This design comes from an exercise in tuning for small area on the open sky130 flow, not from production work. Where RTL was checked, it was by simulation tests only, not by an equivalence proof against the original. Some runs may be left out. An edit can pass the tests and still lose a function that they never use. Only the layout flow was run in runs 4 and 6; the RTL was not checked for function there. Power and IR drop assume default switching activity. The clock port is modelled as an ideal driver; clocking choices that lean on that would not hold on a real chip.

## flow/run.sh

```bash
#!/bin/bash
# synth_recipe.tcl (not shown) runs the flow's synth.tcl, then flattens the netlist and writes it again
# the make line also repeats each setting of config.mk as NAME=value (left out here)
make -C /OpenROAD-flow-scripts/flow DESIGN_CONFIG=/design/flow/config.mk WORK_HOME=/design/flow/orfs CLKGATE_MAP_FILE= SYNTH_SCRIPT=/design/flow/synth_recipe.tcl finish
```

## flow/config.mk

```make
export PLATFORM = sky130hd
export DESIGN_NAME = riscv_core
export DESIGN_NICKNAME = riscv_core
export VERILOG_FILES = /design/flow/design.v
export SDC_FILE = /design/flow/constraint.sdc
export NUM_CORES = 4
export LEC_CHECK = 0
export ABC_AREA = 1
export CAP_MARGIN = 20
export CORE_MARGIN = 2
export CORE_UTILIZATION = 30
export SLEW_MARGIN = 20
```

## flow/constraint.sdc

```tcl
create_clock -name core_clock -period 18.0 [get_ports {clk}]
set_input_delay 3.6000 -clock core_clock [delete_from_list [all_inputs] [get_ports {clk}]]
set_output_delay 3.6000 -clock core_clock [all_outputs]
set_load 0.01 [all_outputs]
```

## flow/design.v

```verilog
module riscv_core (
    input clk,
    input reset,
    output [31:0] imem_addr,
    input  [31:0] imem_rdata,
    output [31:0] dmem_addr,
    output [31:0] dmem_wdata,
    output [1:0]  dmem_size,
    output        dmem_we,
    input  [31:0] dmem_rdata
);
    reg  [1:0]  ph;       
    reg  [1:0]  pass;     
    reg         clr;      
    reg  [29:0] pc;       
    reg  [31:0] T;        
    reg  [31:0] A;        
    reg         c;        
    reg         z;        
    reg         flag;     
    reg  [31:0] rf [1:31];
    wire [31:0] ins = imem_rdata;
    wire [2:0]  f3  = ins[14:12];
    wire c_lui   = ~ins[6] &  ins[4] &  ins[2] &  ins[5];
    wire c_auipc = ~ins[6] &  ins[4] &  ins[2] & ~ins[5];
    wire c_jal   =  ins[6] &  ins[3];
    wire c_jalr  =  ins[6] & ~ins[3] &  ins[2];
    wire c_br    =  ins[6] & ~ins[2];
    wire c_ld    = ~ins[6] & ~ins[4] & ~ins[5];
    wire c_st    = ~ins[6] & ~ins[4] &  ins[5];
    wire c_opi   = ~ins[6] &  ins[4] & ~ins[2] & ~ins[5];
    wire c_op    = ~ins[6] &  ins[4] & ~ins[2] &  ins[5];
    wire c_alu   = c_opi | c_op;
    wire k_sh    = f3[1:0] == 2'b01;
    wire k_slt   = f3[2:1] == 2'b01;
    reg [31:0] imm;
    always @* begin
        if (c_lui | c_auipc)      imm = {ins[31:12], 12'b0};
        else if (c_jal)           imm = {{12{ins[31]}}, ins[19:12], ins[20], ins[30:21], 1'b0};
        else if (c_br)            imm = {{20{ins[31]}}, ins[7], ins[30:25], ins[11:8], 1'b0};
        else if (c_st)            imm = {{21{ins[31]}}, ins[30:25], ins[11:7]};
        else                      imm = {{21{ins[31]}}, ins[30:20]};
    end
    reg [7:0] imm_b, pc_b, t_b;
    always @* begin
        case (ph)
            2'd0: imm_b = imm[7:0];
            2'd1: imm_b = imm[15:8];
            2'd2: imm_b = imm[23:16];
            default: imm_b = imm[31:24];
        endcase
        case (ph)
            2'd0: pc_b = {pc[5:0], 2'b00};
            2'd1: pc_b = pc[13:6];
            2'd2: pc_b = pc[21:14];
            default: pc_b = pc[29:22];
        endcase
    end
    reg       rs2sel, rzero, opa_pc, inv, ashift, tload, wen, last, fcap;
    reg [1:0] opb;        
    reg [1:0] wsel;       
    always @* begin
        rs2sel = 1'b0; rzero = 1'b0; opa_pc = 1'b0; inv = 1'b0; ashift = 1'b0;
        tload = 1'b0; wen = 1'b0; last = 1'b0; fcap = 1'b0; opb = 2'd0; wsel = 2'd0;
        if (c_lui) begin
            rzero = 1'b1; wen = 1'b1; last = 1'b1;
        end else if (c_auipc) begin
            opa_pc = 1'b1; wen = 1'b1; last = 1'b1;
        end else if (c_jal | c_jalr) begin
            if (pass == 2'd0) begin
                opa_pc = c_jal; ashift = 1'b1;
            end else begin
                opa_pc = 1'b1; opb = 2'd2; wen = 1'b1; last = 1'b1;
            end
        end else if (c_br) begin
            if (pass == 2'd0) begin
                rs2sel = 1'b1; tload = 1'b1; opa_pc = 1'b1; ashift = 1'b1;
            end else begin
                opb = 2'd1; inv = 1'b1; last = 1'b1;
            end
        end else if (c_ld) begin
            if (pass == 2'd0) ashift = 1'b1;
            else begin wsel = 2'd2; wen = 1'b1; last = 1'b1; end
        end else if (c_st) begin
            if (pass == 2'd0) ashift = 1'b1;
            else begin rs2sel = 1'b1; tload = 1'b1; last = 1'b1; end
        end else if (c_opi) begin
            if (k_sh) begin
                if (pass == 2'd0) tload = 1'b1;
                else begin wsel = 2'd1; wen = 1'b1; last = 1'b1; end
            end else if (k_slt) begin
                if (pass == 2'd0) begin inv = 1'b1; fcap = 1'b1; end
                else begin wsel = 2'd3; wen = 1'b1; last = 1'b1; end
            end else begin
                wen = 1'b1; last = 1'b1;
            end
        end else begin  
            if (k_sh) begin
                if (pass == 2'd0) begin rs2sel = 1'b1; opb = 2'd3; ashift = 1'b1; end
                else if (pass == 2'd1) tload = 1'b1;
                else begin wsel = 2'd1; wen = 1'b1; last = 1'b1; end
            end else if (k_slt) begin
                if (pass == 2'd0) begin rs2sel = 1'b1; tload = 1'b1; end
                else if (pass == 2'd1) begin opb = 2'd1; inv = 1'b1; fcap = 1'b1; end
                else begin wsel = 2'd3; wen = 1'b1; last = 1'b1; end
            end else begin
                if (pass == 2'd0) begin rs2sel = 1'b1; tload = 1'b1; end
                else begin opb = 2'd1; inv = ~f3[2] & ins[30]; wen = 1'b1; last = 1'b1; end
            end
        end
    end
    wire [4:0] rsel = rzero ? 5'd0 : rs2sel ? ins[24:20] : ins[19:15];
    reg  [7:0] port;
    integer j;
    always @* begin
        port = 8'd0;
        for (j = 1; j < 32; j = j + 1)
            if (rsel == j) port = rf[j][7:0];
    end
    wire [7:0] opa  = opa_pc ? pc_b : port;
    wire [7:0] opbv = (opb == 2'd0) ? imm_b :
                      (opb == 2'd1) ? T[7:0] :
                      {5'b0, (opb == 2'd2) & (ph == 2'd0), 2'b00};
    wire       cin  = (ph == 2'd0) ? inv : c;
    wire [8:0] sum9 = {1'b0, opa} + {1'b0, opbv ^ {8{inv}}} + {8'b0, cin};
    wire [7:0] sum  = sum9[7:0];
    wire       co   = sum9[8];
    wire       logic_op = c_alu & f3[2];
    wire [7:0] alu_out = ~logic_op ? sum :
                         (f3[1:0] == 2'b00) ? (opa ^ opbv) :
                         (f3[1:0] == 2'b10) ? (opa | opbv) : (opa & opbv);
    wire uns = c_br ? f3[1] : f3[0];
    wire lt  = (uns | (opa[7] == opbv[7])) ? ~co : opa[7];
    wire eq  = z & (sum == 8'd0);
    wire taken = f3[2] ? (lt ^ f3[0]) : (eq ^ f3[0]);
    wire [4:0] shamt = c_op ? A[4:0] : ins[24:20];
    wire       right = f3[2];
    wire       left  = ~right & (shamt != 5'd0);
    wire [4:0] m     = left ? (5'd0 - shamt) : shamt;    
    wire [1:0] q     = m[4:3];
    wire [2:0] r     = m[2:0];
    wire [1:0] q1    = q + 2'd1;
    wire [7:0] lo_t  = T[q*8 +: 8];
    wire [7:0] hi_t  = T[q1*8 +: 8];
    wire [1:0] sidx  = 2'd3 - ph;
    wire       sign  = T[sidx*8 + 7];
    wire [2:0] kq    = {1'b0, ph} + {1'b0, q};
    wire       lo_wr = kq >= 3'd4;
    wire       hi_wr = kq >= 3'd3;
    wire [7:0] fill  = {8{right & ins[30] & sign}};
    wire [7:0] lo_b  = (lo_wr ^ left) ? fill : lo_t;
    wire [7:0] hi_b  = (hi_wr ^ left) ? fill : hi_t;
    wire [15:0] win  = {hi_b, lo_b} >> r;
    wire [7:0] sh_out = win[7:0];
    reg [7:0] ld_raw;
    always @* begin
        case (ph)
            2'd0: ld_raw = dmem_rdata[7:0];
            2'd1: ld_raw = dmem_rdata[15:8];
            2'd2: ld_raw = dmem_rdata[23:16];
            default: ld_raw = dmem_rdata[31:24];
        endcase
    end
    wire ld_in  = (ph == 2'd0) | f3[1] | (f3[0] & (ph == 2'd1));
    wire ld_sgn = ~f3[2] & (f3[0] ? dmem_rdata[15] : dmem_rdata[7]);
    wire [7:0] ld_b = ld_in ? ld_raw : {8{ld_sgn}};
    reg [7:0] wd;
    always @* begin
        case (wsel)
            2'd0: wd = alu_out;
            2'd1: wd = sh_out;
            2'd2: wd = ld_b;
            default: wd = {7'b0, flag & (ph == 2'd0)};
        endcase
        if (clr) wd = 8'd0;
    end
    wire [4:0] rd = ins[11:7];
    wire       rf_we = wen & ~clr;
    always @(posedge clk or posedge reset) begin
        if (reset) begin
            ph <= 2'd0;
            pass <= 2'd0;
            clr <= 1'b1;
            pc <= 30'd0;
        end else begin
            ph <= ph + 2'd1;
            if (ph == 2'd3) begin
                if (clr) clr <= 1'b0;
                else if (last) begin
                    pass <= 2'd0;
                    pc <= (c_jal | c_jalr | (c_br & taken)) ? A[31:2] : pc + 30'd1;
                end else
                    pass <= pass + 2'd1;
            end
        end
    end
    integer i;
    always @(posedge clk) begin
        c <= co;
        z <= ((ph == 2'd0) | z) & (sum == 8'd0);
        if (fcap & (ph == 2'd3)) flag <= lt;
        if (ashift) A <= {sum, A[31:8]};
        T <= {tload ? port : T[7:0], T[31:8]};
        for (i = 1; i < 32; i = i + 1)
            rf[i] <= {(clr | (rf_we & (rd == i))) ? wd : rf[i][7:0], rf[i][31:8]};
    end
    assign imem_addr  = {pc, 2'b00};
    assign dmem_addr  = A;
    assign dmem_wdata = {port, T[31:8]};
    assign dmem_size  = f3[1:0];
    assign dmem_we    = c_st & (pass == 2'd1) & (ph == 2'd3);
endmodule
```

run_1/closeup.png
Region (149, 216) to (189, 256) µm. Cells in grey, sequential cells in the stronger grey; small squares are vias.
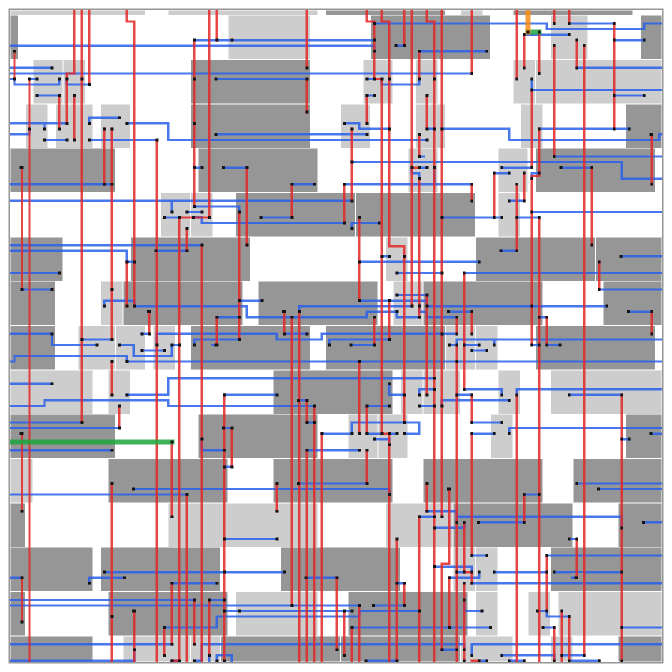
layer	colour
M1	blue
M4	orange
M2	red
M3	green
cells with their middle in the window	82
netlist names of flops here include	`rf` (34)
most frequent	dfxtp_1 (34), nand2_1 (14)
sequential cells in the window	34

run_1/routed.png
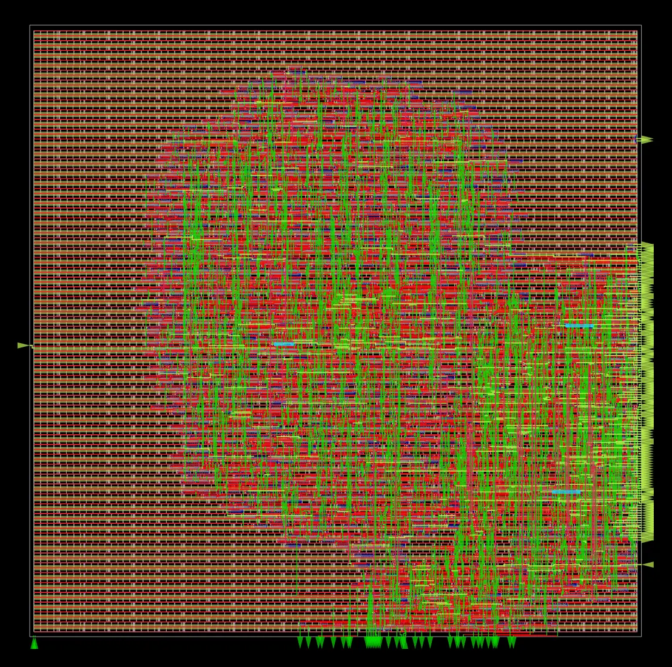
met1 WL: 40.8 mm
via count of the routed design: 22600
GR Util All Layers: 0.150
wire length on met3: 4.52 mm

run_1/layers.png
Drawn at 1.5 px/µm. Two of the layers only.
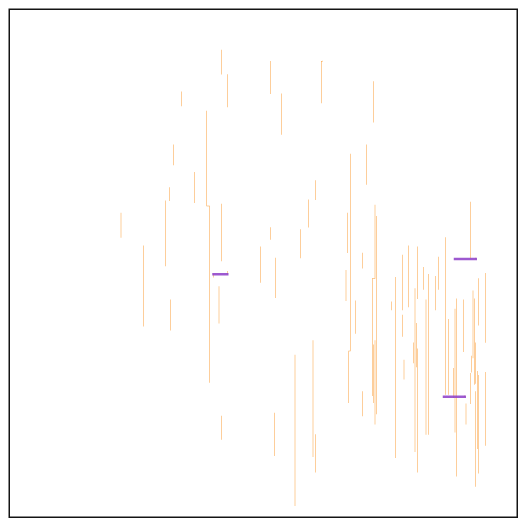
layer	colour	wire length
M4	orange	3260 µm
M5	purple	36.8 µm

run_1/route_heat.png
Drawn at 1 px/µm. The die is cut into 34 by 34 equal tiles; dark blue is low, red is high, scaled to the fullest tile. Values are wire area over tile area, all layers added.
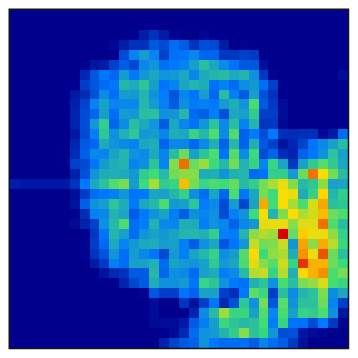
tiles over half the peak	11%
nearly empty tiles	39%
emptiest ninth of the die	south-west

run 1: cells by family after synthesis:
| group | synth area share |
|---|---|
| buffers and inverters | 0.0530 |
| AND/OR/NAND/NOR | 0.153 |
| XOR/XNOR | 0.0105 |
| AO/OA/AOI/OAI | 0.0933 |
| other | 0.000112 |
| flip-flops | 0.671 |
| multiplexers | 0.00472 |
| adder cells (fa/ha/maj) | 0.0145 |
run 1: worst paths after layout:
path / depth (start not counted) / startpoint / endpoint / slack, ns
min in group asynchronous: 3 / reset / pc[7] / 3.37
min: 0 / rf[28][19] / rf[28][11] / 0.29
max in group asynchronous: 3 / reset / pass[0] / 14.22
max reg2reg: 46 / pass[0] / pc[12] / 7.71
max: 29 / imem_rdata[6] / dmem_wdata[30] / 4.42
min reg2reg: 0 / rf[28][19] / rf[28][11] / 0.29
run 1: power by group:
part	internal [mW]	leakage [nW]	total [mW]	switching [mW]
Sequential	3.12	9.16	3.41	0.290
Combinational	0.538	5.86	1.74	1.21
Clock	1.27	1.69	2.17	0.903
run 1: placed cells by master (no fill, tap or decap), types with 4 or more instances in the layout:
master / synthesis / layout
clkbuf_1: 79 / 20
a22oi_1: 5 / 5
edfxtp_1: 33 / 33
clkinv_2: 0 / 12
ha_1: 34 / 34
clkinv_1: 4 / 4
dfxtp_1: 1026 / 1026
o2111ai_1: 6 / 6
mux2_2: 14 / 14
a31oi_1: 8 / 7
nand3_2: 4 / 4
o21ai_0: 313 / 312
nor4_1: 5 / 5
dfrtp_1: 34 / 34
nor2_1: 135 / 134
nand4_1: 38 / 38
o211ai_1: 12 / 12
nand2_2: 10 / 10
o22ai_1: 25 / 25
or2_2: 6 / 6
nor3_1: 13 / 13
nand3_1: 192 / 192
xor2_1: 29 / 29
buf_4: 31 / 31
nand2_1: 748 / 748
o21ai_1: 39 / 39
nand3_4: 7 / 7
inv_2: 20 / 21
inv_1: 280 / 279
clkdlybuf4s50_1: 0 / 160
bufinv_16: 0 / 8
nor2_4: 5 / 6
nor2_2: 9 / 9
xnor2_1: 11 / 11
clkbuf_16: 0 / 104
o221ai_1: 13 / 13
a22o_1: 5 / 5
clkbuf_8: 0 / 22
a211oi_1: 7 / 6
a21oi_1: 110 / 109
run 1: worst max-delay path: cells and delay by family:
family          cells  cell delay [ns]
compound gates      8             1.60
simple gates       18             3.04
buf+inv             3             1.70
==> results.tsv, run 1 <==
metric	value	unit
share of layout cells above drive strength 1	0.0767	
startpoint types	input pin	
cell with the most instances after synthesis	dfxtp_1	
Routed Antenna Nets	0	
Highest Signal Layer	met5	
detailed-router iteration count before antenna repair	5	
outcome	finished clean	
Post-synth EDFFs	33	
post-CTS resize count	0	
Max-cap violations	0	
TritonCTS clock tree	built	
initial core utilization	0.302	
final RePlAce weighted congestion	0.921	
nets	3637	
CP max FO	39	
Max-area cell class	flip-flops and latches	
Congestion Overflow GR	0	
Synth area leaders	dfxtp_1 61%, nand2_1 8.4%, o21ai_0 4.7%, inv_1 3.1%, edfxtp_1 3.0%	
pre-CTS setup slack	4.02	ns
Setup CP Type	input pin to output pin	
filler cell count	11000	
Multi-input gate area	9260	µm²
die width	338	µm
ys flop type	dfxtp_1	
Mapped Area	33400	µm²
total power draw	7.32	mW
Fmax	73.6	MHz
CP required	14.40	ns
row cnt	122	
Worst path max stage delay	0.64	ns
Peak VDD IR	0.170	mV
vias in the first global route	21700	
post-synthesis async set-or-reset flop share	0.0320	
placed cells	4922	
cell taking the most area after synthesis	dfxtp_1	
Most flops, register	rf	
final hold slack	0.290	ns
Post-route DRC	0	
biggest regs	rf: 992 flops, A: 32 flops, T: 32 flops	
==> run 2, diff against run 1 <==
--- a/flow/config.mk
+++ b/flow/config.mk
@@ -10,3 +10,6 @@
 export CORE_MARGIN = 2
-export CORE_UTILIZATION = 30
+export CORE_UTILIZATION = 55
+export CTS_BUF_LIST = sky130_fd_sc_hd__clkbuf_4 sky130_fd_sc_hd__clkbuf_8
+export CTS_CLUSTER_DIAMETER = 60
+export CTS_CLUSTER_SIZE = 20
 export SLEW_MARGIN = 20
run_2/closeup.png
Region (105, 155) to (145, 195) µm. Cells in grey, sequential cells in the stronger grey; small squares are vias.
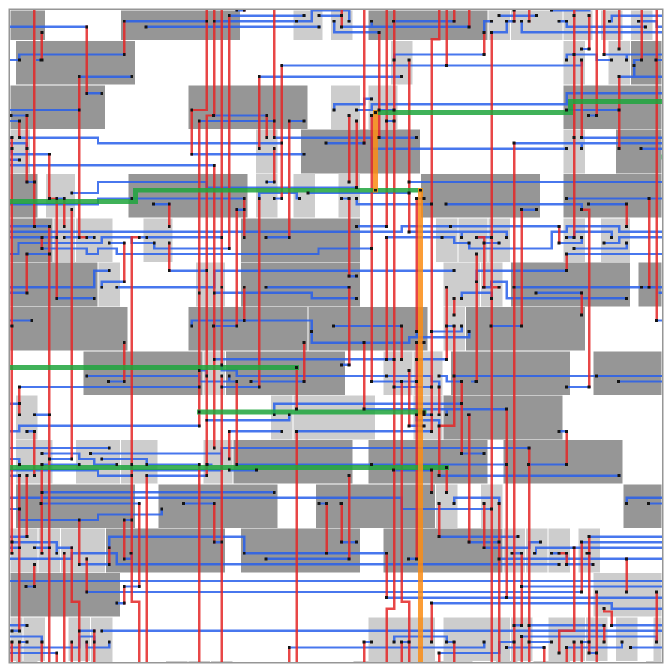
layer	colour
M1	blue
M2	red
M4	orange
M3	green
netlist names of flops here include	`rf` (33)
cells with their middle in the window	95
most frequent	dfxtp_1 (33), nand2_1 (21), inv_1 (8)
sequential cells in the window	33

run_2/routed.png
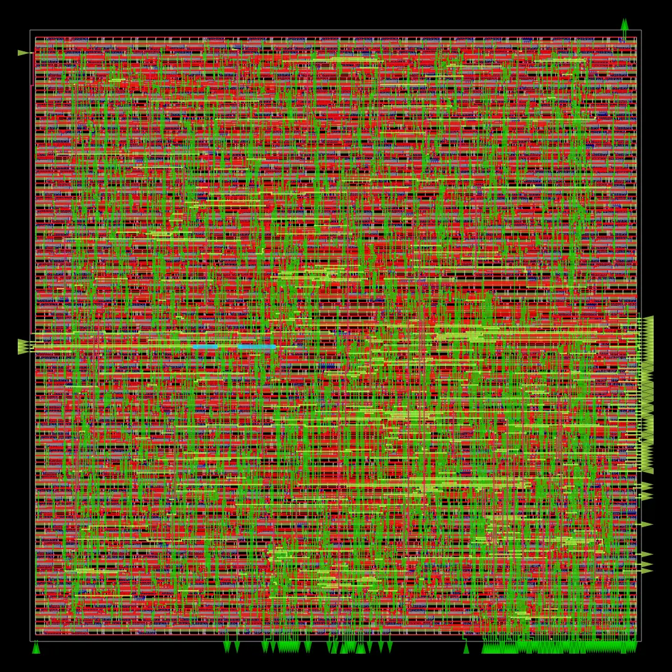
WL per Instance: 20.0 µm
Highest Signal Layer: met5
met1 WL: 40.9 mm
GR Util All Layers: 0.274
WL met2: 38.1 mm

run_2/util_map.png
Drawn at 1.5 px/µm. The die is cut into 25 by 25 equal tiles; dark blue is low, red is high, 0 to 100% covered.
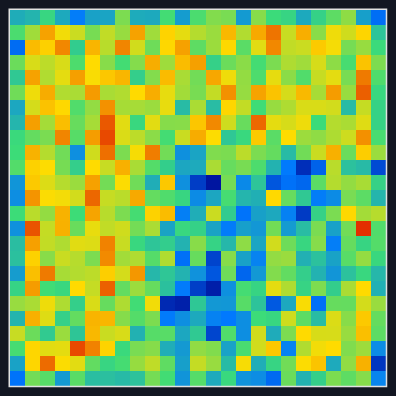
fullest tile	95%
mean over tiles	57%
emptiest ninth of the die	south

==> results.tsv, run 2 <==
metric	value	unit
final RePlAce weighted congestion	0.934	
vias in the first global route	22100	
via count of the routed design	22900	
cell with the most instances after synthesis	dfxtp_1	
Most flops, register	rf	
Setup CP Type	input pin to output pin	
commonest non-fill, non-tap cell in the layout	dfxtp_1	
CP required	14.40	ns
biggest regs	rf: 992 flops, A: 32 flops, T: 32 flops	
TritonCTS clock tree	built	
die width	250	µm
Post-route DRC	0	
total power draw	6.33	mW
Post-Synth Adder-Cell Area	0.0145	
worst hold stages	0	
Congestion Overflow GR	0	
Max-cap violations	0	
post-synthesis async set-or-reset flop share	0.0320	
detailed-router iteration count before antenna repair	5	
compound-cell area share of the yosys netlist	0.0933	
cell taking the most area after synthesis	dfxtp_1	
final hold slack	0.300	ns
Post-synth EDFFs	33	
multiplexer area fraction after synthesis	0.00472	
outcome	finished clean	
Routed Antenna Nets	0	
R2R depth	46	
startpoint types	input pin	
initial core utilization	0.554	
Synth area leaders	dfxtp_1 61%, nand2_1 8.4%, o21ai_0 4.7%, inv_1 3.1%, edfxtp_1 3.0%	
Mapped Area	33400	µm²
ys flop type	dfxtp_1	
wire length on met3	5.22	mm
most frequent cells in the layout	1026 x dfxtp_1, 747 x nand2_1, 312 x o21ai_0	
Fmax	74.6	MHz
row cnt	90	
CP max FO	39	
share of layout cells above drive strength 1	0.0601	
[run 2: cell types whose count changed in the layout (fill, tap and decap cells not counted), sizes merged]
cell      previous run  this run
clkinv              22         9
diode                0         3
clkinvlp             3         2
clkbuf             146        72
bufinv               8         1
inv                304       312
[run 2: area by class of cell]
type / instances / area, µm²
clock buffer: 72 / 978
timing repair buffer: 191 / 1830
inverter: 305 / 1150
antenna: 3 / 7.51
fill: 5149 / 23400
clock inverter: 19 / 238
sequential: 1094 / 22400
tap: 782 / 978
multi-input combinational: 1844 / 9260
[run 2: per-stage QoR]
| stage | util | cells |
|---|---|---|
| floorplan | - | 3374 |
| global placement | 0.591 | 4216 |
| detailed placement | 0.591 | 4216 |
| CTS | 0.612 | 4307 |
| global route | 0.612 | 4309 |
| finish | 0.612 | 4310 |
[run 2: kinds of logic after synthesis]
kind of cell | after synthesis
other | 1
buffers and inverters | 436
AND/OR/NAND/NOR | 1185
flip-flops | 1094
AO/OA/AOI/OAI | 566
adder cells (fa/ha/maj) | 37
multiplexers | 14
XOR/XNOR | 40
[run 2: power by group]
part	switching, mW	total, mW	internal, mW
clock network	0.749	1.15	0.399
logic	1.24	1.78	0.540
registers	0.292	3.40	3.11
total	2.28	6.33	4.05
[run 2: path summary, 6_finish.rpt]
| path | start | end | slack (ns) |
|---|---|---|---|
| min in group asynchronous | reset | pc[15] | 3.32 |
| max | imem_rdata[2] | dmem_wdata[26] | 4.59 |
| min | rf[31][26] | rf[31][18] | 0.30 |
| max reg2reg | pass[0] | pc[18] | 7.76 |
| min reg2reg | rf[31][26] | rf[31][18] | 0.30 |
| max in group asynchronous | reset | clr | 14.31 |
[run 2: worst max-delay path, stage by stage]
cell and delay (ns):
clkdlybuf4s50_1 0.58, o21ai_2 0.20, buf_4 0.41, nand2_2 0.11, nor2_4 0.13, nand3_4 0.12, o211ai_4 0.66, inv_2 0.29
nor2_4 0.30, inv_2 0.12, o21ai_1 0.15, nand2_1 0.09, a21oi_1 0.20, o2111a_1 0.26, nand3_1 0.09, nor2_1 0.21
nand3_1 0.11, nor2_1 0.19, nand4_1 0.15, nor2_1 0.16, nand4_1 0.09, o21ai_1 0.13, nand4_1 0.14, nor3_1 0.40
nand3_1 0.30, clkdlybuf4s50_1 0.56
==> run 3, diff against run 2 <==
==> flow/flow/run.sh (new file) <==
#!/bin/bash
# The standard layout, with plain buf_1 cells as the port buffers.
set -euo pipefail
bash standard.sh "BUFFER_PORTS_ARGS=-buffer_cell sky130_fd_sc_hd__buf_1" finish > standard_flow.log 2>&1
==> flow/standard.sh (new file) <==
#!/bin/bash
# synth_recipe.tcl (not shown) runs the flow's synth.tcl, then flattens the netlist and writes it again
# the make line also repeats each setting of config.mk as NAME=value (left out here)
make -C /OpenROAD-flow-scripts/flow DESIGN_CONFIG=/design/flow/config.mk WORK_HOME=/design/flow/orfs CLKGATE_MAP_FILE= SYNTH_SCRIPT=/design/flow/synth_recipe.tcl "${@:-finish}"
removed: flow/run.sh
run_3/closeup.png
Region (105, 155) to (145, 195) µm. Cells in grey, sequential cells in the stronger grey; small squares are vias.
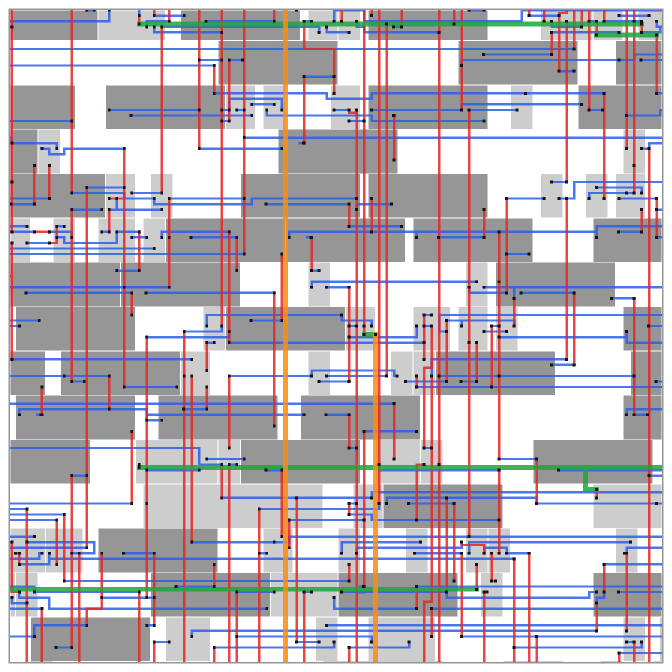
layer	colour
M2	red
M3	green
M4	orange
M1	blue
cells with their middle in the window	90
most frequent	dfxtp_1 (36), nand2_1 (19)
sequential cells in the window	36
netlist names of flops here include	`rf` (36)

run_3/route_heat.png
Drawn at 1.5 px/µm. The die is cut into 25 by 25 equal tiles; dark blue is low, red is high, scaled to the fullest tile. Values are wire area over tile area, all layers added.
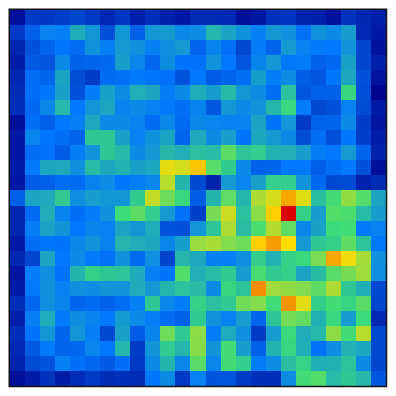
tiles over half the peak	12%
fullest tile	0.72
nearly empty tiles	0.20%
mean over tiles	0.22

run_3/layers.png
Drawn at 2 px/µm. Two of the layers only.
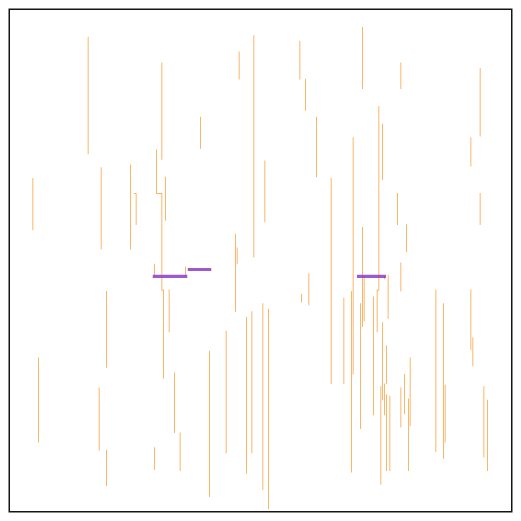
layer	colour	wire length
M5	purple	38.6 µm
M4	orange	2840 µm
GR Util All Layers: 0.272
WL per Instance: 19.8 µm

==> results.tsv, run 3 <==
metric	value	unit
most frequent cells in the layout	1026 x dfxtp_1, 747 x nand2_1, 312 x o21ai_0	
Worst path max stage delay	0.79	ns
Max H-tree Level	3	
commonest non-fill, non-tap cell in the layout	dfxtp_1	
final RePlAce weighted congestion	0.945	
R2R depth	46	
CP required	18.59	ns
Fmax	77.8	MHz
ys flop type	dfxtp_1	
R2R Path Start	pass[0]	
nets	3615	
capturing point of the worst reg2reg path	pc[12]	
CP max-delay cell	nand2_2	
pre-CTS setup slack	4.55	ns
Congestion Overflow GR	0	
WHS Endpoint	rf[26][9]	
cell-internal power	3.92	mW
most frequent CP cell	nand2_1	
worst hold stages	0	
initial core utilization	0.554	
NetSw	2.27	mW
utilization after layout	0.596	
Synth area leaders	dfxtp_1 61%, nand2_1 8.4%, o21ai_0 4.7%, inv_1 3.1%, edfxtp_1 3.0%	
Mapped Area	33400	µm²
cell with the most instances after synthesis	dfxtp_1	
r2r setup slk	7.81	ns
sw frac	0.366	
Post-synth EDFFs	33	
Routed Antenna Nets	0	
row cnt	90	
outcome	finished clean	
share of layout cells above drive strength 1	0.0615	
cell taking the most area after synthesis	dfxtp_1	
Setup CP Type	input pin to register	
Most flops, register	rf	
Non-Filler Instances	4321	
CP max FO	31	
share of power burned in registers	0.549	
TritonCTS clock tree	built	
Hold Path Origin	rf[26][17]	
P&R area growth vs syn	7.42	%
Post-route DRC	0	
vias in the first global route	22000	
Peak VDD IR	0.125	mV
Clk pwr share	0.183	
placed cells	4223	
Max-cap violations	0	
detailed-router iteration count before antenna repair	6	
startpoint types	input pin	
post-synthesis async set-or-reset flop share	0.0320	
part of the power in combinational logic	0.268	
Pwr Density	172	nW/µm²
[run 3: cell types whose count changed in the layout (fill, tap and decap cells not counted), moves of 3 or more]
cell / delta
buf_1: +160
buf_4: +7
clkdlybuf4s50_1: -160
diode_2: +5
inv_16: -3
inv_6: +4
[run 3: cells by family after synthesis]
family	synth area share
multiplexers	0.00472
adder cells (fa/ha/maj)	0.0145
other	0.000112
AND/OR/NAND/NOR	0.153
XOR/XNOR	0.0105
buffers and inverters	0.0530
flip-flops	0.671
AO/OA/AOI/OAI	0.0933
[run 3: metal layers]
layer,up-vias,wire length [µm],GRT usage
met5,-,38,0
met4,6,2840,0.0956
met3,166,5920,0.0579
met2,722,37000,0.410
met1,10800,39900,0.387
li1,11100,-,-
[run 3: worst max-delay path by stage]
stage                  startpoint              to  slack, ns  depth (start not counted)
floorplan           imem_rdata[6]  dmem_wdata[26]       8.07                         26
global route        imem_rdata[6]          pc[10]       4.32                         43
detailed placement  imem_rdata[6]          pc[13]       4.55                         43
global placement    imem_rdata[6]          pc[11]       4.76                         43
CTS                 imem_rdata[6]          pc[13]       5.29                         43
finish              imem_rdata[6]          pc[12]       5.15                         43
[run 3: stage by stage]
stage	area, µm²	power [mW]
finish	35900	6.19
global route	35900	6.52
CTS	35900	6.22
detailed placement	34700	5.10
global placement	34700	5.06
floorplan	33400	4.27
[run 3: area by class of cell]
cell class	instances	area, µm²
fill	5296	24400
sequential	1094	22400
multi-input combinational	1844	9260
inverter	305	1150
clock buffer	72	978
tap	782	978
timing repair buffer	198	886
clock inverter	18	204
antenna	8	20.0
[run 3: power by group through the flow]
stage | combinational (mW) | clock, mW | sequential (mW)
2_1_floorplan | 0.909 | 0 | 3.36
3_3_place_gp | 1.64 | 0 | 3.42
3_5_place_dp | 1.65 | 0 | 3.44
4_1_cts | 1.66 | 1.16 | 3.40
5_1_grt | 1.81 | 1.25 | 3.46
6_report | 1.66 | 1.13 | 3.40
[run 3: worst max-delay path: cells and delay by family]
| kind | cells | cell delay, ns |
|---|---|---|
| AO/OA/AOI/OAI | 9 | 2.13 |
| adder cells (fa/ha/maj) | 1 | 0.37 |
| XOR/XNOR | 1 | 0.16 |
| buffers and inverters | 3 | 0.77 |
| AND/OR/NAND/NOR | 29 | 6.32 |
==> run 4, diff against run 3 <==
--- a/flow/design.v
+++ b/flow/design.v
@@ -1 +1,17 @@
+module rf_wbit (input we, input we_n, input q, input wd, output d);
+    assign d = ~((we | q) & (we_n | wd));
+endmodule
+module rf_aoi3 (input [2:0] s, input [2:0] d, output y);
+    assign y = ~|(s & d);
+endmodule
+module rf_rbit (input [30:0] sel, input [30:0] d, output o);
+    wire [32:0] s = {2'b00, sel};
+    wire [32:0] x = {2'b00, d};
+    wire [10:0] y;
+    genvar g;
+    generate for (g = 0; g < 11; g = g + 1) begin : g_a
+        rf_aoi3 u (.s(s[3*g +: 3]), .d(x[3*g +: 3]), .y(y[g]));
+    end endgenerate
+    assign o = ~&y;
+endmodule
 module riscv_core (
@@ -21,2 +37,3 @@
     reg  [31:0] rf [1:31];
+    reg         sp;       
     wire [31:0] ins = imem_rdata;
@@ -112,9 +129,18 @@
     wire [4:0] rsel = rzero ? 5'd0 : rs2sel ? ins[24:20] : ins[19:15];
-    reg  [7:0] port;
-    integer j;
-    always @* begin
-        port = 8'd0;
-        for (j = 1; j < 32; j = j + 1)
-            if (rsel == j) port = rf[j][7:0];
-    end
+    wire [30:0] rsel_h;
+    wire [7:0]  port_raw;
+    genvar gr, gb;
+    generate
+        for (gr = 1; gr < 32; gr = gr + 1) begin : g_rsel
+            assign rsel_h[gr-1] = rsel == gr;
+        end
+        for (gb = 0; gb < 8; gb = gb + 1) begin : g_rport
+            wire [30:0] col;
+            for (gr = 1; gr < 32; gr = gr + 1) begin : g_c
+                assign col[gr-1] = rf[gr][gb];
+            end
+            rf_rbit u_r (.sel(rsel_h), .d(col), .o(port_raw[gb]));
+        end
+    endgenerate
+    wire [7:0] port = port_raw ^ {8{sp & (rsel != 5'd0)}};
     wire [7:0] opa  = opa_pc ? pc_b : port;
@@ -176,4 +202,22 @@
     end
+    wire [7:0] wdx = wd ^ {8{sp}};
     wire [4:0] rd = ins[11:7];
+    wire [30:0] pcy; wire [29:0] pc_inc;
+    assign pcy[0] = 1'b1;
+    genvar gi;
+    generate for (gi = 0; gi < 30; gi = gi + 1) begin : g_inc
+        assign pc_inc[gi] = pc[gi] ^ pcy[gi];
+        assign pcy[gi+1] = pc[gi] & pcy[gi];
+    end endgenerate
     wire       rf_we = wen & ~clr;
+    generate
+        for (gr = 1; gr < 32; gr = gr + 1) begin : g_rf
+            wire       we = clr | (rf_we & (rd == gr));
+            wire [7:0] top;
+            for (gb = 0; gb < 8; gb = gb + 1) begin : g_w
+                rf_wbit u_w (.we(we), .we_n(~we), .q(rf[gr][gb]), .wd(wdx[gb]), .d(top[gb]));
+            end
+            always @(posedge clk) rf[gr] <= {top, rf[gr][31:8]};
+        end
+    endgenerate
     always @(posedge clk or posedge reset) begin
@@ -184,4 +228,6 @@
             pc <= 30'd0;
+            sp <= 1'b0;
         end else begin
             ph <= ph + 2'd1;
+            if (ph == 2'd3) sp <= ~sp;
             if (ph == 2'd3) begin
@@ -190,3 +236,3 @@
                     pass <= 2'd0;
-                    pc <= (c_jal | c_jalr | (c_br & taken)) ? A[31:2] : pc + 30'd1;
+                    pc <= (c_jal | c_jalr | (c_br & taken)) ? A[31:2] : pc_inc;
                 end else
@@ -196,3 +242,2 @@
     end
-    integer i;
     always @(posedge clk) begin
@@ -203,4 +248,2 @@
         T <= {tload ? port : T[7:0], T[31:8]};
-        for (i = 1; i < 32; i = i + 1)
-            rf[i] <= {(clr | (rf_we & (rd == i))) ? wd : rf[i][7:0], rf[i][31:8]};
     end
--- a/flow/config.mk
+++ b/flow/config.mk
@@ -7,3 +7,3 @@
 export LEC_CHECK = 0
-export ABC_AREA = 1
+export ABC_AREA = 0
 export CAP_MARGIN = 20
@@ -15 +15,2 @@
 export SLEW_MARGIN = 20
+export SYNTH_HIERARCHICAL = 1
run_4/route_heat.png
Drawn at 1.5 px/µm. The die is cut into 24 by 24 equal tiles; dark blue is low, red is high, scaled to the fullest tile. Values are wire area over tile area, all layers added.
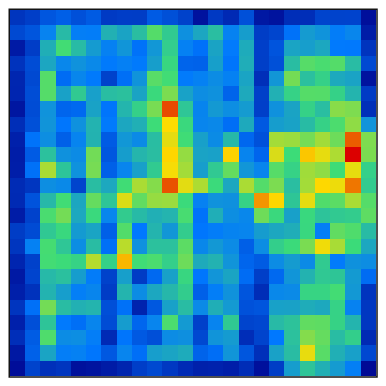
densest ninth of the die	east
mean over tiles	0.21
fullest tile	0.62
tiles over half the peak	18%

run_4/layers.png
Drawn at 2 px/µm. Two of the layers only.
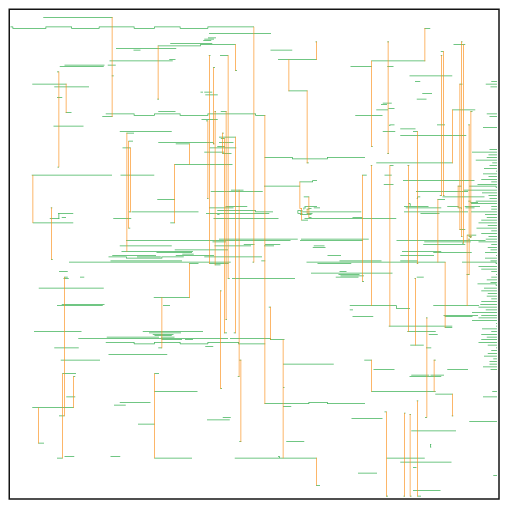
layer	colour	wire length
M4	orange	3360 µm
M3	green	4290 µm
DRT Wirelength: 78.0 mm
via count of the routed design: 19700
GR Util All Layers: 0.259
WL per Instance: 22.7 µm

run_4/util_map.png
Drawn at 1.5 px/µm. The die is cut into 24 by 24 equal tiles; dark blue is low, red is high, 0 to 100% covered.
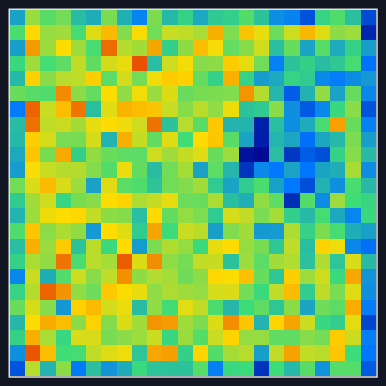
tiles over 75% full	14%
fullest tile	91%
mean over tiles	56%

==> results.tsv, run 4 <==
metric	value	unit
outcome	finished clean	
WHS Endpoint	rf[27][3]	
cell with the most instances after synthesis	dfxtp_1	
pre-CTS setup slack	5.97	ns
Post-Synth Adder-Cell Area	0.0253	
Comb power	1.62	mW
Post-route DRC	0	
R2R depth	26	
placed cells	3351	
multiplexer area fraction after synthesis	0.0328	
TritonCTS clock tree	built	
post-CTS resize count	0	
Top power group	registers	
part of the power in combinational logic	0.264	
R2R Path Start	pass[0]	
CP max FO	20	
vias in the first global route	19500	
Routed Antenna Nets	0	
die width	244	µm
capturing point of the worst reg2reg path	rf[1][31]	
Max-cap violations	0	
nets	2786	
Synth area leaders	dfxtp_1 65%, o22ai_1 5.0%, a222oi_1 3.2%, edfxtp_1 3.1%, dfrtp_1 2.8%	
worst hold stages	0	
sequential group power	3.41	mW
Non-Filler Instances	3442	
most frequent cells in the layout	1026 x dfxtp_1, 254 x o22ai_1, 160 x buf_1	
sw frac	0.343	
Pwr Density	179	nW/µm²
startpoint types	input pin	
Post-synth EDFFs	33	
XOR/XNOR Fraction of Synth Area	0.00935	
Most flops, register	rf	
CP required	14.40	ns
Clk pwr share	0.181	
crit path cell chain	buf_1 -> buf_4 -> nor2_1 -> and3_1 -> nor2_1 -> and3_1 -> o21ai_0 -> or2_2 -> nor2_1 -> a222oi_1 -> nand4_1 -> or3_1 -> xnor2_1 -> buf_1	
utilization after layout	0.598	
## run 4: cell types whose count changed in the layout (fill, tap and decap cells not counted), sizes merged, moves of 23 or more
| cell | before | now |
|---|---|---|
| a21o | 0 | 26 |
| a21oi | 110 | 80 |
| a222oi | 0 | 102 |
| conb | 2 | 34 |
| ha | 34 | 61 |
| inv | 313 | 74 |
| mux2i | 0 | 80 |
| nand2 | 759 | 75 |
| nand3 | 203 | 29 |
| nor2 | 151 | 128 |
| o21ai | 352 | 55 |
| o22ai | 25 | 254 |
## run 4: routing by layer
metal	vias to the layer above	wire [µm]	share of wire	global-route usage
met5	-	0	0	0
met4	0	3360	0.043	0.112
met3	158	4290	0.055	0.0417
met2	612	35400	0.45	0.413
met1	9597	34900	0.45	0.351
li1	9350	-	-	-
## run 4: worst register-to-register path, cell delays in order, from the launching register on
cell       delay (ns)
dfrtp_1          0.41
inv_1            0.10
ha_1             0.58
nor2_1           0.16
o21a_1           0.24
nor2_1           0.58
nor3b_1          0.09
o21ai_0          0.63
nor2b_1          0.34
a222oi_1         0.63
nand4_1          0.34
or3_1            0.50
xnor2_1          0.71
nor2_1           0.08
a21oi_1          0.32
ha_1             0.36
a21oi_2          0.26
o2111ai_2        0.20
o31a_1           0.33
xor2_2           0.20
nand2_1          0.08
o21ai_0          0.20
a221o_1          0.43
o31ai_1          0.37
xnor2_2          0.16
buf_4            0.50
o22ai_1          0.25
## run 4: layout make-up
| class | count | area (µm²) |
|---|---|---|
| diodes | 2 | 5.00 |
| clock buffers | 74 | 993 |
| clock inverters | 15 | 173 |
| fillers | 4828 | 23100 |
| inverters | 69 | 259 |
| multi-input cells | 1231 | 8650 |
| flip-flops and latches | 1095 | 22400 |
| well taps | 765 | 957 |
| repair buffers | 191 | 833 |
## run 4: per-module statistics from Yosys, one instance, submodules excluded
| module | area [µm²] | cells inside | times used |
|---|---|---|---|
| rf_aoi3 | 10.0 | 1 | 88 |
| rf_rbit | 27.5 | 5 | 8 |
| rf_wbit | 6.26 | 1 | 248 |
| riscv_core | 29100 | 2089 | 1 |
## run 4: kinds of logic after synthesis
group | Yosys count
AO/OA/AOI/OAI | 629
XOR/XNOR | 33
adder cells (fa/ha/maj) | 63
buffers and inverters | 164
flip-flops | 1095
multiplexers | 97
other | 9
AND/OR/NAND/NOR | 375
==> run 5, diff against run 4 <==
--- a/flow/design.v
+++ b/flow/design.v
@@ -15,2 +15,6 @@
     assign o = ~&y;
+endmodule
+module pc_bit (input pc, input cy, input jump, input a, output d, output cy_out);
+    assign d = jump ? a : pc ^ cy;
+    assign cy_out = pc & cy;
 endmodule
@@ -204,8 +208,9 @@
     wire [4:0] rd = ins[11:7];
-    wire [30:0] pcy; wire [29:0] pc_inc;
-    assign pcy[0] = 1'b1;
+    wire       pc_end  = (ph == 2'd3) & ~clr & last;
+    wire       pc_jump = pc_end & (c_jal | c_jalr | (c_br & taken));
+    wire [30:0] pcy; wire [29:0] pc_nx;
+    assign pcy[0] = pc_end & ~pc_jump;
     genvar gi;
     generate for (gi = 0; gi < 30; gi = gi + 1) begin : g_inc
-        assign pc_inc[gi] = pc[gi] ^ pcy[gi];
-        assign pcy[gi+1] = pc[gi] & pcy[gi];
+        pc_bit u_pc (.pc(pc[gi]), .cy(pcy[gi]), .jump(pc_jump), .a(A[gi+2]), .d(pc_nx[gi]), .cy_out(pcy[gi+1]));
     end endgenerate
@@ -224,2 +229,9 @@
         if (reset) begin
+            pc <= 30'd0;
+        end else begin
+            pc <= pc_nx;
+        end
+    end
+    always @(posedge clk or posedge reset) begin
+        if (reset) begin
             ph <= 2'd0;
@@ -227,3 +239,2 @@
             clr <= 1'b1;
-            pc <= 30'd0;
             sp <= 1'b0;
@@ -234,6 +245,5 @@
                 if (clr) clr <= 1'b0;
-                else if (last) begin
+                else if (last)
                     pass <= 2'd0;
-                    pc <= (c_jal | c_jalr | (c_br & taken)) ? A[31:2] : pc_inc;
-                end else
+                else
                     pass <= pass + 2'd1;
run_5/layers.png
Drawn at 2 px/µm. Two of the layers only.
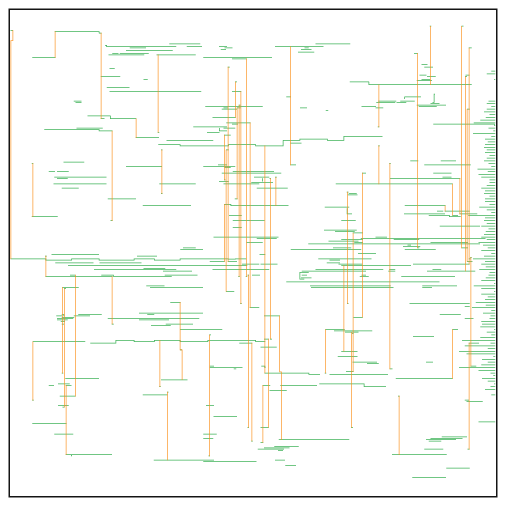
layer	colour	wire length
M4	orange	3100 µm
M3	green	4580 µm

run_5/closeup.png
Region (102, 150) to (142, 190) µm. Cells in grey, sequential cells in the stronger grey; small squares are vias.
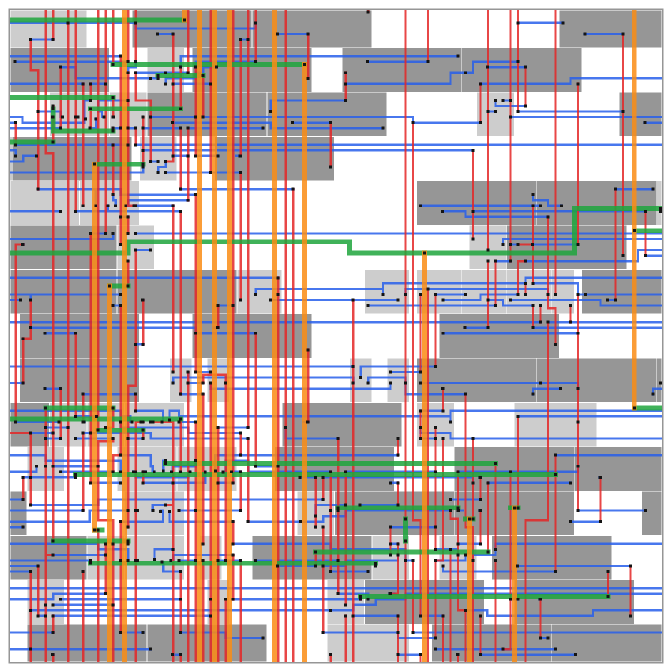
layer	colour
M2	red
M1	blue
M4	orange
M3	green
netlist names of flops here include	`rf` (39)
sequential cells in the window	39
most frequent	dfxtp_1 (39), o22ai_1 (14), a222oi_1 (7)
cells with their middle in the window	78

run_5/route_heat.png
Drawn at 1.5 px/µm. The die is cut into 24 by 24 equal tiles; dark blue is low, red is high, scaled to the fullest tile. Values are wire area over tile area, all layers added.
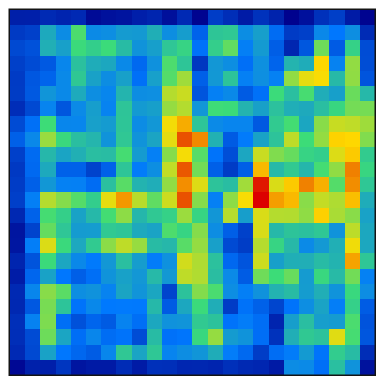
nearly empty tiles	0.70%
densest ninth of the die	east
tiles over half the peak	23%
fullest tile	0.58

==> results.tsv, run 5 <==
metric	value	unit
post-CTS resize count	0	
via count of the routed design	19500	
initial core utilization	0.556	
Synth area leaders	dfxtp_1 65%, o22ai_1 5.0%, a222oi_1 3.2%, edfxtp_1 3.2%, dfrtp_1 2.8%	
outcome	finished clean	
Worst path max stage delay	0.60	ns
nets	2739	
Max-cap violations	0	
capturing point of the worst reg2reg path	pc[29]	
Post-synth EDFFs	33	
Max H-tree Level	3	
Non-Filler Instances	3382	
TritonCTS clock tree	built	
row cnt	87	
detailed-router iteration count before antenna repair	7	
Setup CP Type	input pin to register	
placed cells	3293	
R2R Path Start	pass[1]	
die width	243	µm
vias in the first global route	18600	
Most flops, register	rf	
final RePlAce weighted congestion	0.974	
total power draw	5.94	mW
ys flop type	dfxtp_1	
Congestion Overflow GR	0	
DRT Wirelength	77.8	mm
Routed Antenna Nets	0	
Post-route DRC	0	
post-synthesis async set-or-reset flop share	0.0329	
run 5: cell count changes after synthesis, sizes merged, moves of 11 or more:
cell | previous run | this run
nor2 | 128 | 94
clkbuf | 53 | 42
mux2 | 14 | 54
nand3 | 29 | 18
a21oi | 80 | 58
mux2i | 80 | 30
run 5: report_power, final:
group	internal, mW	switching [mW]	leakage (nW)
Sequential	3.08	0.286	9.38
Combinational	0.499	0.961	3.67
Clock	0.389	0.726	0.591
run 5: critical path, delay by kind of cell:
kind	cells	cell delay, ns
AOI/OAI and AO/OA	9	2.67
xor gates and xnor gates	3	0.61
adders and majority gates	31	6.40
buffers and inverters	1	0.52
muxes	2	0.40
and+or+nand+nor	9	2.58
run 5: final cells by class:
cell class	instances	area [µm²]
Antenna cell	2	5.00
Clock buffer	71	965
Multi-Input combinational cell	1168	8450
Inverter	71	267
Timing Repair Buffer	203	923
Tap cell	756	946
Fill cell	4614	22300
Sequential cell	1095	22400
Clock inverter	16	204
run 5: cells by family after synthesis:
logic type / count (synthesis) / share of synthesized area
and+or+nand+nor: 319 / 0.0501
adders and majority gates: 65 / 0.0264
other: 9 / 0.00107
xor gates and xnor gates: 35 / 0.00999
DFF: 1095 / 0.714
AOI/OAI and AO/OA: 631 / 0.143
buffers and inverters: 155 / 0.0225
muxes: 84 / 0.0329
run 5: modules after synthesis (local to each module, per instance):
module | flip-flops and latches | copies in the design | cells | area, µm²
riscv_core | 1095 | 1 | 1957 | 28000
rf_aoi3 | 0 | 88 | 1 | 10.0
pc_bit | 0 | 30 | 2 | 27.5
rf_rbit | 0 | 8 | 5 | 27.5
rf_wbit | 0 | 248 | 1 | 6.26
run 5: metal layers:
layer  track usage  wire (µm)  up-vias
met5             0          0        -
met4         0.108       3100        0
met3        0.0421       4580      134
met2         0.406      35000      704
met1         0.356      35000     9521
li1              -          -     9146
run 5: how the worst min path moves through the flow:
stage,startpoint,cells after the start,end,slack [ns]
6_report,rf[7][18],0,rf[7][10],0.32
5_1_grt,rf[22][21],0,rf[22][13],0.32
4_1_cts,rf[22][21],0,rf[22][13],0.32
3_5_place_dp,rf[15][30],0,rf[15][22],0.31
3_3_place_gp,rf[29][8],0,rf[29][0],0.31
2_1_floorplan,rf[10][8],0,rf[10][0],0.31
==> run 6, diff against run 5 <==
--- a/flow/design.v
+++ b/flow/design.v
@@ -7,10 +7,16 @@
 module rf_rbit (input [30:0] sel, input [30:0] d, output o);
-    wire [32:0] s = {2'b00, sel};
-    wire [32:0] x = {2'b00, d};
     wire [10:0] y;
     genvar g;
-    generate for (g = 0; g < 11; g = g + 1) begin : g_a
-        rf_aoi3 u (.s(s[3*g +: 3]), .d(x[3*g +: 3]), .y(y[g]));
-    end endgenerate
+    generate for (g = 0; g < 10; g = g + 1) begin : g_a
+        rf_aoi3 u (.s(sel[3*g +: 3]), .d(d[3*g +: 3]), .y(y[g]));
+    end endgenerate
+    assign y[10] = ~(sel[30] & d[30]);
     assign o = ~&y;
+endmodule
+module fa_bit (input a, input b, input ci, output s, output co);
+    assign s  = a ^ b ^ ci;
+    assign co = (a & b) | (ci & (a ^ b));
+endmodule
+module sel4_bit (input [3:0] s, input [3:0] d, output y);
+    assign y = |(s & d);
 endmodule
@@ -154,5 +160,11 @@
     wire       cin  = (ph == 2'd0) ? inv : c;
-    wire [8:0] sum9 = {1'b0, opa} + {1'b0, opbv ^ {8{inv}}} + {8'b0, cin};
-    wire [7:0] sum  = sum9[7:0];
-    wire       co   = sum9[8];
+    wire [7:0] opbx = opbv ^ {8{inv}};
+    wire [8:0] acy;
+    wire [7:0] sum;
+    assign acy[0] = cin;
+    genvar ga;
+    generate for (ga = 0; ga < 8; ga = ga + 1) begin : g_add
+        fa_bit u_fa (.a(opa[ga]), .b(opbx[ga]), .ci(acy[ga]), .s(sum[ga]), .co(acy[ga+1]));
+    end endgenerate
+    wire       co   = acy[8];
     wire       logic_op = c_alu & f3[2];
@@ -171,5 +183,8 @@
     wire [2:0] r     = m[2:0];
-    wire [1:0] q1    = q + 2'd1;
-    wire [7:0] lo_t  = T[q*8 +: 8];
-    wire [7:0] hi_t  = T[q1*8 +: 8];
+    wire [3:0] qh    = {q == 2'd3, q == 2'd2, q == 2'd1, q == 2'd0};
+    wire [7:0] lo_t, hi_t;
+    generate for (ga = 0; ga < 8; ga = ga + 1) begin : g_tap
+        sel4_bit u_lo (.s(qh), .d({T[24+ga], T[16+ga], T[8+ga], T[ga]}), .y(lo_t[ga]));
+        sel4_bit u_hi (.s(qh), .d({T[ga], T[24+ga], T[16+ga], T[8+ga]}), .y(hi_t[ga]));
+    end endgenerate
     wire [1:0] sidx  = 2'd3 - ph;
==> flow/flow/run.sh (replaced) <==
#!/bin/bash
# The standard layout, with plain buf_1 cells as the port buffers and a clock tree
# built without dummy loads.
set -euo pipefail
bash standard.sh "BUFFER_PORTS_ARGS=-buffer_cell sky130_fd_sc_hd__buf_1" \
  "CTS_ARGS=-sink_clustering_enable -repair_clock_nets -sink_clustering_size 20 -sink_clustering_max_diameter 60 -buf_list {sky130_fd_sc_hd__clkbuf_4 sky130_fd_sc_hd__clkbuf_8} -dont_use_dummy_load" \
  finish > standard_flow.log 2>&1
--- a/flow/config.mk
+++ b/flow/config.mk
@@ -10,3 +10,3 @@
 export CORE_MARGIN = 2
-export CORE_UTILIZATION = 55
+export CORE_UTILIZATION = 50
 export CTS_BUF_LIST = sky130_fd_sc_hd__clkbuf_4 sky130_fd_sc_hd__clkbuf_8
run_6/util_map.png
Drawn at 1.5 px/µm. The die is cut into 25 by 25 equal tiles; dark blue is low, red is high, 0 to 100% covered.
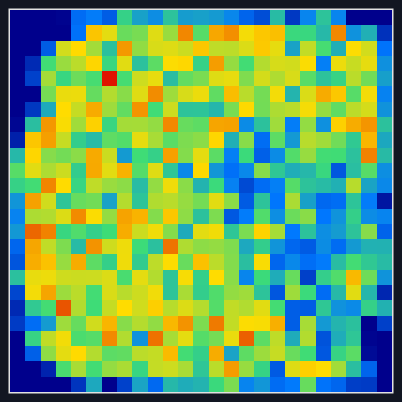
fullest tile	98%
mean over tiles	51%
nearly empty tiles	5.4%
Core Area: 61900 µm²
utilization after layout: 0.549
initial core utilization: 0.507

run_6/routed.png
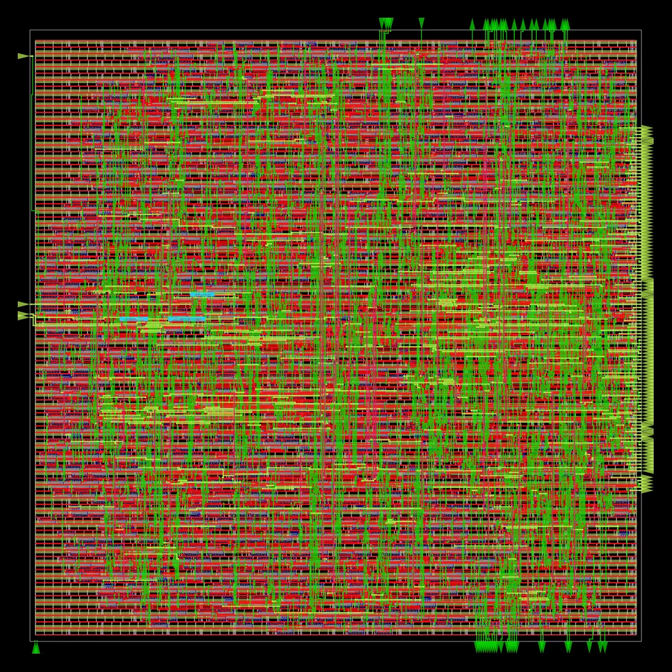
DRT Wirelength: 79.0 mm
WL per Instance: 23.3 µm
WL met2: 35.5 mm
met1 WL: 35.3 mm
wire length on met3: 5.19 mm

run_6/layers.png
Drawn at 2 px/µm. Two of the layers only.
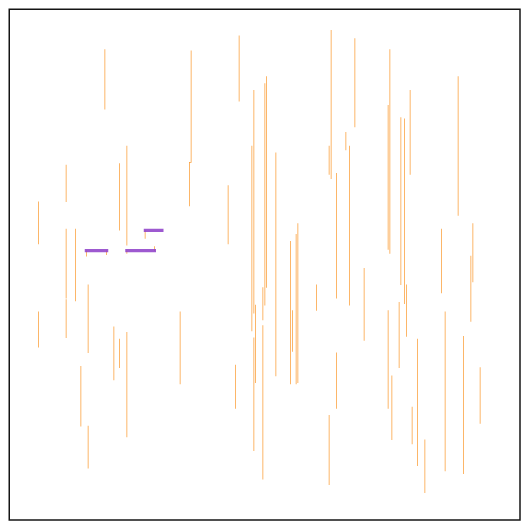
layer	colour	wire length
M5	purple	32.2 µm
M4	orange	2990 µm

==> results.tsv, run 6 <==
metric	value	unit
P&R area growth vs syn	8.17	%
via count of the routed design	19500	
Synth area leaders	dfxtp_1 65%, o22ai_1 5.0%, edfxtp_1 3.2%, a222oi_1 3.0%, dfrtp_1 2.8%	
CP required	18.54	ns
vias in the first global route	18900	
startpoint types	input pin	
Congestion Overflow GR	0	
Setup CP Type	input pin to register	
biggest regs	rf: 992 flops, A: 32 flops, T: 32 flops	
nets	2677	
post-synthesis async set-or-reset flop share	0.0329	
I/O Buffers	160	
final setup fails	0	
Pwr Density	169	nW/µm²
Fmax	57.4	MHz
Routed Antenna Nets	0	
NetSw	1.86	mW
pre-CTS setup slack	0.0200	ns
measured slew at the worst slew-check pin	1.08	ns
most frequent CP cell	ha_1	
Mapped Area	31400	µm²
cell taking the most area after synthesis	dfxtp_1	
cell with the most instances after synthesis	dfxtp_1	
die width	255	µm
cell-internal power	3.89	mW
antenna violations before repair	4	
GR Util All Layers	0.240	
row cnt	91	
CTS max path bufs	3	
Most flops, register	rf	
Die Y	255	µm
Max-cap violations	0	
post-CTS resize count	0	
most frequent cells in the layout	1026 x dfxtp_1, 250 x o22ai_1, 160 x buf_1	
Post-synth EDFFs	33	
Post-route DRC	0	
CP max FO	11	
TritonCTS clock tree	built	
share of power burned in registers	0.583	
Clk pwr share	0.178	
Clk Latency, worst-skew pair	0.70	ns
CTS sink cnt	1095	
commonest non-fill, non-tap cell in the layout	dfxtp_1	
sw frac	0.323	
min Tclk post-route	17.42	ns
ys flop type	dfxtp_1	
share of layout cells above drive strength 1	0.0849	
part of the power in combinational logic	0.238	
Worst path max stage delay	0.61	ns
Area after DPL	33000	µm²
Max H-tree Level	3	
detailed-router iteration count before antenna repair	6	
Peak VDD IR	0.137	mV
CP max-delay cell	a222oi_1	
final RePlAce weighted congestion	0.932	
final instance area	34000	µm²
outcome	finished clean	
synth warn	9	
-- run 6: cell families after synthesis --
family	synth area share
AOI/OAI and AO/OA	0.148
xor gates and xnor gates	0.00641
adders and majority gates	0.0233
buffers and inverters	0.0208
DFF	0.714
muxes	0.0299
other	0.000119
and+or+nand+nor	0.0578
-- run 6: path summary, 6_finish.rpt --
kind	cells past startpoint	slack [ns]	from	to
max	58	0.58	imem_rdata[6]	pc[29]
min	0	0.29	rf[29][23]	rf[29][15]
max reg2reg	59	2.71	pass[0]	pc[29]
min reg2reg	0	0.29	rf[29][23]	rf[29][15]
max in group asynchronous	3	14.57	reset	pc[8]
min in group asynchronous	3	3.04	reset	pc[10]
-- run 6: Yosys stat by module, one instance, submodules excluded, excerpt --
module      cell area, µm²  cells
sel4_bit              18.8      3
fa_bit                20.0      1
riscv_core           27600   1893
pc_bit                27.5      2
rf_aoi3               10.0      1
rf_wbit               6.26      1
-- run 6: metrics by stage --
stage	hold slack, ns	cells	total power, mW	util
2_1_floorplan	0.310	2367	4.08	-
3_3_place_gp	0.310	3323	4.73	0.533
3_5_place_dp	0.312	3323	4.77	0.533
4_1_cts	0.293	3392	5.78	0.548
5_1_grt	0.292	3394	6.00	0.549
6_report	0.292	3395	5.74	0.549
-- run 6: worst max-delay path, delay by kind of cell --
family	cells	cell delay, ns
AO/OA/AOI/OAI	7	1.96
adder cells (fa/ha/maj)	38	9.18
buffers and inverters	3	0.44
multiplexers	1	0.26
AND/OR/NAND/NOR	9	2.50
-- run 6: power groups by stage --
stage	Clock (mW)	Sequential (mW)	Combinational (mW)
global route	1.14	3.41	1.45
global placement	0	3.38	1.35
CTS	1.06	3.35	1.37
finish	1.03	3.35	1.37
detailed placement	0	3.40	1.36
floorplan	0	3.32	0.767
-- run 6: cell type report --
cell class,instances,area [µm²]
fillers,5262,28000
flip-flops and latches,1095,22400
inverters,42,158
repair buffers,212,991
multi-input cells,1138,8400
well taps,837,1050
diodes,2,5.00
clock buffers,69,950
-- run 6: per-layer routing --
layer  track usage  up-vias  share of wire
li1              -     9131              -
met1         0.330     9539           0.45
met2         0.377      688           0.45
met3        0.0413      149          0.066
met4        0.0979        6          0.038
met5             0        -        0.00041
==> run 7, diff against run 6 <==
--- a/flow/design.v
+++ b/flow/design.v
@@ -226,3 +226,3 @@
     wire [30:0] pcy; wire [29:0] pc_nx;
-    assign pcy[0] = pc_end & ~pc_jump;
+    assign pcy[0] = pc_end;
     genvar gi;
--- a/flow/config.mk
+++ b/flow/config.mk
@@ -10,3 +10,3 @@
 export CORE_MARGIN = 2
-export CORE_UTILIZATION = 50
+export CORE_UTILIZATION = 40
 export CTS_BUF_LIST = sky130_fd_sc_hd__clkbuf_4 sky130_fd_sc_hd__clkbuf_8
run_7/closeup.png
Region (121, 178) to (161, 218) µm. Cells in grey, sequential cells in the stronger grey; small squares are vias.
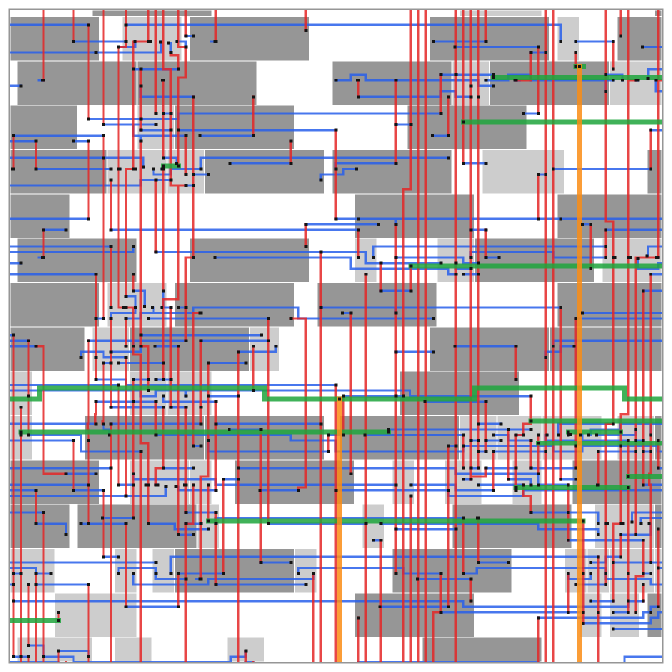
layer	colour
M1	blue
M3	green
M4	orange
M2	red
netlist names of flops here include	`rf` (39)
cells with their middle in the window	81
sequential cells in the window	39
most frequent	dfxtp_1 (39), o22ai_1 (9)

run_7/route_heat.png
Drawn at 1.5 px/µm. The die is cut into 28 by 28 equal tiles; dark blue is low, red is high, scaled to the fullest tile. Values are wire area over tile area, all layers added.
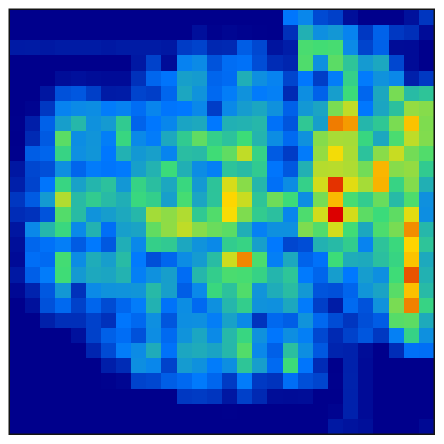
emptiest ninth of the die	south-west
tiles over half the peak	13%
fullest tile	0.61
mean over tiles	0.16
nearly empty tiles	21%
densest ninth of the die	east

run_7/routed.png
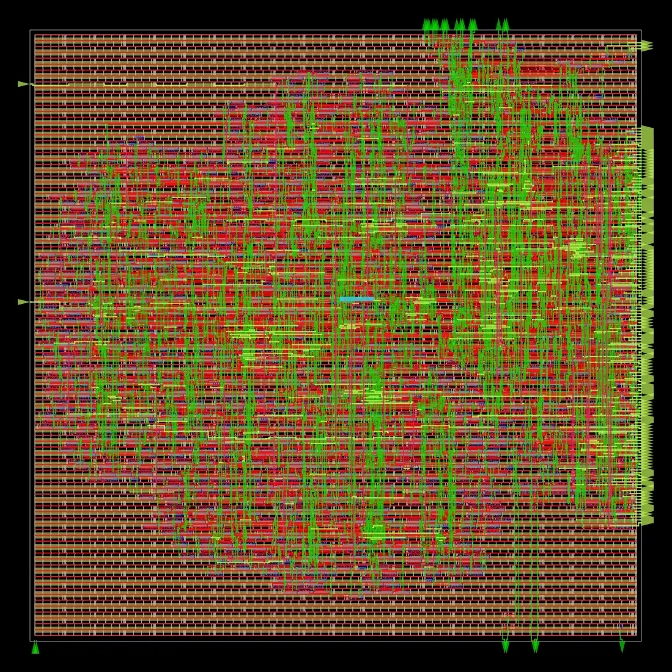
wire length on met3: 4.60 mm
WL per Instance: 21.8 µm

==> results.tsv, run 7 <==
metric	value	unit
most frequent cells in the layout	1026 x dfxtp_1, 251 x o22ai_1, 160 x buf_1	
detailed-router iteration count before antenna repair	6	
total power draw	5.88	mW
placed cells	3463	
nets	2617	
final setup fails	0	
most frequent CP cell	fa_1	
DRT Wirelength	77.0	mm
row cnt	102	
Post-route DRC	0	
Clk Latency, worst-skew pair	0.70	ns
Synth area leaders	dfxtp_1 66%, o22ai_1 5.1%, edfxtp_1 3.2%, a222oi_1 3.0%, dfrtp_1 2.8%	
I/O Buffers	160	
CP required	18.51	ns
measured slew at the worst slew-check pin	1.09	ns
ys flop type	dfxtp_1	
Non-Filler Instances	3536	
Max H-tree Level	3	
cell with the most instances after synthesis	dfxtp_1	
utilization after layout	0.438	
outcome	finished clean	
Die Y	282	µm
min Tclk post-route	12.93	ns
CTS sink cnt	1095	
post-CTS resize count	0	
via count of the routed design	19000	
synth warn	9	
final hold slack	0.252	ns
Most flops, register	rf	
final instance area	33800	µm²
CP max FO	30	
initial core utilization	0.402	
Congestion Overflow GR	0	
## run 7: cell types whose count changed after synthesis, moves of 11 or more
cell	delta
o21ai_0	+11
xor2_1	+11
clkbuf_1	+11
a21oi_1	+20
inv_1	-14
## run 7: worst paths after layout
| path | from | end | slack, ns | cells past startpoint |
|---|---|---|---|---|
| max in group asynchronous | reset | ph[0] | 14.53 | 3 |
| min | rf[23][12] | rf[23][4] | 0.25 | 0 |
| max | imem_rdata[6] | pc[13] | 5.07 | 30 |
| min reg2reg | rf[23][12] | rf[23][4] | 0.25 | 0 |
| max reg2reg | pass[0] | pc[13] | 7.13 | 30 |
| min in group asynchronous | reset | pass[0] | 3.03 | 3 |
## run 7: per-layer routing
layer | part of all wire | wire length (µm) | global-route usage
met2 | 0.45 | 34500 | 0.301
met1 | 0.46 | 35500 | 0.257
met3 | 0.060 | 4600 | 0.0317
met5 | 0.00017 | 13 | 0
met4 | 0.031 | 2400 | 0.0666
## run 7: area by class of cell
class,instances,area (µm²),area share
clock buffers,72,991,0.0293
inverters,29,109,0.00322
multi-input cells,1108,8080,0.239
flip-flops and latches,1095,22400,0.664
well taps,1040,1300,0.0385
repair buffers,192,861,0.0255
## run 7: cell families after synthesis
logic type / share of synthesized area
other: 0.000121
buffers and inverters: 0.0190
and+or+nand+nor: 0.0507
DFF: 0.724
muxes: 0.0289
xor gates and xnor gates: 0.00929
adders and majority gates: 0.0236
AOI/OAI and AO/OA: 0.145
## run 7: Yosys stat by module (local to each module, per instance)
module      times used  flip-flops and latches
pc_bit              30                       0
rf_wbit            248                       0
fa_bit               8                       0
rf_rbit              8                       0
sel4_bit            15                       0
riscv_core           1                    1095
rf_aoi3             80                       0
## run 7: where the power goes
group          switching [mW]  leakage (nW)  total [mW]  internal (mW)
logic                   0.970          3.37        1.46          0.494
clock network           0.680         0.518        1.04          0.361
registers               0.282          9.37        3.37           3.09
total                    1.93          13.3        5.88           3.95
## run 7: worst max-delay path, delay by kind of cell
kind | cells | cell delay [ns]
buffers and inverters | 4 | 1.13
AOI/OAI and AO/OA | 5 | 2.22
muxes | 2 | 0.71
adders and majority gates | 8 | 3.45
and+or+nand+nor | 9 | 1.84
xor gates and xnor gates | 2 | 0.41
==> run 8, diff against run 7 <==
--- a/flow/config.mk
+++ b/flow/config.mk
@@ -10,3 +10,3 @@
 export CORE_MARGIN = 2
-export CORE_UTILIZATION = 40
+export CORE_UTILIZATION = 62
 export CTS_BUF_LIST = sky130_fd_sc_hd__clkbuf_4 sky130_fd_sc_hd__clkbuf_8
run_8/routed.png
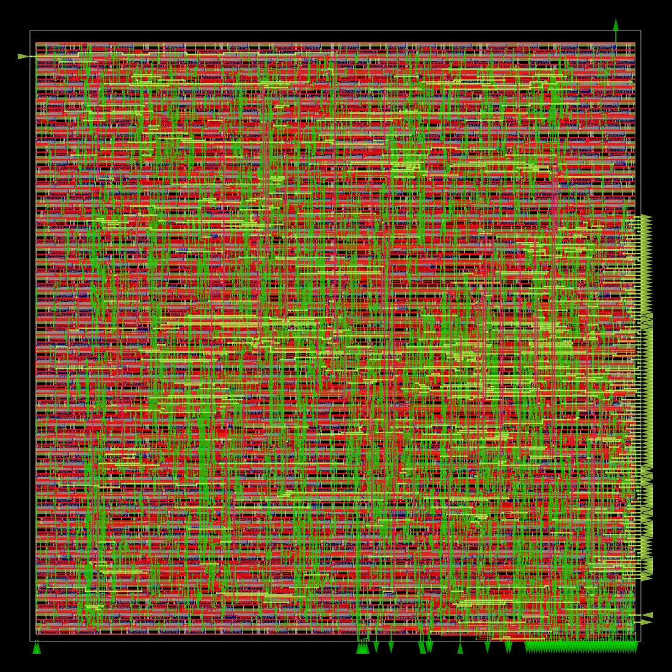
Highest Signal Layer: met4
WL per Instance: 24.4 µm

run_8/util_map.png
Drawn at 1.5 px/µm. The die is cut into 23 by 23 equal tiles; dark blue is low, red is high, 0 to 100% covered.
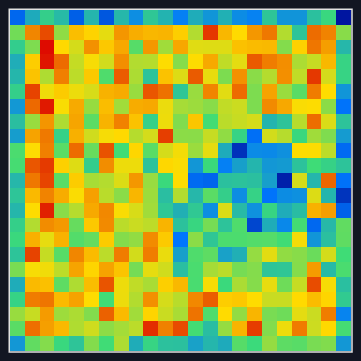
emptiest ninth of the die	east
mean over tiles	63%
tiles over 75% full	30%
fullest tile	99%
Core Area: 49200 µm²
utilization after layout: 0.676

run_8/route_heat.png
Drawn at 1.5 px/µm. The die is cut into 23 by 23 equal tiles; dark blue is low, red is high, scaled to the fullest tile. Values are wire area over tile area, all layers added.
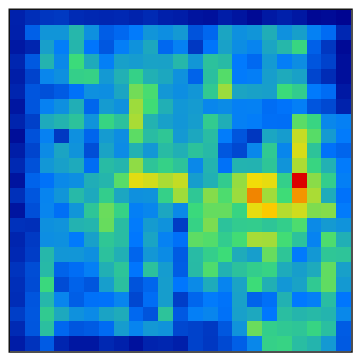
nearly empty tiles	0.40%
mean over tiles	0.25
fullest tile	0.77
tiles over half the peak	11%
densest ninth of the die	east
GR Util All Layers: 0.297
via count of the routed design: 19400

==> results.tsv, run 8 <==
metric	value	unit
P_clk	1.01	mW
Max-cap violations	0	
Fmax	75.0	MHz
Clk Latency, worst-skew pair	0.69	ns
CTS max path bufs	3	
most frequent cells in the layout	1026 x dfxtp_1, 251 x o22ai_1, 160 x buf_1	
Buf+Inv Stages, Crit Path	3	
DRT Wirelength	77.1	mm
I/O Buffers	160	
row cnt	81	
Worst path max stage delay	0.80	ns
total power draw	5.88	mW
most frequent CP cell	fa_1	
Synth area leaders	dfxtp_1 66%, o22ai_1 5.1%, edfxtp_1 3.2%, a222oi_1 3.0%, dfrtp_1 2.8%	
Die Y	228	µm
TritonCTS clock tree	built	
CP required	18.56	ns
CP max FO	30	
Post-synth EDFFs	33	
CP max-delay cell	o21ai_0	
Setup CP Type	input pin to register	
outcome	finished clean	
ys flop type	dfxtp_1	
NetSw	1.96	mW
Post-route DRC	0	
sequential group power	3.38	mW
r2r setup slk	6.96	ns
cell with the most instances after synthesis	dfxtp_1	
cell taking the most area after synthesis	dfxtp_1	
share of power burned in registers	0.575	
final setup fails	0	
post-synthesis async set-or-reset flop share	0.0329	
Clk pwr share	0.172	
antenna violations before repair	0	
initial core utilization	0.631	
Mapped Area	31000	µm²
final RePlAce weighted congestion	1.02	
Peak VDD IR	0.187	mV
Max H-tree Level	3	
CTS sink cnt	1095	
share of layout cells above drive strength 1	0.0715	
Top power group	registers	
run 8: cell types whose count changed in the layout (fill, tap and decap cells not counted), sizes merged:
cell / change
buf: -1
clkbuf: -5
diode: +2
run 8: logic make-up (layout without fill, tap and decap cells):
logic type               count (synthesis)  in the layout  share of synthesized area
XOR/XNOR                                32             32                    0.00929
multiplexers                            70             70                     0.0289
buffers and inverters                  124            287                     0.0190
AO/OA/AOI/OAI                          636            636                      0.145
other                                    1              4                   0.000121
flip-flops                            1095           1095                      0.724
adder cells (fa/ha/maj)                 53             53                     0.0236
AND/OR/NAND/NOR                        315            315                     0.0507
run 8: layer usage:
| metal | vias to the layer above | GRT usage | routed length [µm] |
|---|---|---|---|
| met1 | 9441 | 0.441 | 35400 |
| met3 | 144 | 0.0454 | 6260 |
| met5 | - | 0 | 0 |
| met2 | 896 | 0.439 | 32800 |
| li1 | 8871 | - | - |
| met4 | 0 | 0.116 | 2690 |
run 8: Yosys stat by module (local to each module, per instance):
module / cell area, µm² / flops+latches / cells inside
fa_bit: 20.0 / 0 / 1
rf_wbit: 6.26 / 0 / 1
sel4_bit: 18.8 / 0 / 3
rf_rbit: 27.5 / 0 / 4
rf_aoi3: 10.0 / 0 / 1
pc_bit: 27.5 / 0 / 2
riscv_core: 27200 / 1095 / 1853
run 8: cell type report:
| type | instances | area, µm² |
|---|---|---|
| flip-flops and latches | 1095 | 22400 |
| multi-input cells | 1108 | 8080 |
| well taps | 664 | 831 |
| repair buffers | 191 | 853 |
| diodes | 2 | 5.00 |
| fillers | 3616 | 15900 |
| inverters | 29 | 109 |
| clock buffers | 67 | 922 |
run 8: final timing paths:
| check | startpoint | to | depth (start not counted) |
|---|---|---|---|
| min in group asynchronous | reset | pc[11] | 3 |
| min | rf[31][9] | rf[31][1] | 0 |
| max in group asynchronous | reset | ph[1] | 3 |
| max reg2reg | pass[1] | pc[16] | 30 |
| min reg2reg | rf[31][9] | rf[31][1] | 0 |
| max | imem_rdata[4] | pc[16] | 29 |
run 8: stage by stage:
step / util / instance area (µm²) / cells / setup WS (ns)
finish: 0.676 / 33200 / 3156 / 4.67
global route: 0.676 / 33200 / 3154 / 4.22
CTS: 0.676 / 33200 / 3154 / 4.77
detailed placement: 0.657 / 32300 / 3087 / 4.13
global placement: 0.657 / 32300 / 3086 / 4.14
floorplan: - / 31000 / 2327 / 4.26
==> run 9, diff against run 8 <==
--- a/flow/config.mk
+++ b/flow/config.mk
@@ -10,3 +10,3 @@
 export CORE_MARGIN = 2
-export CORE_UTILIZATION = 62
+export CORE_UTILIZATION = 50
 export CTS_BUF_LIST = sky130_fd_sc_hd__clkbuf_4 sky130_fd_sc_hd__clkbuf_8
run_9/route_heat.png
Drawn at 1.5 px/µm. The die is cut into 25 by 25 equal tiles; dark blue is low, red is high, scaled to the fullest tile. Values are wire area over tile area, all layers added.
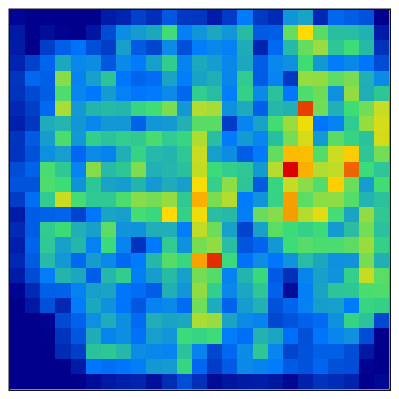
fullest tile	0.58
nearly empty tiles	6.1%
mean over tiles	0.19
tiles over half the peak	19%
emptiest ninth of the die	south-west
via count of the routed design: 19100
GR Util All Layers: 0.237
WL per Instance: 23.4 µm
DRT Wirelength: 77.0 mm

run_9/layers.png
Drawn at 2 px/µm. Two of the layers only.
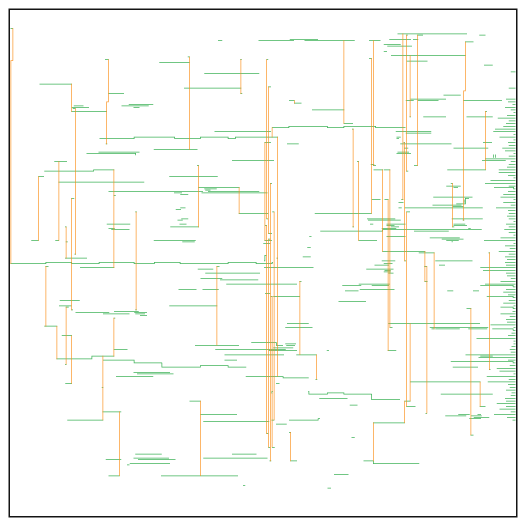
layer	colour	wire length
M4	orange	3110 µm
M3	green	3940 µm

run_9/routed.png
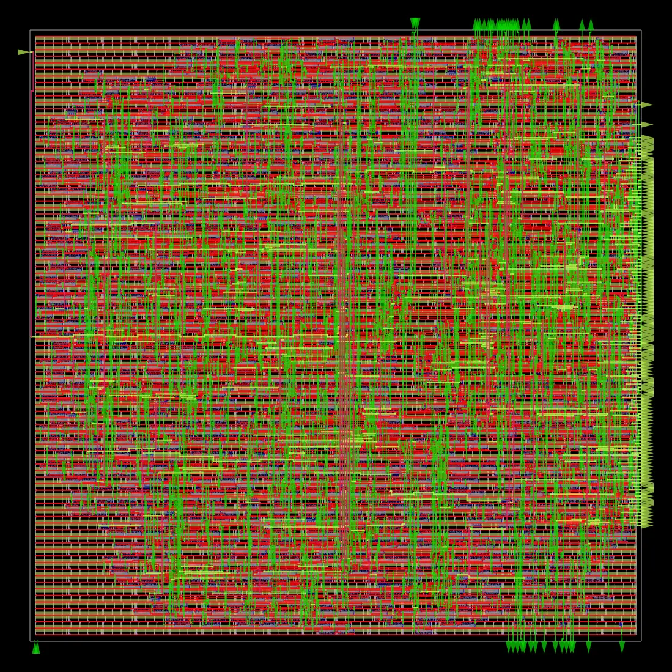
met1 WL: 34.7 mm
WL met2: 35.2 mm
wire length on met3: 3.94 mm

==> results.tsv, run 9 <==
metric	value	unit
I/O Buffers	160	
Clk Latency, worst-skew pair	0.69	ns
CP delay by family, top	adder cells	
Most flops, register	rf	
outcome	finished clean	
CTS max path bufs	3	
final RePlAce weighted congestion	0.921	
biggest regs	rf: 992 flops, A: 32 flops, T: 32 flops	
CP required	18.50	ns
WHS Endpoint	rf[31][11]	
multiplexer area fraction after synthesis	0.0289	
most frequent cells in the layout	1026 x dfxtp_1, 251 x o22ai_1, 160 x buf_1	
Congestion Overflow GR	0	
filler cell count	5173	
row cnt	91	
Buf+Inv Stages, Crit Path	5	
CTS sink cnt	1095	
nets	2618	
cell taking the most area after synthesis	dfxtp_1	
ys flop type	dfxtp_1	
placed cells	3216	
CP max FO	30	
TritonCTS clock tree	built	
Core Area	61500	µm²
register area	22400	µm²
vias in the first global route	18800	
Peak VDD IR	0.248	mV
utilization after layout	0.544	
compound-cell area share of the yosys netlist	0.145	
Multi-input gate area	8080	µm²
most frequent CP cell	fa_1	
pre-CTS setup slack	4.55	ns
final instance area	33500	µm²
die width	253	µm
Synth area leaders	dfxtp_1 66%, o22ai_1 5.1%, edfxtp_1 3.2%, a222oi_1 3.0%, dfrtp_1 2.8%	
cell with the most instances after synthesis	dfxtp_1	
Post-Synth Simple-Gate Area	0.0507	
R2R Path Start	pass[1]	
NetSw	1.93	mW
Post-synth EDFFs	33	
final setup fails	0	
post-CTS resize count	0	
r2r setup slk	7.13	ns
detailed-router iteration count before antenna repair	6	
initial core utilization	0.504	
share of power burned in registers	0.574	
main combinational cell family by area after synthesis	compound AO/OA/AOI/OAI gates	
Setup CP Type	input pin to register	
worst hold stages	0	
Mapped Area	31000	µm²
Max H-tree Level	3	
Fmax	77.5	MHz
sw frac	0.329	
setup ws final	5.10	ns
run 9: cell count changes in the layout (fill, tap and decap cells not counted), sizes merged:
cell and delta:
buf +4, clkbuf +3, diode -1
run 9: area by class of cell:
| type | count | area share |
|---|---|---|
| multi-input combinational | 1108 | 0.241 |
| inverter | 29 | 0.00325 |
| sequential | 1095 | 0.671 |
| clock buffer | 70 | 0.0288 |
| tap | 790 | 0.0295 |
| antenna | 1 | 0.0000748 |
| timing repair buffer | 195 | 0.0264 |
run 9: power by group through the flow:
stage | clock network (mW) | logic, mW | registers (mW)
2_1_floorplan | 0 | 0.817 | 3.35
3_3_place_gp | 0 | 1.44 | 3.40
3_5_place_dp | 0 | 1.45 | 3.43
4_1_cts | 1.06 | 1.46 | 3.37
5_1_grt | 1.15 | 1.56 | 3.44
6_report | 1.03 | 1.47 | 3.37
run 9: worst register-to-register path: cells and delay by family, from the launching register on:
family | cells | cell delay, ns
adder cells (fa/ha/maj) | 9 | 4.08
flip-flops | 1 | 0.41
AND/OR/NAND/NOR | 9 | 2.16
AO/OA/AOI/OAI | 5 | 1.83
multiplexers | 2 | 0.74
buffers and inverters | 4 | 1.08
XOR/XNOR | 2 | 0.41
run 9: layer usage:
layer  track usage  part of all wire  wire length, µm  vias up
met4         0.101             0.040             3110        0
met1         0.321              0.45            34700     9382
met2         0.381              0.46            35200      655
met5             0                 0                0        -
met3        0.0348             0.051             3940      148
li1              -                 -                -     8894
run 9: Yosys stat by module (local to each module, per instance):
module | area [µm²] | cells inside
riscv_core | 27200 | 1853
fa_bit | 20.0 | 1
rf_wbit | 6.26 | 1
rf_rbit | 27.5 | 4
sel4_bit | 18.8 | 3
rf_aoi3 | 10.0 | 1
pc_bit | 27.5 | 2
run 9: worst max-delay path by stage:
| stage | startpoint | to | slack, ns | cells after the start |
|---|---|---|---|---|
| floorplan | imem_rdata[4] | pc[0] | 4.26 | 29 |
| global placement | imem_rdata[6] | pc[13] | 4.17 | 31 |
| detailed placement | imem_rdata[6] | pc[6] | 4.55 | 31 |
| CTS | imem_rdata[6] | pc[3] | 5.21 | 31 |
| global route | imem_rdata[6] | pc[3] | 4.78 | 31 |
| finish | imem_rdata[6] | pc[3] | 5.10 | 31 |
==> run 10, diff against run 9 <==
==> flow/flow/run.sh (replaced) <==
#!/bin/bash
# The standard layout, with plain buf_1 cells as the port buffers and a clock tree
# built without dummy loads.
set -euo pipefail
bash standard.sh "BUFFER_PORTS_ARGS=-buffer_cell sky130_fd_sc_hd__buf_1" \
  "CTS_ARGS=-sink_clustering_enable -repair_clock_nets -sink_clustering_size 30 -sink_clustering_max_diameter 60 -buf_list {sky130_fd_sc_hd__clkbuf_8 sky130_fd_sc_hd__clkbuf_16} -dont_use_dummy_load" \
  finish > standard_flow.log 2>&1
run_10/layers.png
Drawn at 2 px/µm. Two of the layers only.
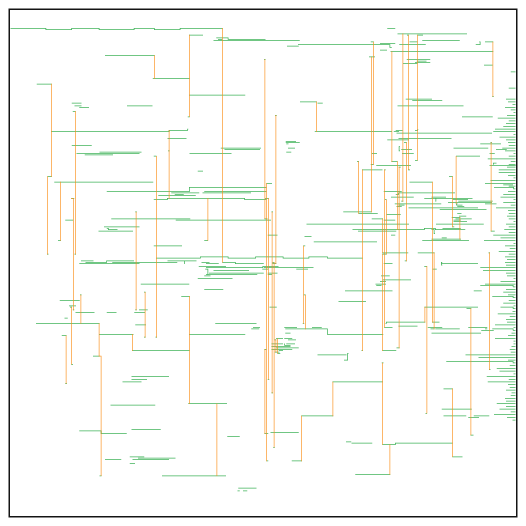
layer	colour	wire length
M4	orange	3010 µm
M3	green	4230 µm
WL per Instance: 23.6 µm
GR Util All Layers: 0.236

run_10/util_map.png
Drawn at 1.5 px/µm. The die is cut into 25 by 25 equal tiles; dark blue is low, red is high, 0 to 100% covered.
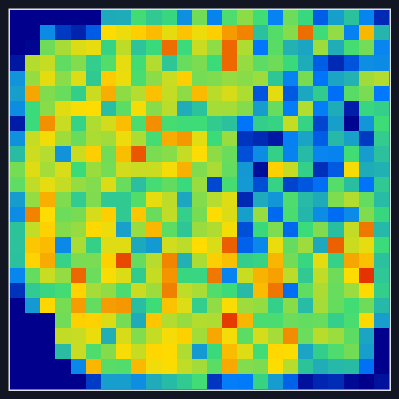
mean over tiles	51%
fullest tile	94%
nearly empty tiles	5.6%
tiles over 75% full	13%
utilization after layout: 0.550
initial core utilization: 0.504

run_10/routed.png
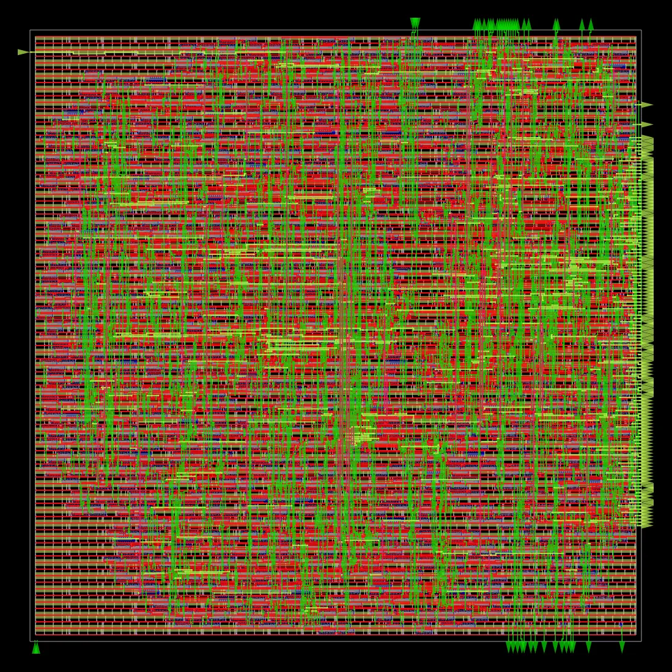
wire length on met3: 4.23 mm
WL met2: 35.2 mm
met1 WL: 34.6 mm
via count of the routed design: 19000
DRT Wirelength: 77.1 mm

==> results.tsv, run 10 <==
metric	value	unit
outcome	finished clean	
die width	253	µm
final RePlAce weighted congestion	0.921	
Worst path max stage delay	0.82	ns
TritonCTS clock tree	built	
Clk Latency, worst-skew pair	0.65	ns
nets	2600	
Most flops, register	rf	
min Tclk post-route	12.97	ns
post-CTS resize count	0	
share of power burned in registers	0.557	
ANT cells	0	
most frequent CP cell	fa_1	
CP required	18.46	ns
Congestion Overflow GR	0	
Comb power	1.48	mW
Area after DPL	32500	µm²
Max H-tree Level	2	
Buf+Inv Stages, Crit Path	5	
measured slew at the worst slew-check pin	1.11	ns
P_clk	1.21	mW
final setup fails	0	
vias in the first global route	18700	
Setup CP Type	input pin to register	
Synth area leaders	dfxtp_1 66%, o22ai_1 5.1%, edfxtp_1 3.2%, a222oi_1 3.0%, dfrtp_1 2.8%	
Pwr Density	179	nW/µm²
Peak VDD IR	0.242	mV
ys flop type	dfxtp_1	
Mapped Area	31000	µm²
cell taking the most area after synthesis	dfxtp_1	
commonest non-fill, non-tap cell in the layout	dfxtp_1	
biggest regs	rf: 992 flops, A: 32 flops, T: 32 flops	
Top power group	registers	
share of layout cells above drive strength 1	0.0678	
most frequent cells in the layout	1026 x dfxtp_1, 251 x o22ai_1, 160 x buf_1	
row cnt	91	
CP max-delay cell	a211oi_1	
CTS sink cnt	1095	
Post-synth EDFFs	33	
CTS max path bufs	3	
sequential group power	3.37	mW
Clk pwr share	0.199	
run 10: cell families (layout without fill, tap and decap cells):
group / count (synthesis) / after routing / share of synthesized area
AOI/OAI and AO/OA: 636 / 636 / 0.145
xor gates and xnor gates: 32 / 32 / 0.00929
adders and majority gates: 53 / 53 / 0.0236
buffers and inverters: 124 / 276 / 0.0190
DFF: 1095 / 1095 / 0.724
muxes: 70 / 70 / 0.0289
other: 1 / 2 / 0.000121
and+or+nand+nor: 315 / 315 / 0.0507
run 10: layer usage:
layer  part of all wire  GRT usage  up-vias
li1                   -          -     8858
met1               0.45      0.323     9286
met2               0.46      0.383      680
met3              0.055     0.0288      141
met4              0.039     0.0960        0
met5                  0          0        -
run 10: area by class of cell:
| type | instances | area [µm²] | area share |
|---|---|---|---|
| clock buffer | 52 | 1300 | 0.0385 |
| inverter | 29 | 109 | 0.00322 |
| multi-input combinational | 1108 | 8080 | 0.239 |
| sequential | 1095 | 22400 | 0.664 |
| tap | 790 | 988 | 0.0293 |
| timing repair buffer | 195 | 883 | 0.0261 |
run 10: worst paths after layout:
| kind | from | endpoint | slack (ns) | cells after the start |
|---|---|---|---|---|
| setup / recovery | imem_rdata[6] | pc[12] | 5.03 | 31 |
| hold / removal | rf[24][19] | rf[24][11] | 0.27 | 0 |
| setup reg to reg | pass[1] | pc[12] | 7.13 | 31 |
| hold reg to reg | rf[24][19] | rf[24][11] | 0.27 | 0 |
| max in group asynchronous | reset | clr | 14.51 | 3 |
| min in group asynchronous | reset | pc[19] | 3.07 | 3 |
run 10: per-stage QoR:
step | std cells | utilization | setup WS, ns | hold WS (ns)
final | 3269 | 0.550 | 5.03 | 0.269
after global routing | 3269 | 0.550 | 4.71 | 0.275
after CTS | 3268 | 0.549 | 5.14 | 0.273
after detailed placement | 3216 | 0.528 | 4.55 | 0.312
after global placement | 3216 | 0.528 | 4.17 | 0.310
after floorplan | 2327 | - | 4.26 | 0.310
run 10: modules after synthesis (local to each module, per instance):
module / times used / cells
pc_bit: 30 / 2
rf_aoi3: 80 / 1
rf_rbit: 8 / 4
rf_wbit: 248 / 1
fa_bit: 8 / 1
sel4_bit: 15 / 3
riscv_core: 1 / 1853
==> run 11, diff against run 10 <==
--- a/flow/design.v
+++ b/flow/design.v
@@ -22,4 +22,4 @@
 endmodule
-module pc_bit (input pc, input cy, input jump, input a, output d, output cy_out);
-    assign d = jump ? a : pc ^ cy;
+module pc_bit (input pc, input cy, input jump, input jump_n, input a, output d, output cy_out);
+    assign d = (jump & a) | (jump_n & (pc ^ cy));
     assign cy_out = pc & cy;
@@ -229,3 +229,3 @@
     generate for (gi = 0; gi < 30; gi = gi + 1) begin : g_inc
-        pc_bit u_pc (.pc(pc[gi]), .cy(pcy[gi]), .jump(pc_jump), .a(A[gi+2]), .d(pc_nx[gi]), .cy_out(pcy[gi+1]));
+        pc_bit u_pc (.pc(pc[gi]), .cy(pcy[gi]), .jump(pc_jump), .jump_n(~pc_jump), .a(A[gi+2]), .d(pc_nx[gi]), .cy_out(pcy[gi+1]));
     end endgenerate
==> flow/flow/run.sh (replaced) <==
#!/bin/bash
# The standard layout, with plain buf_1 cells as the port buffers and a clock tree
# built without dummy loads.
set -euo pipefail
bash standard.sh "BUFFER_PORTS_ARGS=-buffer_cell sky130_fd_sc_hd__buf_1" \
  "CTS_ARGS=-sink_clustering_enable -repair_clock_nets -sink_clustering_size 20 -sink_clustering_max_diameter 60 -buf_list {sky130_fd_sc_hd__clkbuf_4 sky130_fd_sc_hd__clkbuf_8} -dont_use_dummy_load" \
  finish > standard_flow.log 2>&1
--- a/flow/config.mk
+++ b/flow/config.mk
@@ -10,3 +10,3 @@
 export CORE_MARGIN = 2
-export CORE_UTILIZATION = 50
+export CORE_UTILIZATION = 55
 export CTS_BUF_LIST = sky130_fd_sc_hd__clkbuf_4 sky130_fd_sc_hd__clkbuf_8
run_11/layers.png
Drawn at 2 px/µm. Two of the layers only.
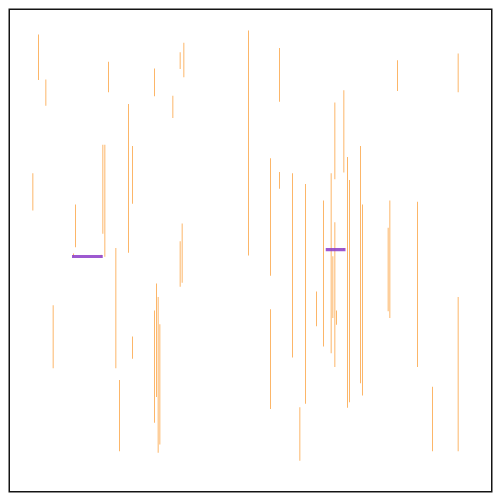
layer	colour	wire length
M4	orange	2410 µm
M5	purple	22.1 µm
GR Util All Layers: 0.266
via count of the routed design: 19200
WL per Instance: 23.9 µm
DRT Wirelength: 78.0 mm

run_11/route_heat.png
Drawn at 1.5 px/µm. The die is cut into 24 by 24 equal tiles; dark blue is low, red is high, scaled to the fullest tile. Values are wire area over tile area, all layers added.
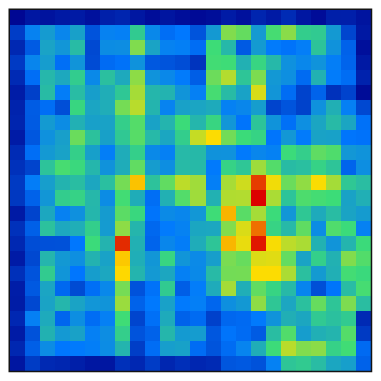
mean over tiles	0.22
tiles over half the peak	17%
nearly empty tiles	0.20%
fullest tile	0.63

run_11/util_map.png
Drawn at 1.5 px/µm. The die is cut into 24 by 24 equal tiles; dark blue is low, red is high, 0 to 100% covered.
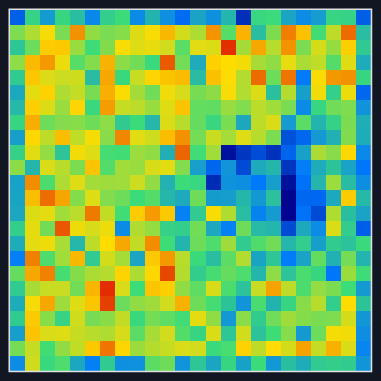
fullest tile	95%
emptiest ninth of the die	east
mean over tiles	56%
nearly empty tiles	0.30%
tiles over 75% full	14%

==> results.tsv, run 11 <==
metric	value	unit
Worst path max stage delay	0.94	ns
outcome	finished clean	
CTS sink cnt	1095	
Critical Path Sink	rf[28][31]	
Highest Signal Layer	met5	
most frequent cells in the layout	1026 x dfxtp_1, 251 x o22ai_1, 160 x buf_1	
most frequent CP cell	fa_1	
filler cell count	4501	
R2R Path Start	pass[0]	
startpoint types	input pin	
share of layout cells above drive strength 1	0.0690	
synth warn	9	
Worst Setup SP	imem_rdata[6]	
CP max FO	33	
CP max-delay cell	o21ai_1	
R2R depth	29	
final setup fails	0	
row cnt	86	
Post-route DRC	0	
Most flops, register	rf	
met1 WL	36.8	mm
vias in the first global route	18000	
initial core utilization	0.558	
Congestion Overflow GR	0	
nets	2641	
largest net degree at the start of global routing	37	
detailed-router iteration count before antenna repair	6	
measured slew at the worst slew-check pin	1.23	ns
min Tclk post-route	13.06	ns
Pwr Density	172	nW/µm²
Die Y	241	µm
P&R area growth vs syn	8.27	%
clk root buf	clkbuf_8	
capturing point of the worst reg2reg path	rf[28][31]	
post-CTS resize count	0	
Core Area	55200	µm²
Fmax	76.6	MHz
antenna violations before repair	4	
Max-cap violations	0	
final RePlAce weighted congestion	0.949	
Setup CP Type	input pin to register	
utilization after layout	0.604	
Clk Latency, worst-skew pair	0.70	ns
syn avg cell area	13.2	µm²
biggest regs	rf: 992 flops, A: 32 flops, T: 32 flops	
worst hold stages	0	
TritonCTS clock tree	built	
CP required	18.51	ns
cell taking the most area after synthesis	dfxtp_1	
CTS max path bufs	3	
CP endpoint kind	register	
Post-synth EDFFs	33	
ys flop type	dfxtp_1	
wire length on met3	5.31	mm
Peak VDD IR	0.185	mV
## run 11: worst min-delay path by stage
stage	from	endpoint	slack, ns
5_1_grt	rf[13][22]	rf[13][14]	0.27
4_1_cts	rf[13][22]	rf[13][14]	0.28
3_5_place_dp	rf[6][13]	rf[6][5]	0.31
3_3_place_gp	rf[9][20]	rf[9][12]	0.31
2_1_floorplan	rf[10][8]	rf[10][0]	0.31
6_report	rf[13][22]	rf[13][14]	0.28
## run 11: per-stage QoR
stage	cell area (µm²)	power [mW]	cells	setup WS, ns	hold WS, ns
global placement	32400	4.72	3201	3.91	0.310
CTS	33300	5.77	3268	4.92	0.275
finish	33300	5.74	3271	4.94	0.275
detailed placement	32400	4.76	3201	4.21	0.312
global route	33300	6.00	3270	4.48	0.271
floorplan	30800	4.11	2324	5.20	0.310
## run 11: cells by family after synthesis
logic type      count (synthesis)  share of synthesized area
xor+xnor                       28                    0.00797
mux                            42                     0.0152
other cells                     1                   0.000122
simple gates                  340                     0.0558
fa+ha+maj                      56                     0.0247
buf+inv                       139                     0.0216
compound gates                622                      0.146
flops                        1095                      0.729
## run 11: Yosys stat by module (local to each module, per instance)
module	copies in the design	flops+latches
riscv_core	1	1095
rf_rbit	8	0
pc_bit	30	0
fa_bit	8	0
sel4_bit	15	0
rf_aoi3	80	0
rf_wbit	248	0
## run 11: power by group
part	internal, mW	switching [mW]	leakage [nW]
clock	0.338	0.681	0.482
sequential	3.11	0.283	9.39
combinational	0.445	0.890	3.45
total	3.89	1.85	13.3
## run 11: layer usage
layer / vias to the layer above / GRT usage
li1: 8918 / -
met1: 9518 / 0.390
met3: 120 / 0.0486
met5: - / 0
met4: 4 / 0.0962
met2: 653 / 0.395
## run 11: cell type report
cell class,instances,area (µm²),area share
inverters,53,199,0.00597
repair buffers,215,1010,0.0304
well taps,748,936,0.0281
flip-flops and latches,1095,22400,0.673
multi-input cells,1090,7810,0.234
clock buffers,67,922,0.0277
diodes,3,7.51,0.000225
## run 11: critical path, delay by kind of cell
family,cells,cell delay (ns)
simple gates,7,2.19
xor+xnor,2,0.42
buf+inv,4,0.98
mux,1,0.08
compound gates,7,2.85
fa+ha+maj,8,3.38
==> run 12, diff against run 11 <==
--- a/flow/design.v
+++ b/flow/design.v
@@ -19,4 +19,7 @@
 endmodule
-module sel4_bit (input [3:0] s, input [3:0] d, output y);
-    assign y = |(s & d);
+module sel4_bit (input [3:0] s, input [3:0] d, input f, output y);
+    assign y = (|(s & d)) | f;
+endmodule
+module sel2_bit (input s, input s_n, input a, input b, output y);
+    assign y = (s & a) | (s_n & b);
 endmodule
@@ -125,5 +128,7 @@
             if (k_sh) begin
-                if (pass == 2'd0) begin rs2sel = 1'b1; opb = 2'd3; ashift = 1'b1; end
-                else if (pass == 2'd1) tload = 1'b1;
-                else begin wsel = 2'd1; wen = 1'b1; last = 1'b1; end
+                if (pass == 2'd0) tload = 1'b1;
+                else begin
+                    rs2sel = 1'b1; opb = 2'd3; ashift = ph == 2'd0;
+                    wsel = 2'd1; wen = 1'b1; last = 1'b1;
+                end
             end else if (k_slt) begin
@@ -177,3 +182,3 @@
     wire taken = f3[2] ? (lt ^ f3[0]) : (eq ^ f3[0]);
-    wire [4:0] shamt = c_op ? A[4:0] : ins[24:20];
+    wire [4:0] shamt = ~c_op ? ins[24:20] : (ph == 2'd0) ? port[4:0] : A[28:24];
     wire       right = f3[2];
@@ -184,7 +189,2 @@
     wire [3:0] qh    = {q == 2'd3, q == 2'd2, q == 2'd1, q == 2'd0};
-    wire [7:0] lo_t, hi_t;
-    generate for (ga = 0; ga < 8; ga = ga + 1) begin : g_tap
-        sel4_bit u_lo (.s(qh), .d({T[24+ga], T[16+ga], T[8+ga], T[ga]}), .y(lo_t[ga]));
-        sel4_bit u_hi (.s(qh), .d({T[ga], T[24+ga], T[16+ga], T[8+ga]}), .y(hi_t[ga]));
-    end endgenerate
     wire [1:0] sidx  = 2'd3 - ph;
@@ -194,5 +194,11 @@
     wire       hi_wr = kq >= 3'd3;
-    wire [7:0] fill  = {8{right & ins[30] & sign}};
-    wire [7:0] lo_b  = (lo_wr ^ left) ? fill : lo_t;
-    wire [7:0] hi_b  = (hi_wr ^ left) ? fill : hi_t;
+    wire       fill  = right & ins[30] & sign;
+    wire       lo_out = lo_wr ^ left, hi_out = hi_wr ^ left;
+    wire [3:0] qlo   = qh & {4{~lo_out}};
+    wire [3:0] qhi   = qh & {4{~hi_out}};
+    wire [7:0] lo_b, hi_b;
+    generate for (ga = 0; ga < 8; ga = ga + 1) begin : g_tap
+        sel4_bit u_lo (.s(qlo), .d({T[24+ga], T[16+ga], T[8+ga], T[ga]}), .f(lo_out & fill), .y(lo_b[ga]));
+        sel4_bit u_hi (.s(qhi), .d({T[ga], T[24+ga], T[16+ga], T[8+ga]}), .f(hi_out & fill), .y(hi_b[ga]));
+    end endgenerate
     wire [15:0] win  = {hi_b, lo_b} >> r;
@@ -223,2 +229,6 @@
     wire [4:0] rd = ins[11:7];
+    wire [7:0] t_top;
+    generate for (ga = 0; ga < 8; ga = ga + 1) begin : g_ttop
+        sel2_bit u_t (.s(tload), .s_n(~tload), .a(port[ga]), .b(T[ga]), .y(t_top[ga]));
+    end endgenerate
     wire       pc_end  = (ph == 2'd3) & ~clr & last;
@@ -272,3 +282,3 @@
         if (ashift) A <= {sum, A[31:8]};
-        T <= {tload ? port : T[7:0], T[31:8]};
+        T <= {t_top, T[31:8]};
     end
--- a/flow/config.mk
+++ b/flow/config.mk
@@ -8,3 +8,3 @@
 export ABC_AREA = 0
-export CAP_MARGIN = 20
+export CAP_MARGIN = 0
 export CORE_MARGIN = 2
@@ -14,3 +14,3 @@
 export CTS_CLUSTER_SIZE = 20
-export SLEW_MARGIN = 20
+export SLEW_MARGIN = 0
 export SYNTH_HIERARCHICAL = 1
run_12/closeup.png
Region (101, 149) to (141, 189) µm. Cells in grey, sequential cells in the stronger grey; small squares are vias.
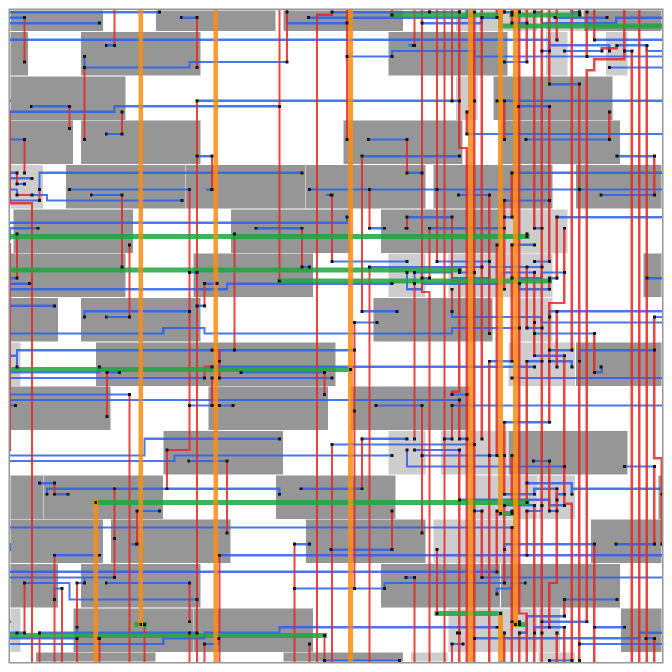
layer	colour
M1	blue
M2	red
M4	orange
M3	green
sequential cells in the window	39
cells with their middle in the window	57
netlist names of flops here include	`rf` (39)
most frequent	dfxtp_1 (39), o22ai_1 (6), a2111o_1 (6)

run_12/routed.png
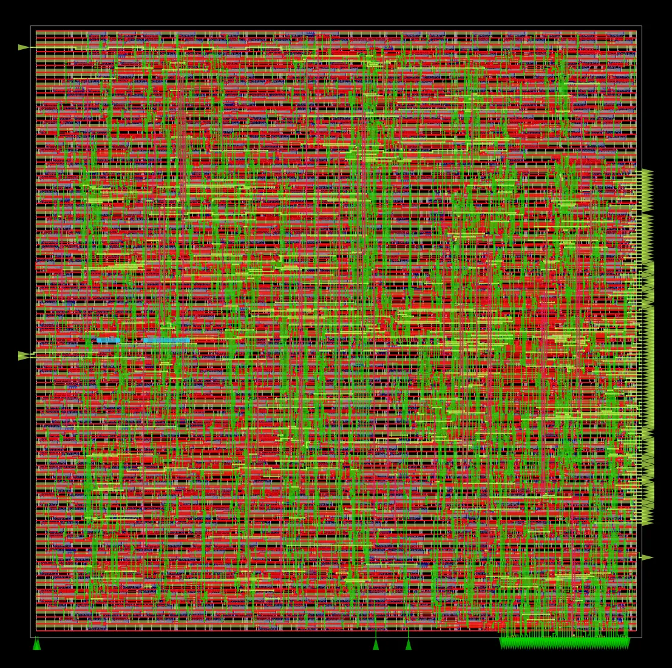
DRT Wirelength: 75.8 mm
WL per Instance: 22.8 µm
via count of the routed design: 19300
Highest Signal Layer: met5

run_12/util_map.png
Drawn at 1.5 px/µm. The die is cut into 24 by 24 equal tiles; dark blue is low, red is high, 0 to 100% covered.
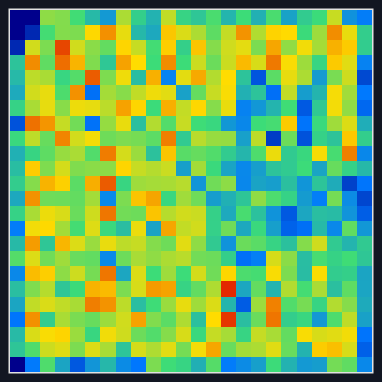
emptiest ninth of the die	east
nearly empty tiles	0.70%
fullest tile	95%
initial core utilization: 0.553
Core Area: 56100 µm²
utilization after layout: 0.594

==> results.tsv, run 12 <==
metric	value	unit
outcome	finished clean	
synth warn	9	
Pwr Density	174	nW/µm²
cell with the most instances after synthesis	dfxtp_1	
measured slew at the worst slew-check pin	1.04	ns
setup ws final	3.22	ns
Max H-tree Level	3	
TritonCTS clock tree	built	
Clk Latency, worst-skew pair	0.69	ns
met1 WL	36.0	mm
row cnt	87	
CTS sink cnt	1095	
largest net degree at the start of global routing	65	
share of layout cells above drive strength 1	0.0624	
Congestion Overflow GR	0	
CP max-delay cell	nor4bb_2	
Fmax	67.6	MHz
final hold slack	0.293	ns
Worst Setup SP	imem_rdata[4]	
Die Y	241	µm
most frequent cells in the layout	1026 x dfxtp_1, 248 x o22ai_1, 162 x nor2_1	
Synth area leaders	dfxtp_1 66%, o22ai_1 5.0%, a222oi_1 3.5%, edfxtp_1 3.2%, dfrtp_1 2.8%	
cell taking the most area after synthesis	dfxtp_1	
post-CTS resize count	0	
die width	241	µm
most frequent CP cell	nor2_1	
Post-synth EDFFs	33	
final RePlAce weighted congestion	0.932	
Post-route DRC	0	
==> run 12: cell types whose count changed after synthesis, moves of 8 or more <==
cell,before,now
ha_1,44,58
o21ai_0,28,50
a222oi_1,95,109
a22oi_1,39,6
mux2i_1,25,33
nor2b_1,18,4
mux2_2,14,6
buf_2,16,3
nor3_1,24,14
nor2_1,103,162
or2_2,7,35
a22o_1,30,39
nand2_1,77,104
==> run 12: layout make-up <==
cell class / count / area (µm²)
clock buffer: 66 / 908
multi-input combinational: 1165 / 8010
inverter: 51 / 191
fill: 4641 / 22800
timing repair buffer: 188 / 811
sequential: 1095 / 22400
antenna: 1 / 2.50
tap: 756 / 946
==> run 12: modules after synthesis (local to each module, per instance) <==
| module | area, µm² | cells inside |
|---|---|---|
| sel4_bit | 18.8 | 3 |
| sel2_bit | 8.76 | 1 |
| rf_wbit | 6.26 | 1 |
| rf_aoi3 | 10.0 | 1 |
| rf_rbit | 27.5 | 4 |
| riscv_core | 27300 | 1912 |
| pc_bit | 21.3 | 2 |
| fa_bit | 20.0 | 1 |
==> run 12: cell families after synthesis <==
group | Yosys count | share of synthesized area
adder cells (fa/ha/maj) | 67 | 0.0292
AO/OA/AOI/OAI | 616 | 0.141
buffers and inverters | 134 | 0.0205
other | 1 | 0.000121
XOR/XNOR | 32 | 0.00977
multiplexers | 42 | 0.0144
AND/OR/NAND/NOR | 406 | 0.0613
flip-flops | 1095 | 0.724
==> run 12: path summary, 6_finish.rpt <==
check / to / slack, ns / cells past startpoint
worst max-delay path: rf[21][31] / 3.22 / 33
worst max register to register: rf[21][31] / 6.14 / 36
max in group asynchronous: pass[0] / 14.51 / 3
min in group asynchronous: pass[1] / 3.02 / 3
worst min register to register: rf[12][17] / 0.29 / 0
worst min-delay path: rf[12][17] / 0.29 / 0
==> run 12: power groups by stage <==
stage	logic (mW)	registers [mW]	clock network, mW
2_1_floorplan	0.766	3.36	0
3_3_place_gp	1.35	3.42	0
3_5_place_dp	1.37	3.45	0
4_1_cts	1.37	3.39	1.04
5_1_grt	1.47	3.46	1.12
6_report	1.38	3.39	1.00
==> run 12: per-layer routing <==
layer | vias to the layer above | GRT usage
met5 | - | 0
met4 | 4 | 0.100
met3 | 133 | 0.0424
met2 | 693 | 0.384
met1 | 9412 | 0.378
li1 | 9038 | -
==> run 13, diff against run 12 <==
--- a/flow/config.mk
+++ b/flow/config.mk
@@ -8,3 +8,3 @@
 export ABC_AREA = 0
-export CAP_MARGIN = 0
+export CAP_MARGIN = 20
 export CORE_MARGIN = 2
@@ -14,3 +14,3 @@
 export CTS_CLUSTER_SIZE = 20
-export SLEW_MARGIN = 0
+export SLEW_MARGIN = 20
 export SYNTH_HIERARCHICAL = 1
run_13/layers.png
Drawn at 2 px/µm. Two of the layers only.
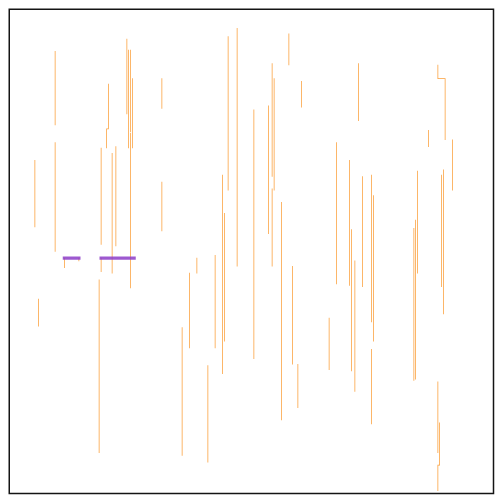
layer	colour	wire length
M5	purple	23.9 µm
M4	orange	2860 µm

run_13/route_heat.png
Drawn at 1.5 px/µm. The die is cut into 24 by 24 equal tiles; dark blue is low, red is high, scaled to the fullest tile. Values are wire area over tile area, all layers added.
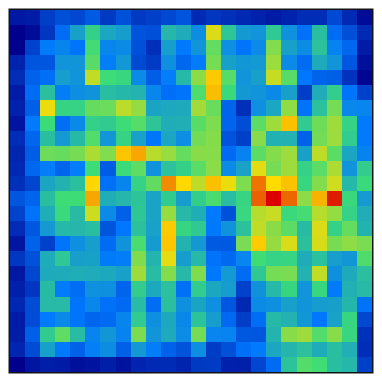
emptiest ninth of the die	south-west
densest ninth of the die	east
tiles over half the peak	23%

==> results.tsv, run 13 <==
metric	value	unit
outcome	finished clean	
cell taking the most area after synthesis	dfxtp_1	
CTS sink cnt	1095	
Post-synth EDFFs	33	
largest net degree at the start of global routing	65	
Pwr Density	174	nW/µm²
share of layout cells above drive strength 1	0.0624	
capturing point of the worst reg2reg path	rf[21][31]	
TritonCTS clock tree	built	
I/O Buffers	160	
startpoint types	input pin	
met1 WL	36.0	mm
antenna violations before repair	3	
Max-cap violations	0	
synth warn	9	
Fmax	67.6	MHz
Core Area	56100	µm²
part of the power in combinational logic	0.239	
nets	2700	
Setup CP Type	input pin to register	
CTS max path bufs	3	
wire length on met3	4.78	mm
Non-Filler Instances	3322	
sw frac	0.327	
P&R area growth vs syn	7.45	%
final RePlAce weighted congestion	0.932	
min Tclk post-route	14.78	ns
ys flop type	dfxtp_1	
measured slew at the worst slew-check pin	1.04	ns
most frequent cells in the layout	1026 x dfxtp_1, 248 x o22ai_1, 162 x nor2_1	
placed cells	3255	
post-synthesis async set-or-reset flop share	0.0329	
row cnt	87	
initial core utilization	0.553	
biggest regs	rf: 992 flops, A: 32 flops, T: 32 flops	
die width	241	µm
post-CTS resize count	0	
cell with the most instances after synthesis	dfxtp_1	
Routed Antenna Nets	0	
Worst path max stage delay	0.97	ns
Mapped Area	31000	µm²
Die Y	241	µm
Buf+Inv Stages, Crit Path	3	
vias in the first global route	18100	
NetSw	1.89	mW
WL met2	32.1	mm
R2R Path Start	pass[1]	
Max H-tree Level	3	
r2r setup slk	6.14	ns
Synth area leaders	dfxtp_1 66%, o22ai_1 5.0%, a222oi_1 3.5%, edfxtp_1 3.2%, dfrtp_1 2.8%	
CP delay by family, top	simple AND/OR/NAND/NOR gates	
CP required	18.51	ns
most frequent CP cell	nor2_1	
CP endpoint kind	register	
syn avg cell area	12.9	µm²
GR Util All Layers	0.258	
cell-internal power	3.89	mW
CP max FO	28	
Highest Signal Layer	met5	
Congestion Overflow GR	0	
-- run 13: power groups by stage --
stage	logic, mW	clock network, mW	registers (mW)
final	1.38	1.00	3.39
after global routing	1.47	1.12	3.46
after CTS	1.37	1.04	3.39
after detailed placement	1.37	0	3.45
after global placement	1.35	0	3.42
after floorplan	0.766	0	3.36
-- run 13: worst max path at each step --
| stage | start | to | cells after the start |
|---|---|---|---|
| detailed placement | imem_rdata[4] | rf[25][31] | 32 |
| finish | imem_rdata[4] | rf[21][31] | 33 |
| global placement | imem_rdata[4] | rf[25][31] | 32 |
| CTS | imem_rdata[4] | rf[21][31] | 33 |
| floorplan | imem_rdata[12] | rf[10][31] | 33 |
| global route | imem_rdata[4] | rf[1][31] | 33 |
-- run 13: cell families after synthesis --
group	share of synthesized area
DFF	0.724
AOI/OAI and AO/OA	0.141
and+or+nand+nor	0.0613
buffers and inverters	0.0205
adders and majority gates	0.0292
muxes	0.0144
xor gates and xnor gates	0.00977
other	0.000121
-- run 13: per-layer routing --
metal	GRT usage	vias to the layer above
met3	0.0424	133
met1	0.378	9412
li1	-	9038
met2	0.384	693
met5	0	-
met4	0.100	4
-- run 13: cell type report --
cell class / instances / area [µm²]
Antenna cell: 1 / 2.50
Clock buffer: 66 / 908
Fill cell: 4641 / 22800
Inverter: 51 / 191
Multi-Input combinational cell: 1165 / 8010
Sequential cell: 1095 / 22400
Tap cell: 756 / 946
Timing Repair Buffer: 188 / 811
-- run 13: modules after synthesis, one instance, submodules excluded --
module	cell area, µm²	times used	cells
pc_bit	21.3	30	2
riscv_core	27300	1	1912
fa_bit	20.0	8	1
sel2_bit	8.76	8	1
sel4_bit	18.8	15	3
rf_rbit	27.5	8	4
rf_aoi3	10.0	80	1
rf_wbit	6.26	248	1
-- run 13: metrics by stage --
| stage | instance area [µm²] | worst slack [ns] | hold WS [ns] | util |
|---|---|---|---|---|
| final | 33300 | 3.22 | 0.293 | 0.594 |
| after CTS | 33300 | 3.47 | 0.277 | 0.594 |
| after global routing | 33300 | 2.62 | 0.285 | 0.594 |
| after detailed placement | 32400 | 2.76 | 0.312 | 0.578 |
| after global placement | 32400 | 2.97 | 0.310 | 0.578 |
| after floorplan | 31000 | 5.59 | 0.310 | - |
==> run 14, diff against run 13 <==
--- a/flow/design.v
+++ b/flow/design.v
@@ -1 +1,8 @@
+module rf_wdec (input a, input b, input clr, output we, output we_n);
+    assign we_n = ~(clr | (a & b));
+    rf_inv u_i (.a(we_n), .y(we));
+endmodule
+module rf_inv (input a, output y);
+    assign y = ~a;
+endmodule
 module rf_wbit (input we, input we_n, input q, input wd, output d);
@@ -145,2 +152,4 @@
     wire [30:0] rsel_h;
+    wire [3:0] rs_lo = 4'b0001 << rsel[1:0];
+    wire [7:0] rs_hi = 8'b00000001 << rsel[4:2];
     wire [7:0]  port_raw;
@@ -149,3 +158,3 @@
         for (gr = 1; gr < 32; gr = gr + 1) begin : g_rsel
-            assign rsel_h[gr-1] = rsel == gr;
+            assign rsel_h[gr-1] = rs_lo[gr % 4] & rs_hi[gr / 4];
         end
@@ -242,8 +251,11 @@
     wire       rf_we = wen & ~clr;
+    wire [3:0] rd_lo = {4{rf_we}} & (4'b0001 << rd[1:0]);
+    wire [7:0] rd_hi = 8'b00000001 << rd[4:2];
     generate
         for (gr = 1; gr < 32; gr = gr + 1) begin : g_rf
-            wire       we = clr | (rf_we & (rd == gr));
+            wire       we, we_n;
+            rf_wdec u_d (.a(rd_lo[gr % 4]), .b(rd_hi[gr / 4]), .clr(clr), .we(we), .we_n(we_n));
             wire [7:0] top;
             for (gb = 0; gb < 8; gb = gb + 1) begin : g_w
-                rf_wbit u_w (.we(we), .we_n(~we), .q(rf[gr][gb]), .wd(wdx[gb]), .d(top[gb]));
+                rf_wbit u_w (.we(we), .we_n(we_n), .q(rf[gr][gb]), .wd(wdx[gb]), .d(top[gb]));
             end
==> flow/flow/run.sh (replaced) <==
#!/bin/bash
# The standard layout, with plain buf_1 cells as the port buffers and a clock tree
# built without dummy loads.
set -euo pipefail
bash standard.sh "BUFFER_PORTS_ARGS=-buffer_cell sky130_fd_sc_hd__buf_1" \
  "CTS_ARGS=-sink_clustering_enable -repair_clock_nets -sink_clustering_size 20 -sink_clustering_max_diameter 60 -buf_list {sky130_fd_sc_hd__clkbuf_4 sky130_fd_sc_hd__clkbuf_8} -tree_buf sky130_fd_sc_hd__clkbuf_4 -dont_use_dummy_load" \
  finish > standard_flow.log 2>&1
run_14/closeup.png
Region (100, 148) to (140, 188) µm. Cells in grey, sequential cells in the stronger grey; small squares are vias.
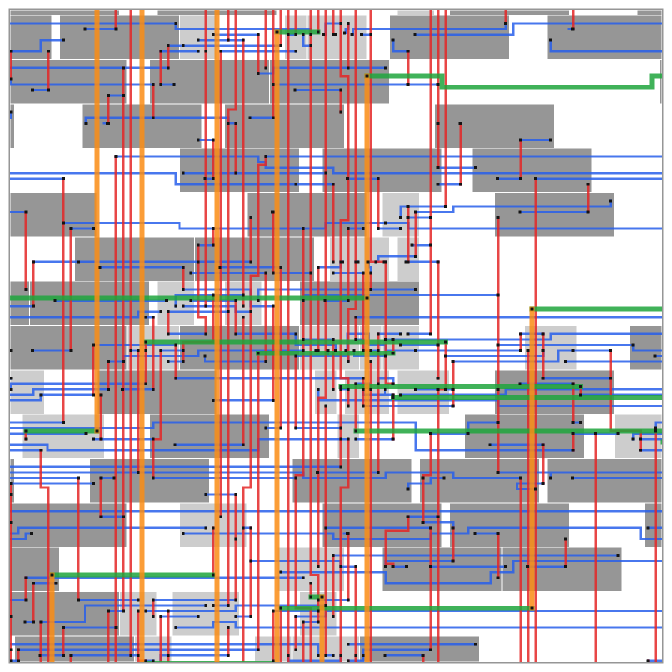
layer	colour
M1	blue
M3	green
M4	orange
M2	red
cells with their middle in the window	66
netlist names of flops here include	`rf` (37)
sequential cells in the window	37
most frequent	dfxtp_1 (37), o22ai_1 (9), a21oi_2 (5)

run_14/layers.png
Drawn at 2 px/µm. Two of the layers only.
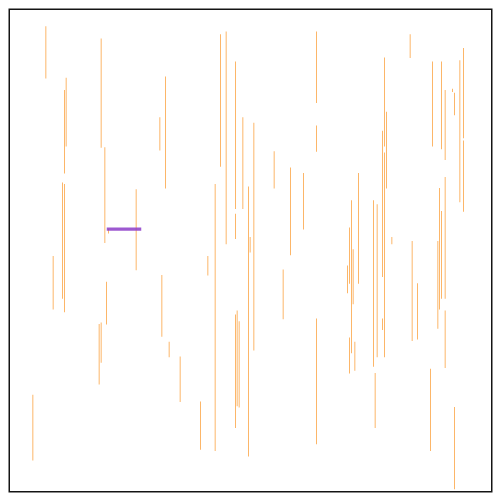
layer	colour	wire length
M4	orange	3100 µm
M5	purple	15.6 µm
GR Util All Layers: 0.262
WL per Instance: 23.4 µm
DRT Wirelength: 76.1 mm
via count of the routed design: 19000

run_14/route_heat.png
Drawn at 1.5 px/µm. The die is cut into 24 by 24 equal tiles; dark blue is low, red is high, scaled to the fullest tile. Values are wire area over tile area, all layers added.
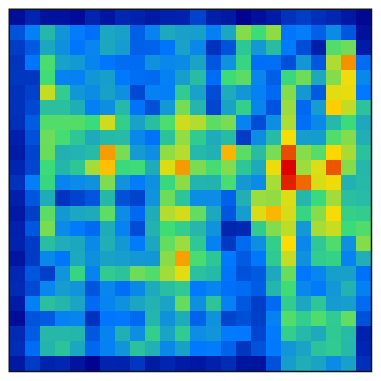
densest ninth of the die	east
fullest tile	0.62
nearly empty tiles	0.50%
mean over tiles	0.21

==> results.tsv, run 14 <==
metric	value	unit
outcome	finished clean	
CTS max path bufs	3	
post-synthesis async set-or-reset flop share	0.0329	
most frequent cells in the layout	1026 x dfxtp_1, 249 x o22ai_1, 160 x buf_1	
Max-cap violations	0	
register area	22400	µm²
largest net degree at the start of global routing	38	
CP delay by family, top	simple AND/OR/NAND/NOR gates	
share of layout cells above drive strength 1	0.0645	
Post-route DRC	0	
cell taking the most area after synthesis	dfxtp_1	
Max H-tree Level	3	
detailed-router iteration count before antenna repair	9	
min Tclk post-route	14.60	ns
antenna violations before repair	2	
utilization after layout	0.601	
die width	240	µm
Clk Latency, worst-skew pair	0.71	ns
biggest regs	rf: 992 flops, A: 32 flops, T: 32 flops	
nets	2645	
post-CTS resize count	0	
Post-synth EDFFs	33	
CP required	18.54	ns
Peak VDD IR	0.146	mV
initial core utilization	0.557	
final RePlAce weighted congestion	0.964	
synth warn	9	
Core Area	55200	µm²
final instance area	33200	µm²
ys flop type	dfxtp_1	
clk root buf	clkbuf_8	
==> run 14: modules after synthesis, one instance, submodules excluded, excerpt <==
module / flops+latches / cells / copies in the design / area [µm²]
pc_bit: 0 / 2 / 30 / 21.3
rf_wbit: 0 / 1 / 248 / 6.26
rf_inv: 0 / 1 / 31 / 3.75
sel4_bit: 0 / 3 / 15 / 18.8
rf_aoi3: 0 / 1 / 80 / 10.0
fa_bit: 0 / 1 / 8 / 20.0
riscv_core: 1095 / 1779 / 1 / 26600
==> run 14: where the power goes <==
part | switching, mW | leakage, nW | internal, mW
clock network | 0.679 | 0.489 | 0.342
registers | 0.281 | 9.40 | 3.10
logic | 0.891 | 3.52 | 0.445
==> run 14: layout make-up <==
class                   instances  share of cell area
flip-flops and latches       1095               0.676
multi-input cells            1081               0.233
clock buffers                  68              0.0282
well taps                     748              0.0282
repair buffers                189              0.0253
inverters                      77             0.00871
diodes                          1           0.0000754
==> run 14: path summary, 6_finish.rpt <==
path,start,end,slack [ns],cells past startpoint
min,rf[27][17],rf[27][9],0.30,0
max reg2reg,pass[0],rf[5][28],5.93,36
min reg2reg,rf[27][17],rf[27][9],0.30,0
min in group asynchronous,reset,pc[22],3.04,3
max in group asynchronous,reset,sp,14.52,3
max,imem_rdata[12],rf[5][28],3.40,36
==> run 14: kinds of logic after synthesis <==
logic type	after synthesis	synth area share
buffers and inverters	147	0.0220
muxes	36	0.0119
xor gates and xnor gates	32	0.00985
DFF	1095	0.730
AOI/OAI and AO/OA	618	0.148
other	1	0.000122
and+or+nand+nor	326	0.0485
adders and majority gates	67	0.0295
==> run 14: per-stage QoR <==
| stage | worst slack [ns] | hold WS [ns] | instances | power, mW |
|---|---|---|---|---|
| 2_1_floorplan | 4.07 | 0.310 | 2323 | 4.10 |
| 3_3_place_gp | 3.15 | 0.309 | 3189 | 4.70 |
| 3_5_place_dp | 2.91 | 0.312 | 3189 | 4.74 |
| 4_1_cts | 3.64 | 0.300 | 3257 | 5.75 |
| 5_1_grt | 2.84 | 0.300 | 3259 | 5.99 |
| 6_report | 3.40 | 0.299 | 3259 | 5.73 |
==> run 14: layer usage <==
metal	up-vias	GRT usage
met5	-	0
met4	2	0.107
met3	174	0.0388
met2	719	0.411
met1	9316	0.365
li1	8837	-
==> run 15, diff against run 14 <==
==> flow/flow/run.sh (replaced) <==
#!/bin/bash
# The standard layout, with plain buf_1 cells as the port buffers and a clock tree
# built without dummy loads.
set -euo pipefail
bash standard.sh "BUFFER_PORTS_ARGS=-buffer_cell sky130_fd_sc_hd__buf_1" \
  "CTS_ARGS=-sink_clustering_enable -repair_clock_nets -sink_clustering_size 36 -sink_clustering_max_diameter 80 -buf_list {sky130_fd_sc_hd__clkbuf_16} -dont_use_dummy_load" \
  finish > standard_flow.log 2>&1
run_15/closeup.png
Region (100, 148) to (140, 188) µm. Cells in grey, sequential cells in the stronger grey; small squares are vias.
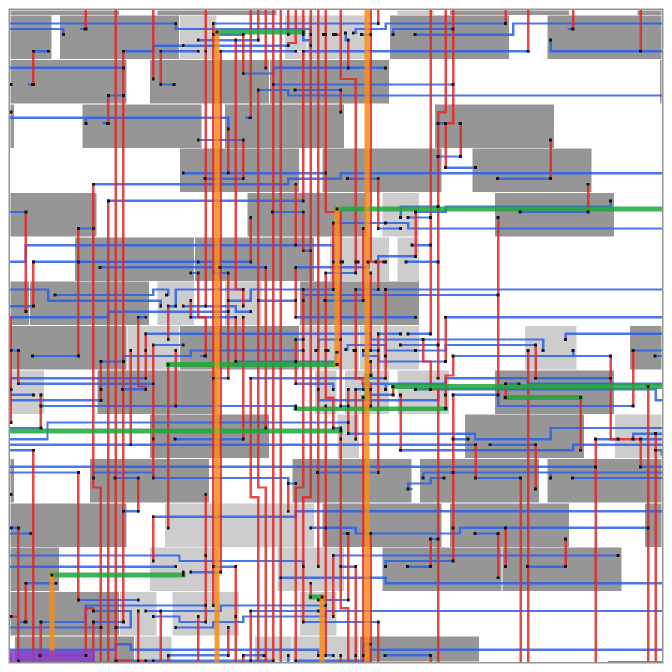
layer	colour
M1	blue
M5	purple
M2	red
M3	green
M4	orange
netlist names of flops here include	`rf` (37)
cells with their middle in the window	66
sequential cells in the window	37
most frequent	dfxtp_1 (37), o22ai_1 (9), a21oi_2 (5)

run_15/util_map.png
Drawn at 1.5 px/µm. The die is cut into 24 by 24 equal tiles; dark blue is low, red is high, 0 to 100% covered.
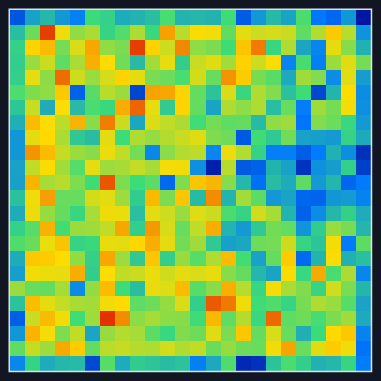
tiles over 75% full	13%
fullest tile	94%
emptiest ninth of the die	east
initial core utilization: 0.557
Core Area: 55200 µm²
utilization after layout: 0.602

run_15/layers.png
Drawn at 2 px/µm. Two of the layers only.
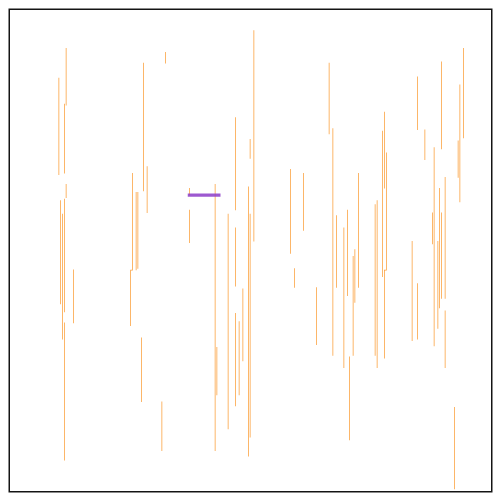
layer	colour	wire length
M4	orange	3160 µm
M5	purple	14.7 µm

==> results.tsv, run 15 <==
metric	value	unit
outcome	finished clean	
Peak VDD IR	0.135	mV
WL per Instance	23.4	µm
capturing point of the worst reg2reg path	rf[5][28]	
via count of the routed design	18900	
Mapped Area	30700	µm²
CTS sink cnt	1095	
Congestion Overflow GR	0	
Area after DPL	32200	µm²
CP max FO	24	
Max-cap violations	0	
final setup fails	0	
Multi-input gate area	7740	µm²
antenna violations before repair	2	
final instance area	33200	µm²
Pwr Density	174	nW/µm²
Worst path max stage delay	0.76	ns
TritonCTS clock tree	built	
Buf+Inv Stages, Crit Path	5	
biggest regs	rf: 992 flops, A: 32 flops, T: 32 flops	
Clk Latency, worst-skew pair	0.63	ns
final RePlAce weighted congestion	0.964	
row cnt	86	
Routed Antenna Nets	0	
ys flop type	dfxtp_1	
I/O Buffers	160	
DRT Wirelength	75.4	mm
total power draw	5.77	mW
most frequent cells in the layout	1026 x dfxtp_1, 249 x o22ai_1, 160 x buf_1	
clk root buf	clkbuf_16	
final hold slack	0.268	ns
post-synthesis async set-or-reset flop share	0.0329	
Most flops, register	rf	
Post-Synth Adder-Cell Area	0.0295	
detailed-router iteration count before antenna repair	6	
min Tclk post-route	14.67	ns
most frequent CP cell	ha_1	
R2R Path Start	pass[0]	
post-CTS resize count	0	
cell with the most instances after synthesis	dfxtp_1	
Setup CP Type	input pin to register	
measured slew at the worst slew-check pin	1.14	ns
Post-route DRC	0	
CP Depth	37	
CP max-delay cell	nor2_1	
r2r setup slk	5.88	ns
commonest non-fill, non-tap cell in the layout	dfxtp_1	
filler cell count	4570	
die width	240	µm
## run 15: worst min-delay path by stage
stage                 end  startpoint  cells after the start
2_1_floorplan   rf[10][0]   rf[10][8]                      0
3_3_place_gp    rf[7][22]   rf[7][30]                      0
5_1_grt        rf[26][17]  rf[26][25]                      0
3_5_place_dp   rf[13][19]  rf[13][27]                      0
6_report       rf[27][21]  rf[27][29]                      0
4_1_cts        rf[27][21]  rf[27][29]                      0
## run 15: worst reg2reg max path, delay by kind of cell, from the launching register on
family	cells	cell delay (ns)
and+or+nand+nor	11	3.75
AOI/OAI and AO/OA	8	2.85
adders and majority gates	6	2.07
xor gates and xnor gates	4	1.47
buffers and inverters	5	0.86
muxes	3	0.61
DFF	1	0.43
## run 15: final cells by class
type	count	share of cell area
antenna	1	0.0000753
inverter	77	0.00870
multi-input combinational	1081	0.233
timing repair buffer	189	0.0252
sequential	1095	0.675
clock buffer	39	0.0294
tap	748	0.0282
## run 15: routing by layer
metal  share of wire  GRT usage  up-vias
met2            0.45      0.407      658
li1                -          -     8781
met5         0.00019          0        -
met4           0.042      0.107        2
met3           0.058     0.0324      149
met1            0.45      0.362     9293
## run 15: report_power, final
| group | total, mW | switching, mW | internal (mW) |
|---|---|---|---|
| Combinational | 1.33 | 0.889 | 0.445 |
| Sequential | 3.38 | 0.280 | 3.10 |
| Clock | 1.06 | 0.665 | 0.395 |
| Total | 5.77 | 1.83 | 3.93 |
## run 15: cells by family (layout without fill, tap and decap cells)
kind of cell,Yosys count,in the layout
AOI/OAI and AO/OA,618,618
xor gates and xnor gates,32,32
DFF,1095,1095
muxes,36,36
buffers and inverters,147,305
adders and majority gates,67,67
and+or+nand+nor,326,326
other,1,3
## run 15: through the flow
step           std cells   util  setup slack (ns)
5_1_grt             3229  0.602              2.73
4_1_cts             3228  0.601              3.54
2_1_floorplan       2323      -              4.07
3_5_place_dp        3189  0.584              2.91
6_report            3230  0.602              3.33
3_3_place_gp        3189  0.584              3.15
## run 15: modules after synthesis (local to each module, per instance)
module	flops+latches	times used
riscv_core	1095	1
rf_wbit	0	248
rf_inv	0	31
rf_wdec	0	31
sel4_bit	0	15
fa_bit	0	8
rf_aoi3	0	80
sel2_bit	0	8
pc_bit	0	30
rf_rbit	0	8

## what the ideal ports hide
Ports are ideal in the flow. The routed layouts listed here were re-timed in OpenROAD.
Step 1, drivers: a clkbuf_16 drives clk and a buf_2 each remaining input, both assumed.
Step 2 times the ports against the registers' clock, not the clock port: input delays grow and output delays shrink by t, the midpoint of the rising clock arrivals with the driver on.
a / b / c = ideal / step 1 / step 2; a / b = the first two.
| run | t, ns | setup slack, ns |
|---|---|---|
| run 1 | 0.716 | 4.418 / 4.395 / 3.903 |
| run 2 | 0.739 | 4.595 / 4.572 / 4.048 |
| run 3 | 0.752 | 5.151 / 5.182 / 4.430 |
| run 4 | 0.717 | 5.757 / 5.732 / 5.732 |
| run 5 | 0.742 | 1.806 / 1.779 / 1.037 |
| run 6 | 0.692 | 0.584 / 0.578 / -0.113 |
| run 7 | 0.710 | 5.068 / 5.033 / 4.323 |
| run 8 | 0.708 | 4.666 / 4.660 / 3.952 |
| run 9 | 0.688 | 5.102 / 5.137 / 4.449 |
| run 10 | 0.662 | 5.030 / 5.070 / 4.407 |
| run 11 | 0.697 | 4.938 / 4.972 / 4.276 |
| run 12 | 0.692 | 3.215 / 3.195 / 2.504 |
| run 13 | 0.692 | 3.215 / 3.195 / 2.504 |
| run 14 | 0.701 | 3.399 / 3.426 / 2.726 |
| run 15 | 0.640 | 3.326 / 3.359 / 2.719 |
With both steps, setup timing fails in run 6, where it was met with ideal ports.
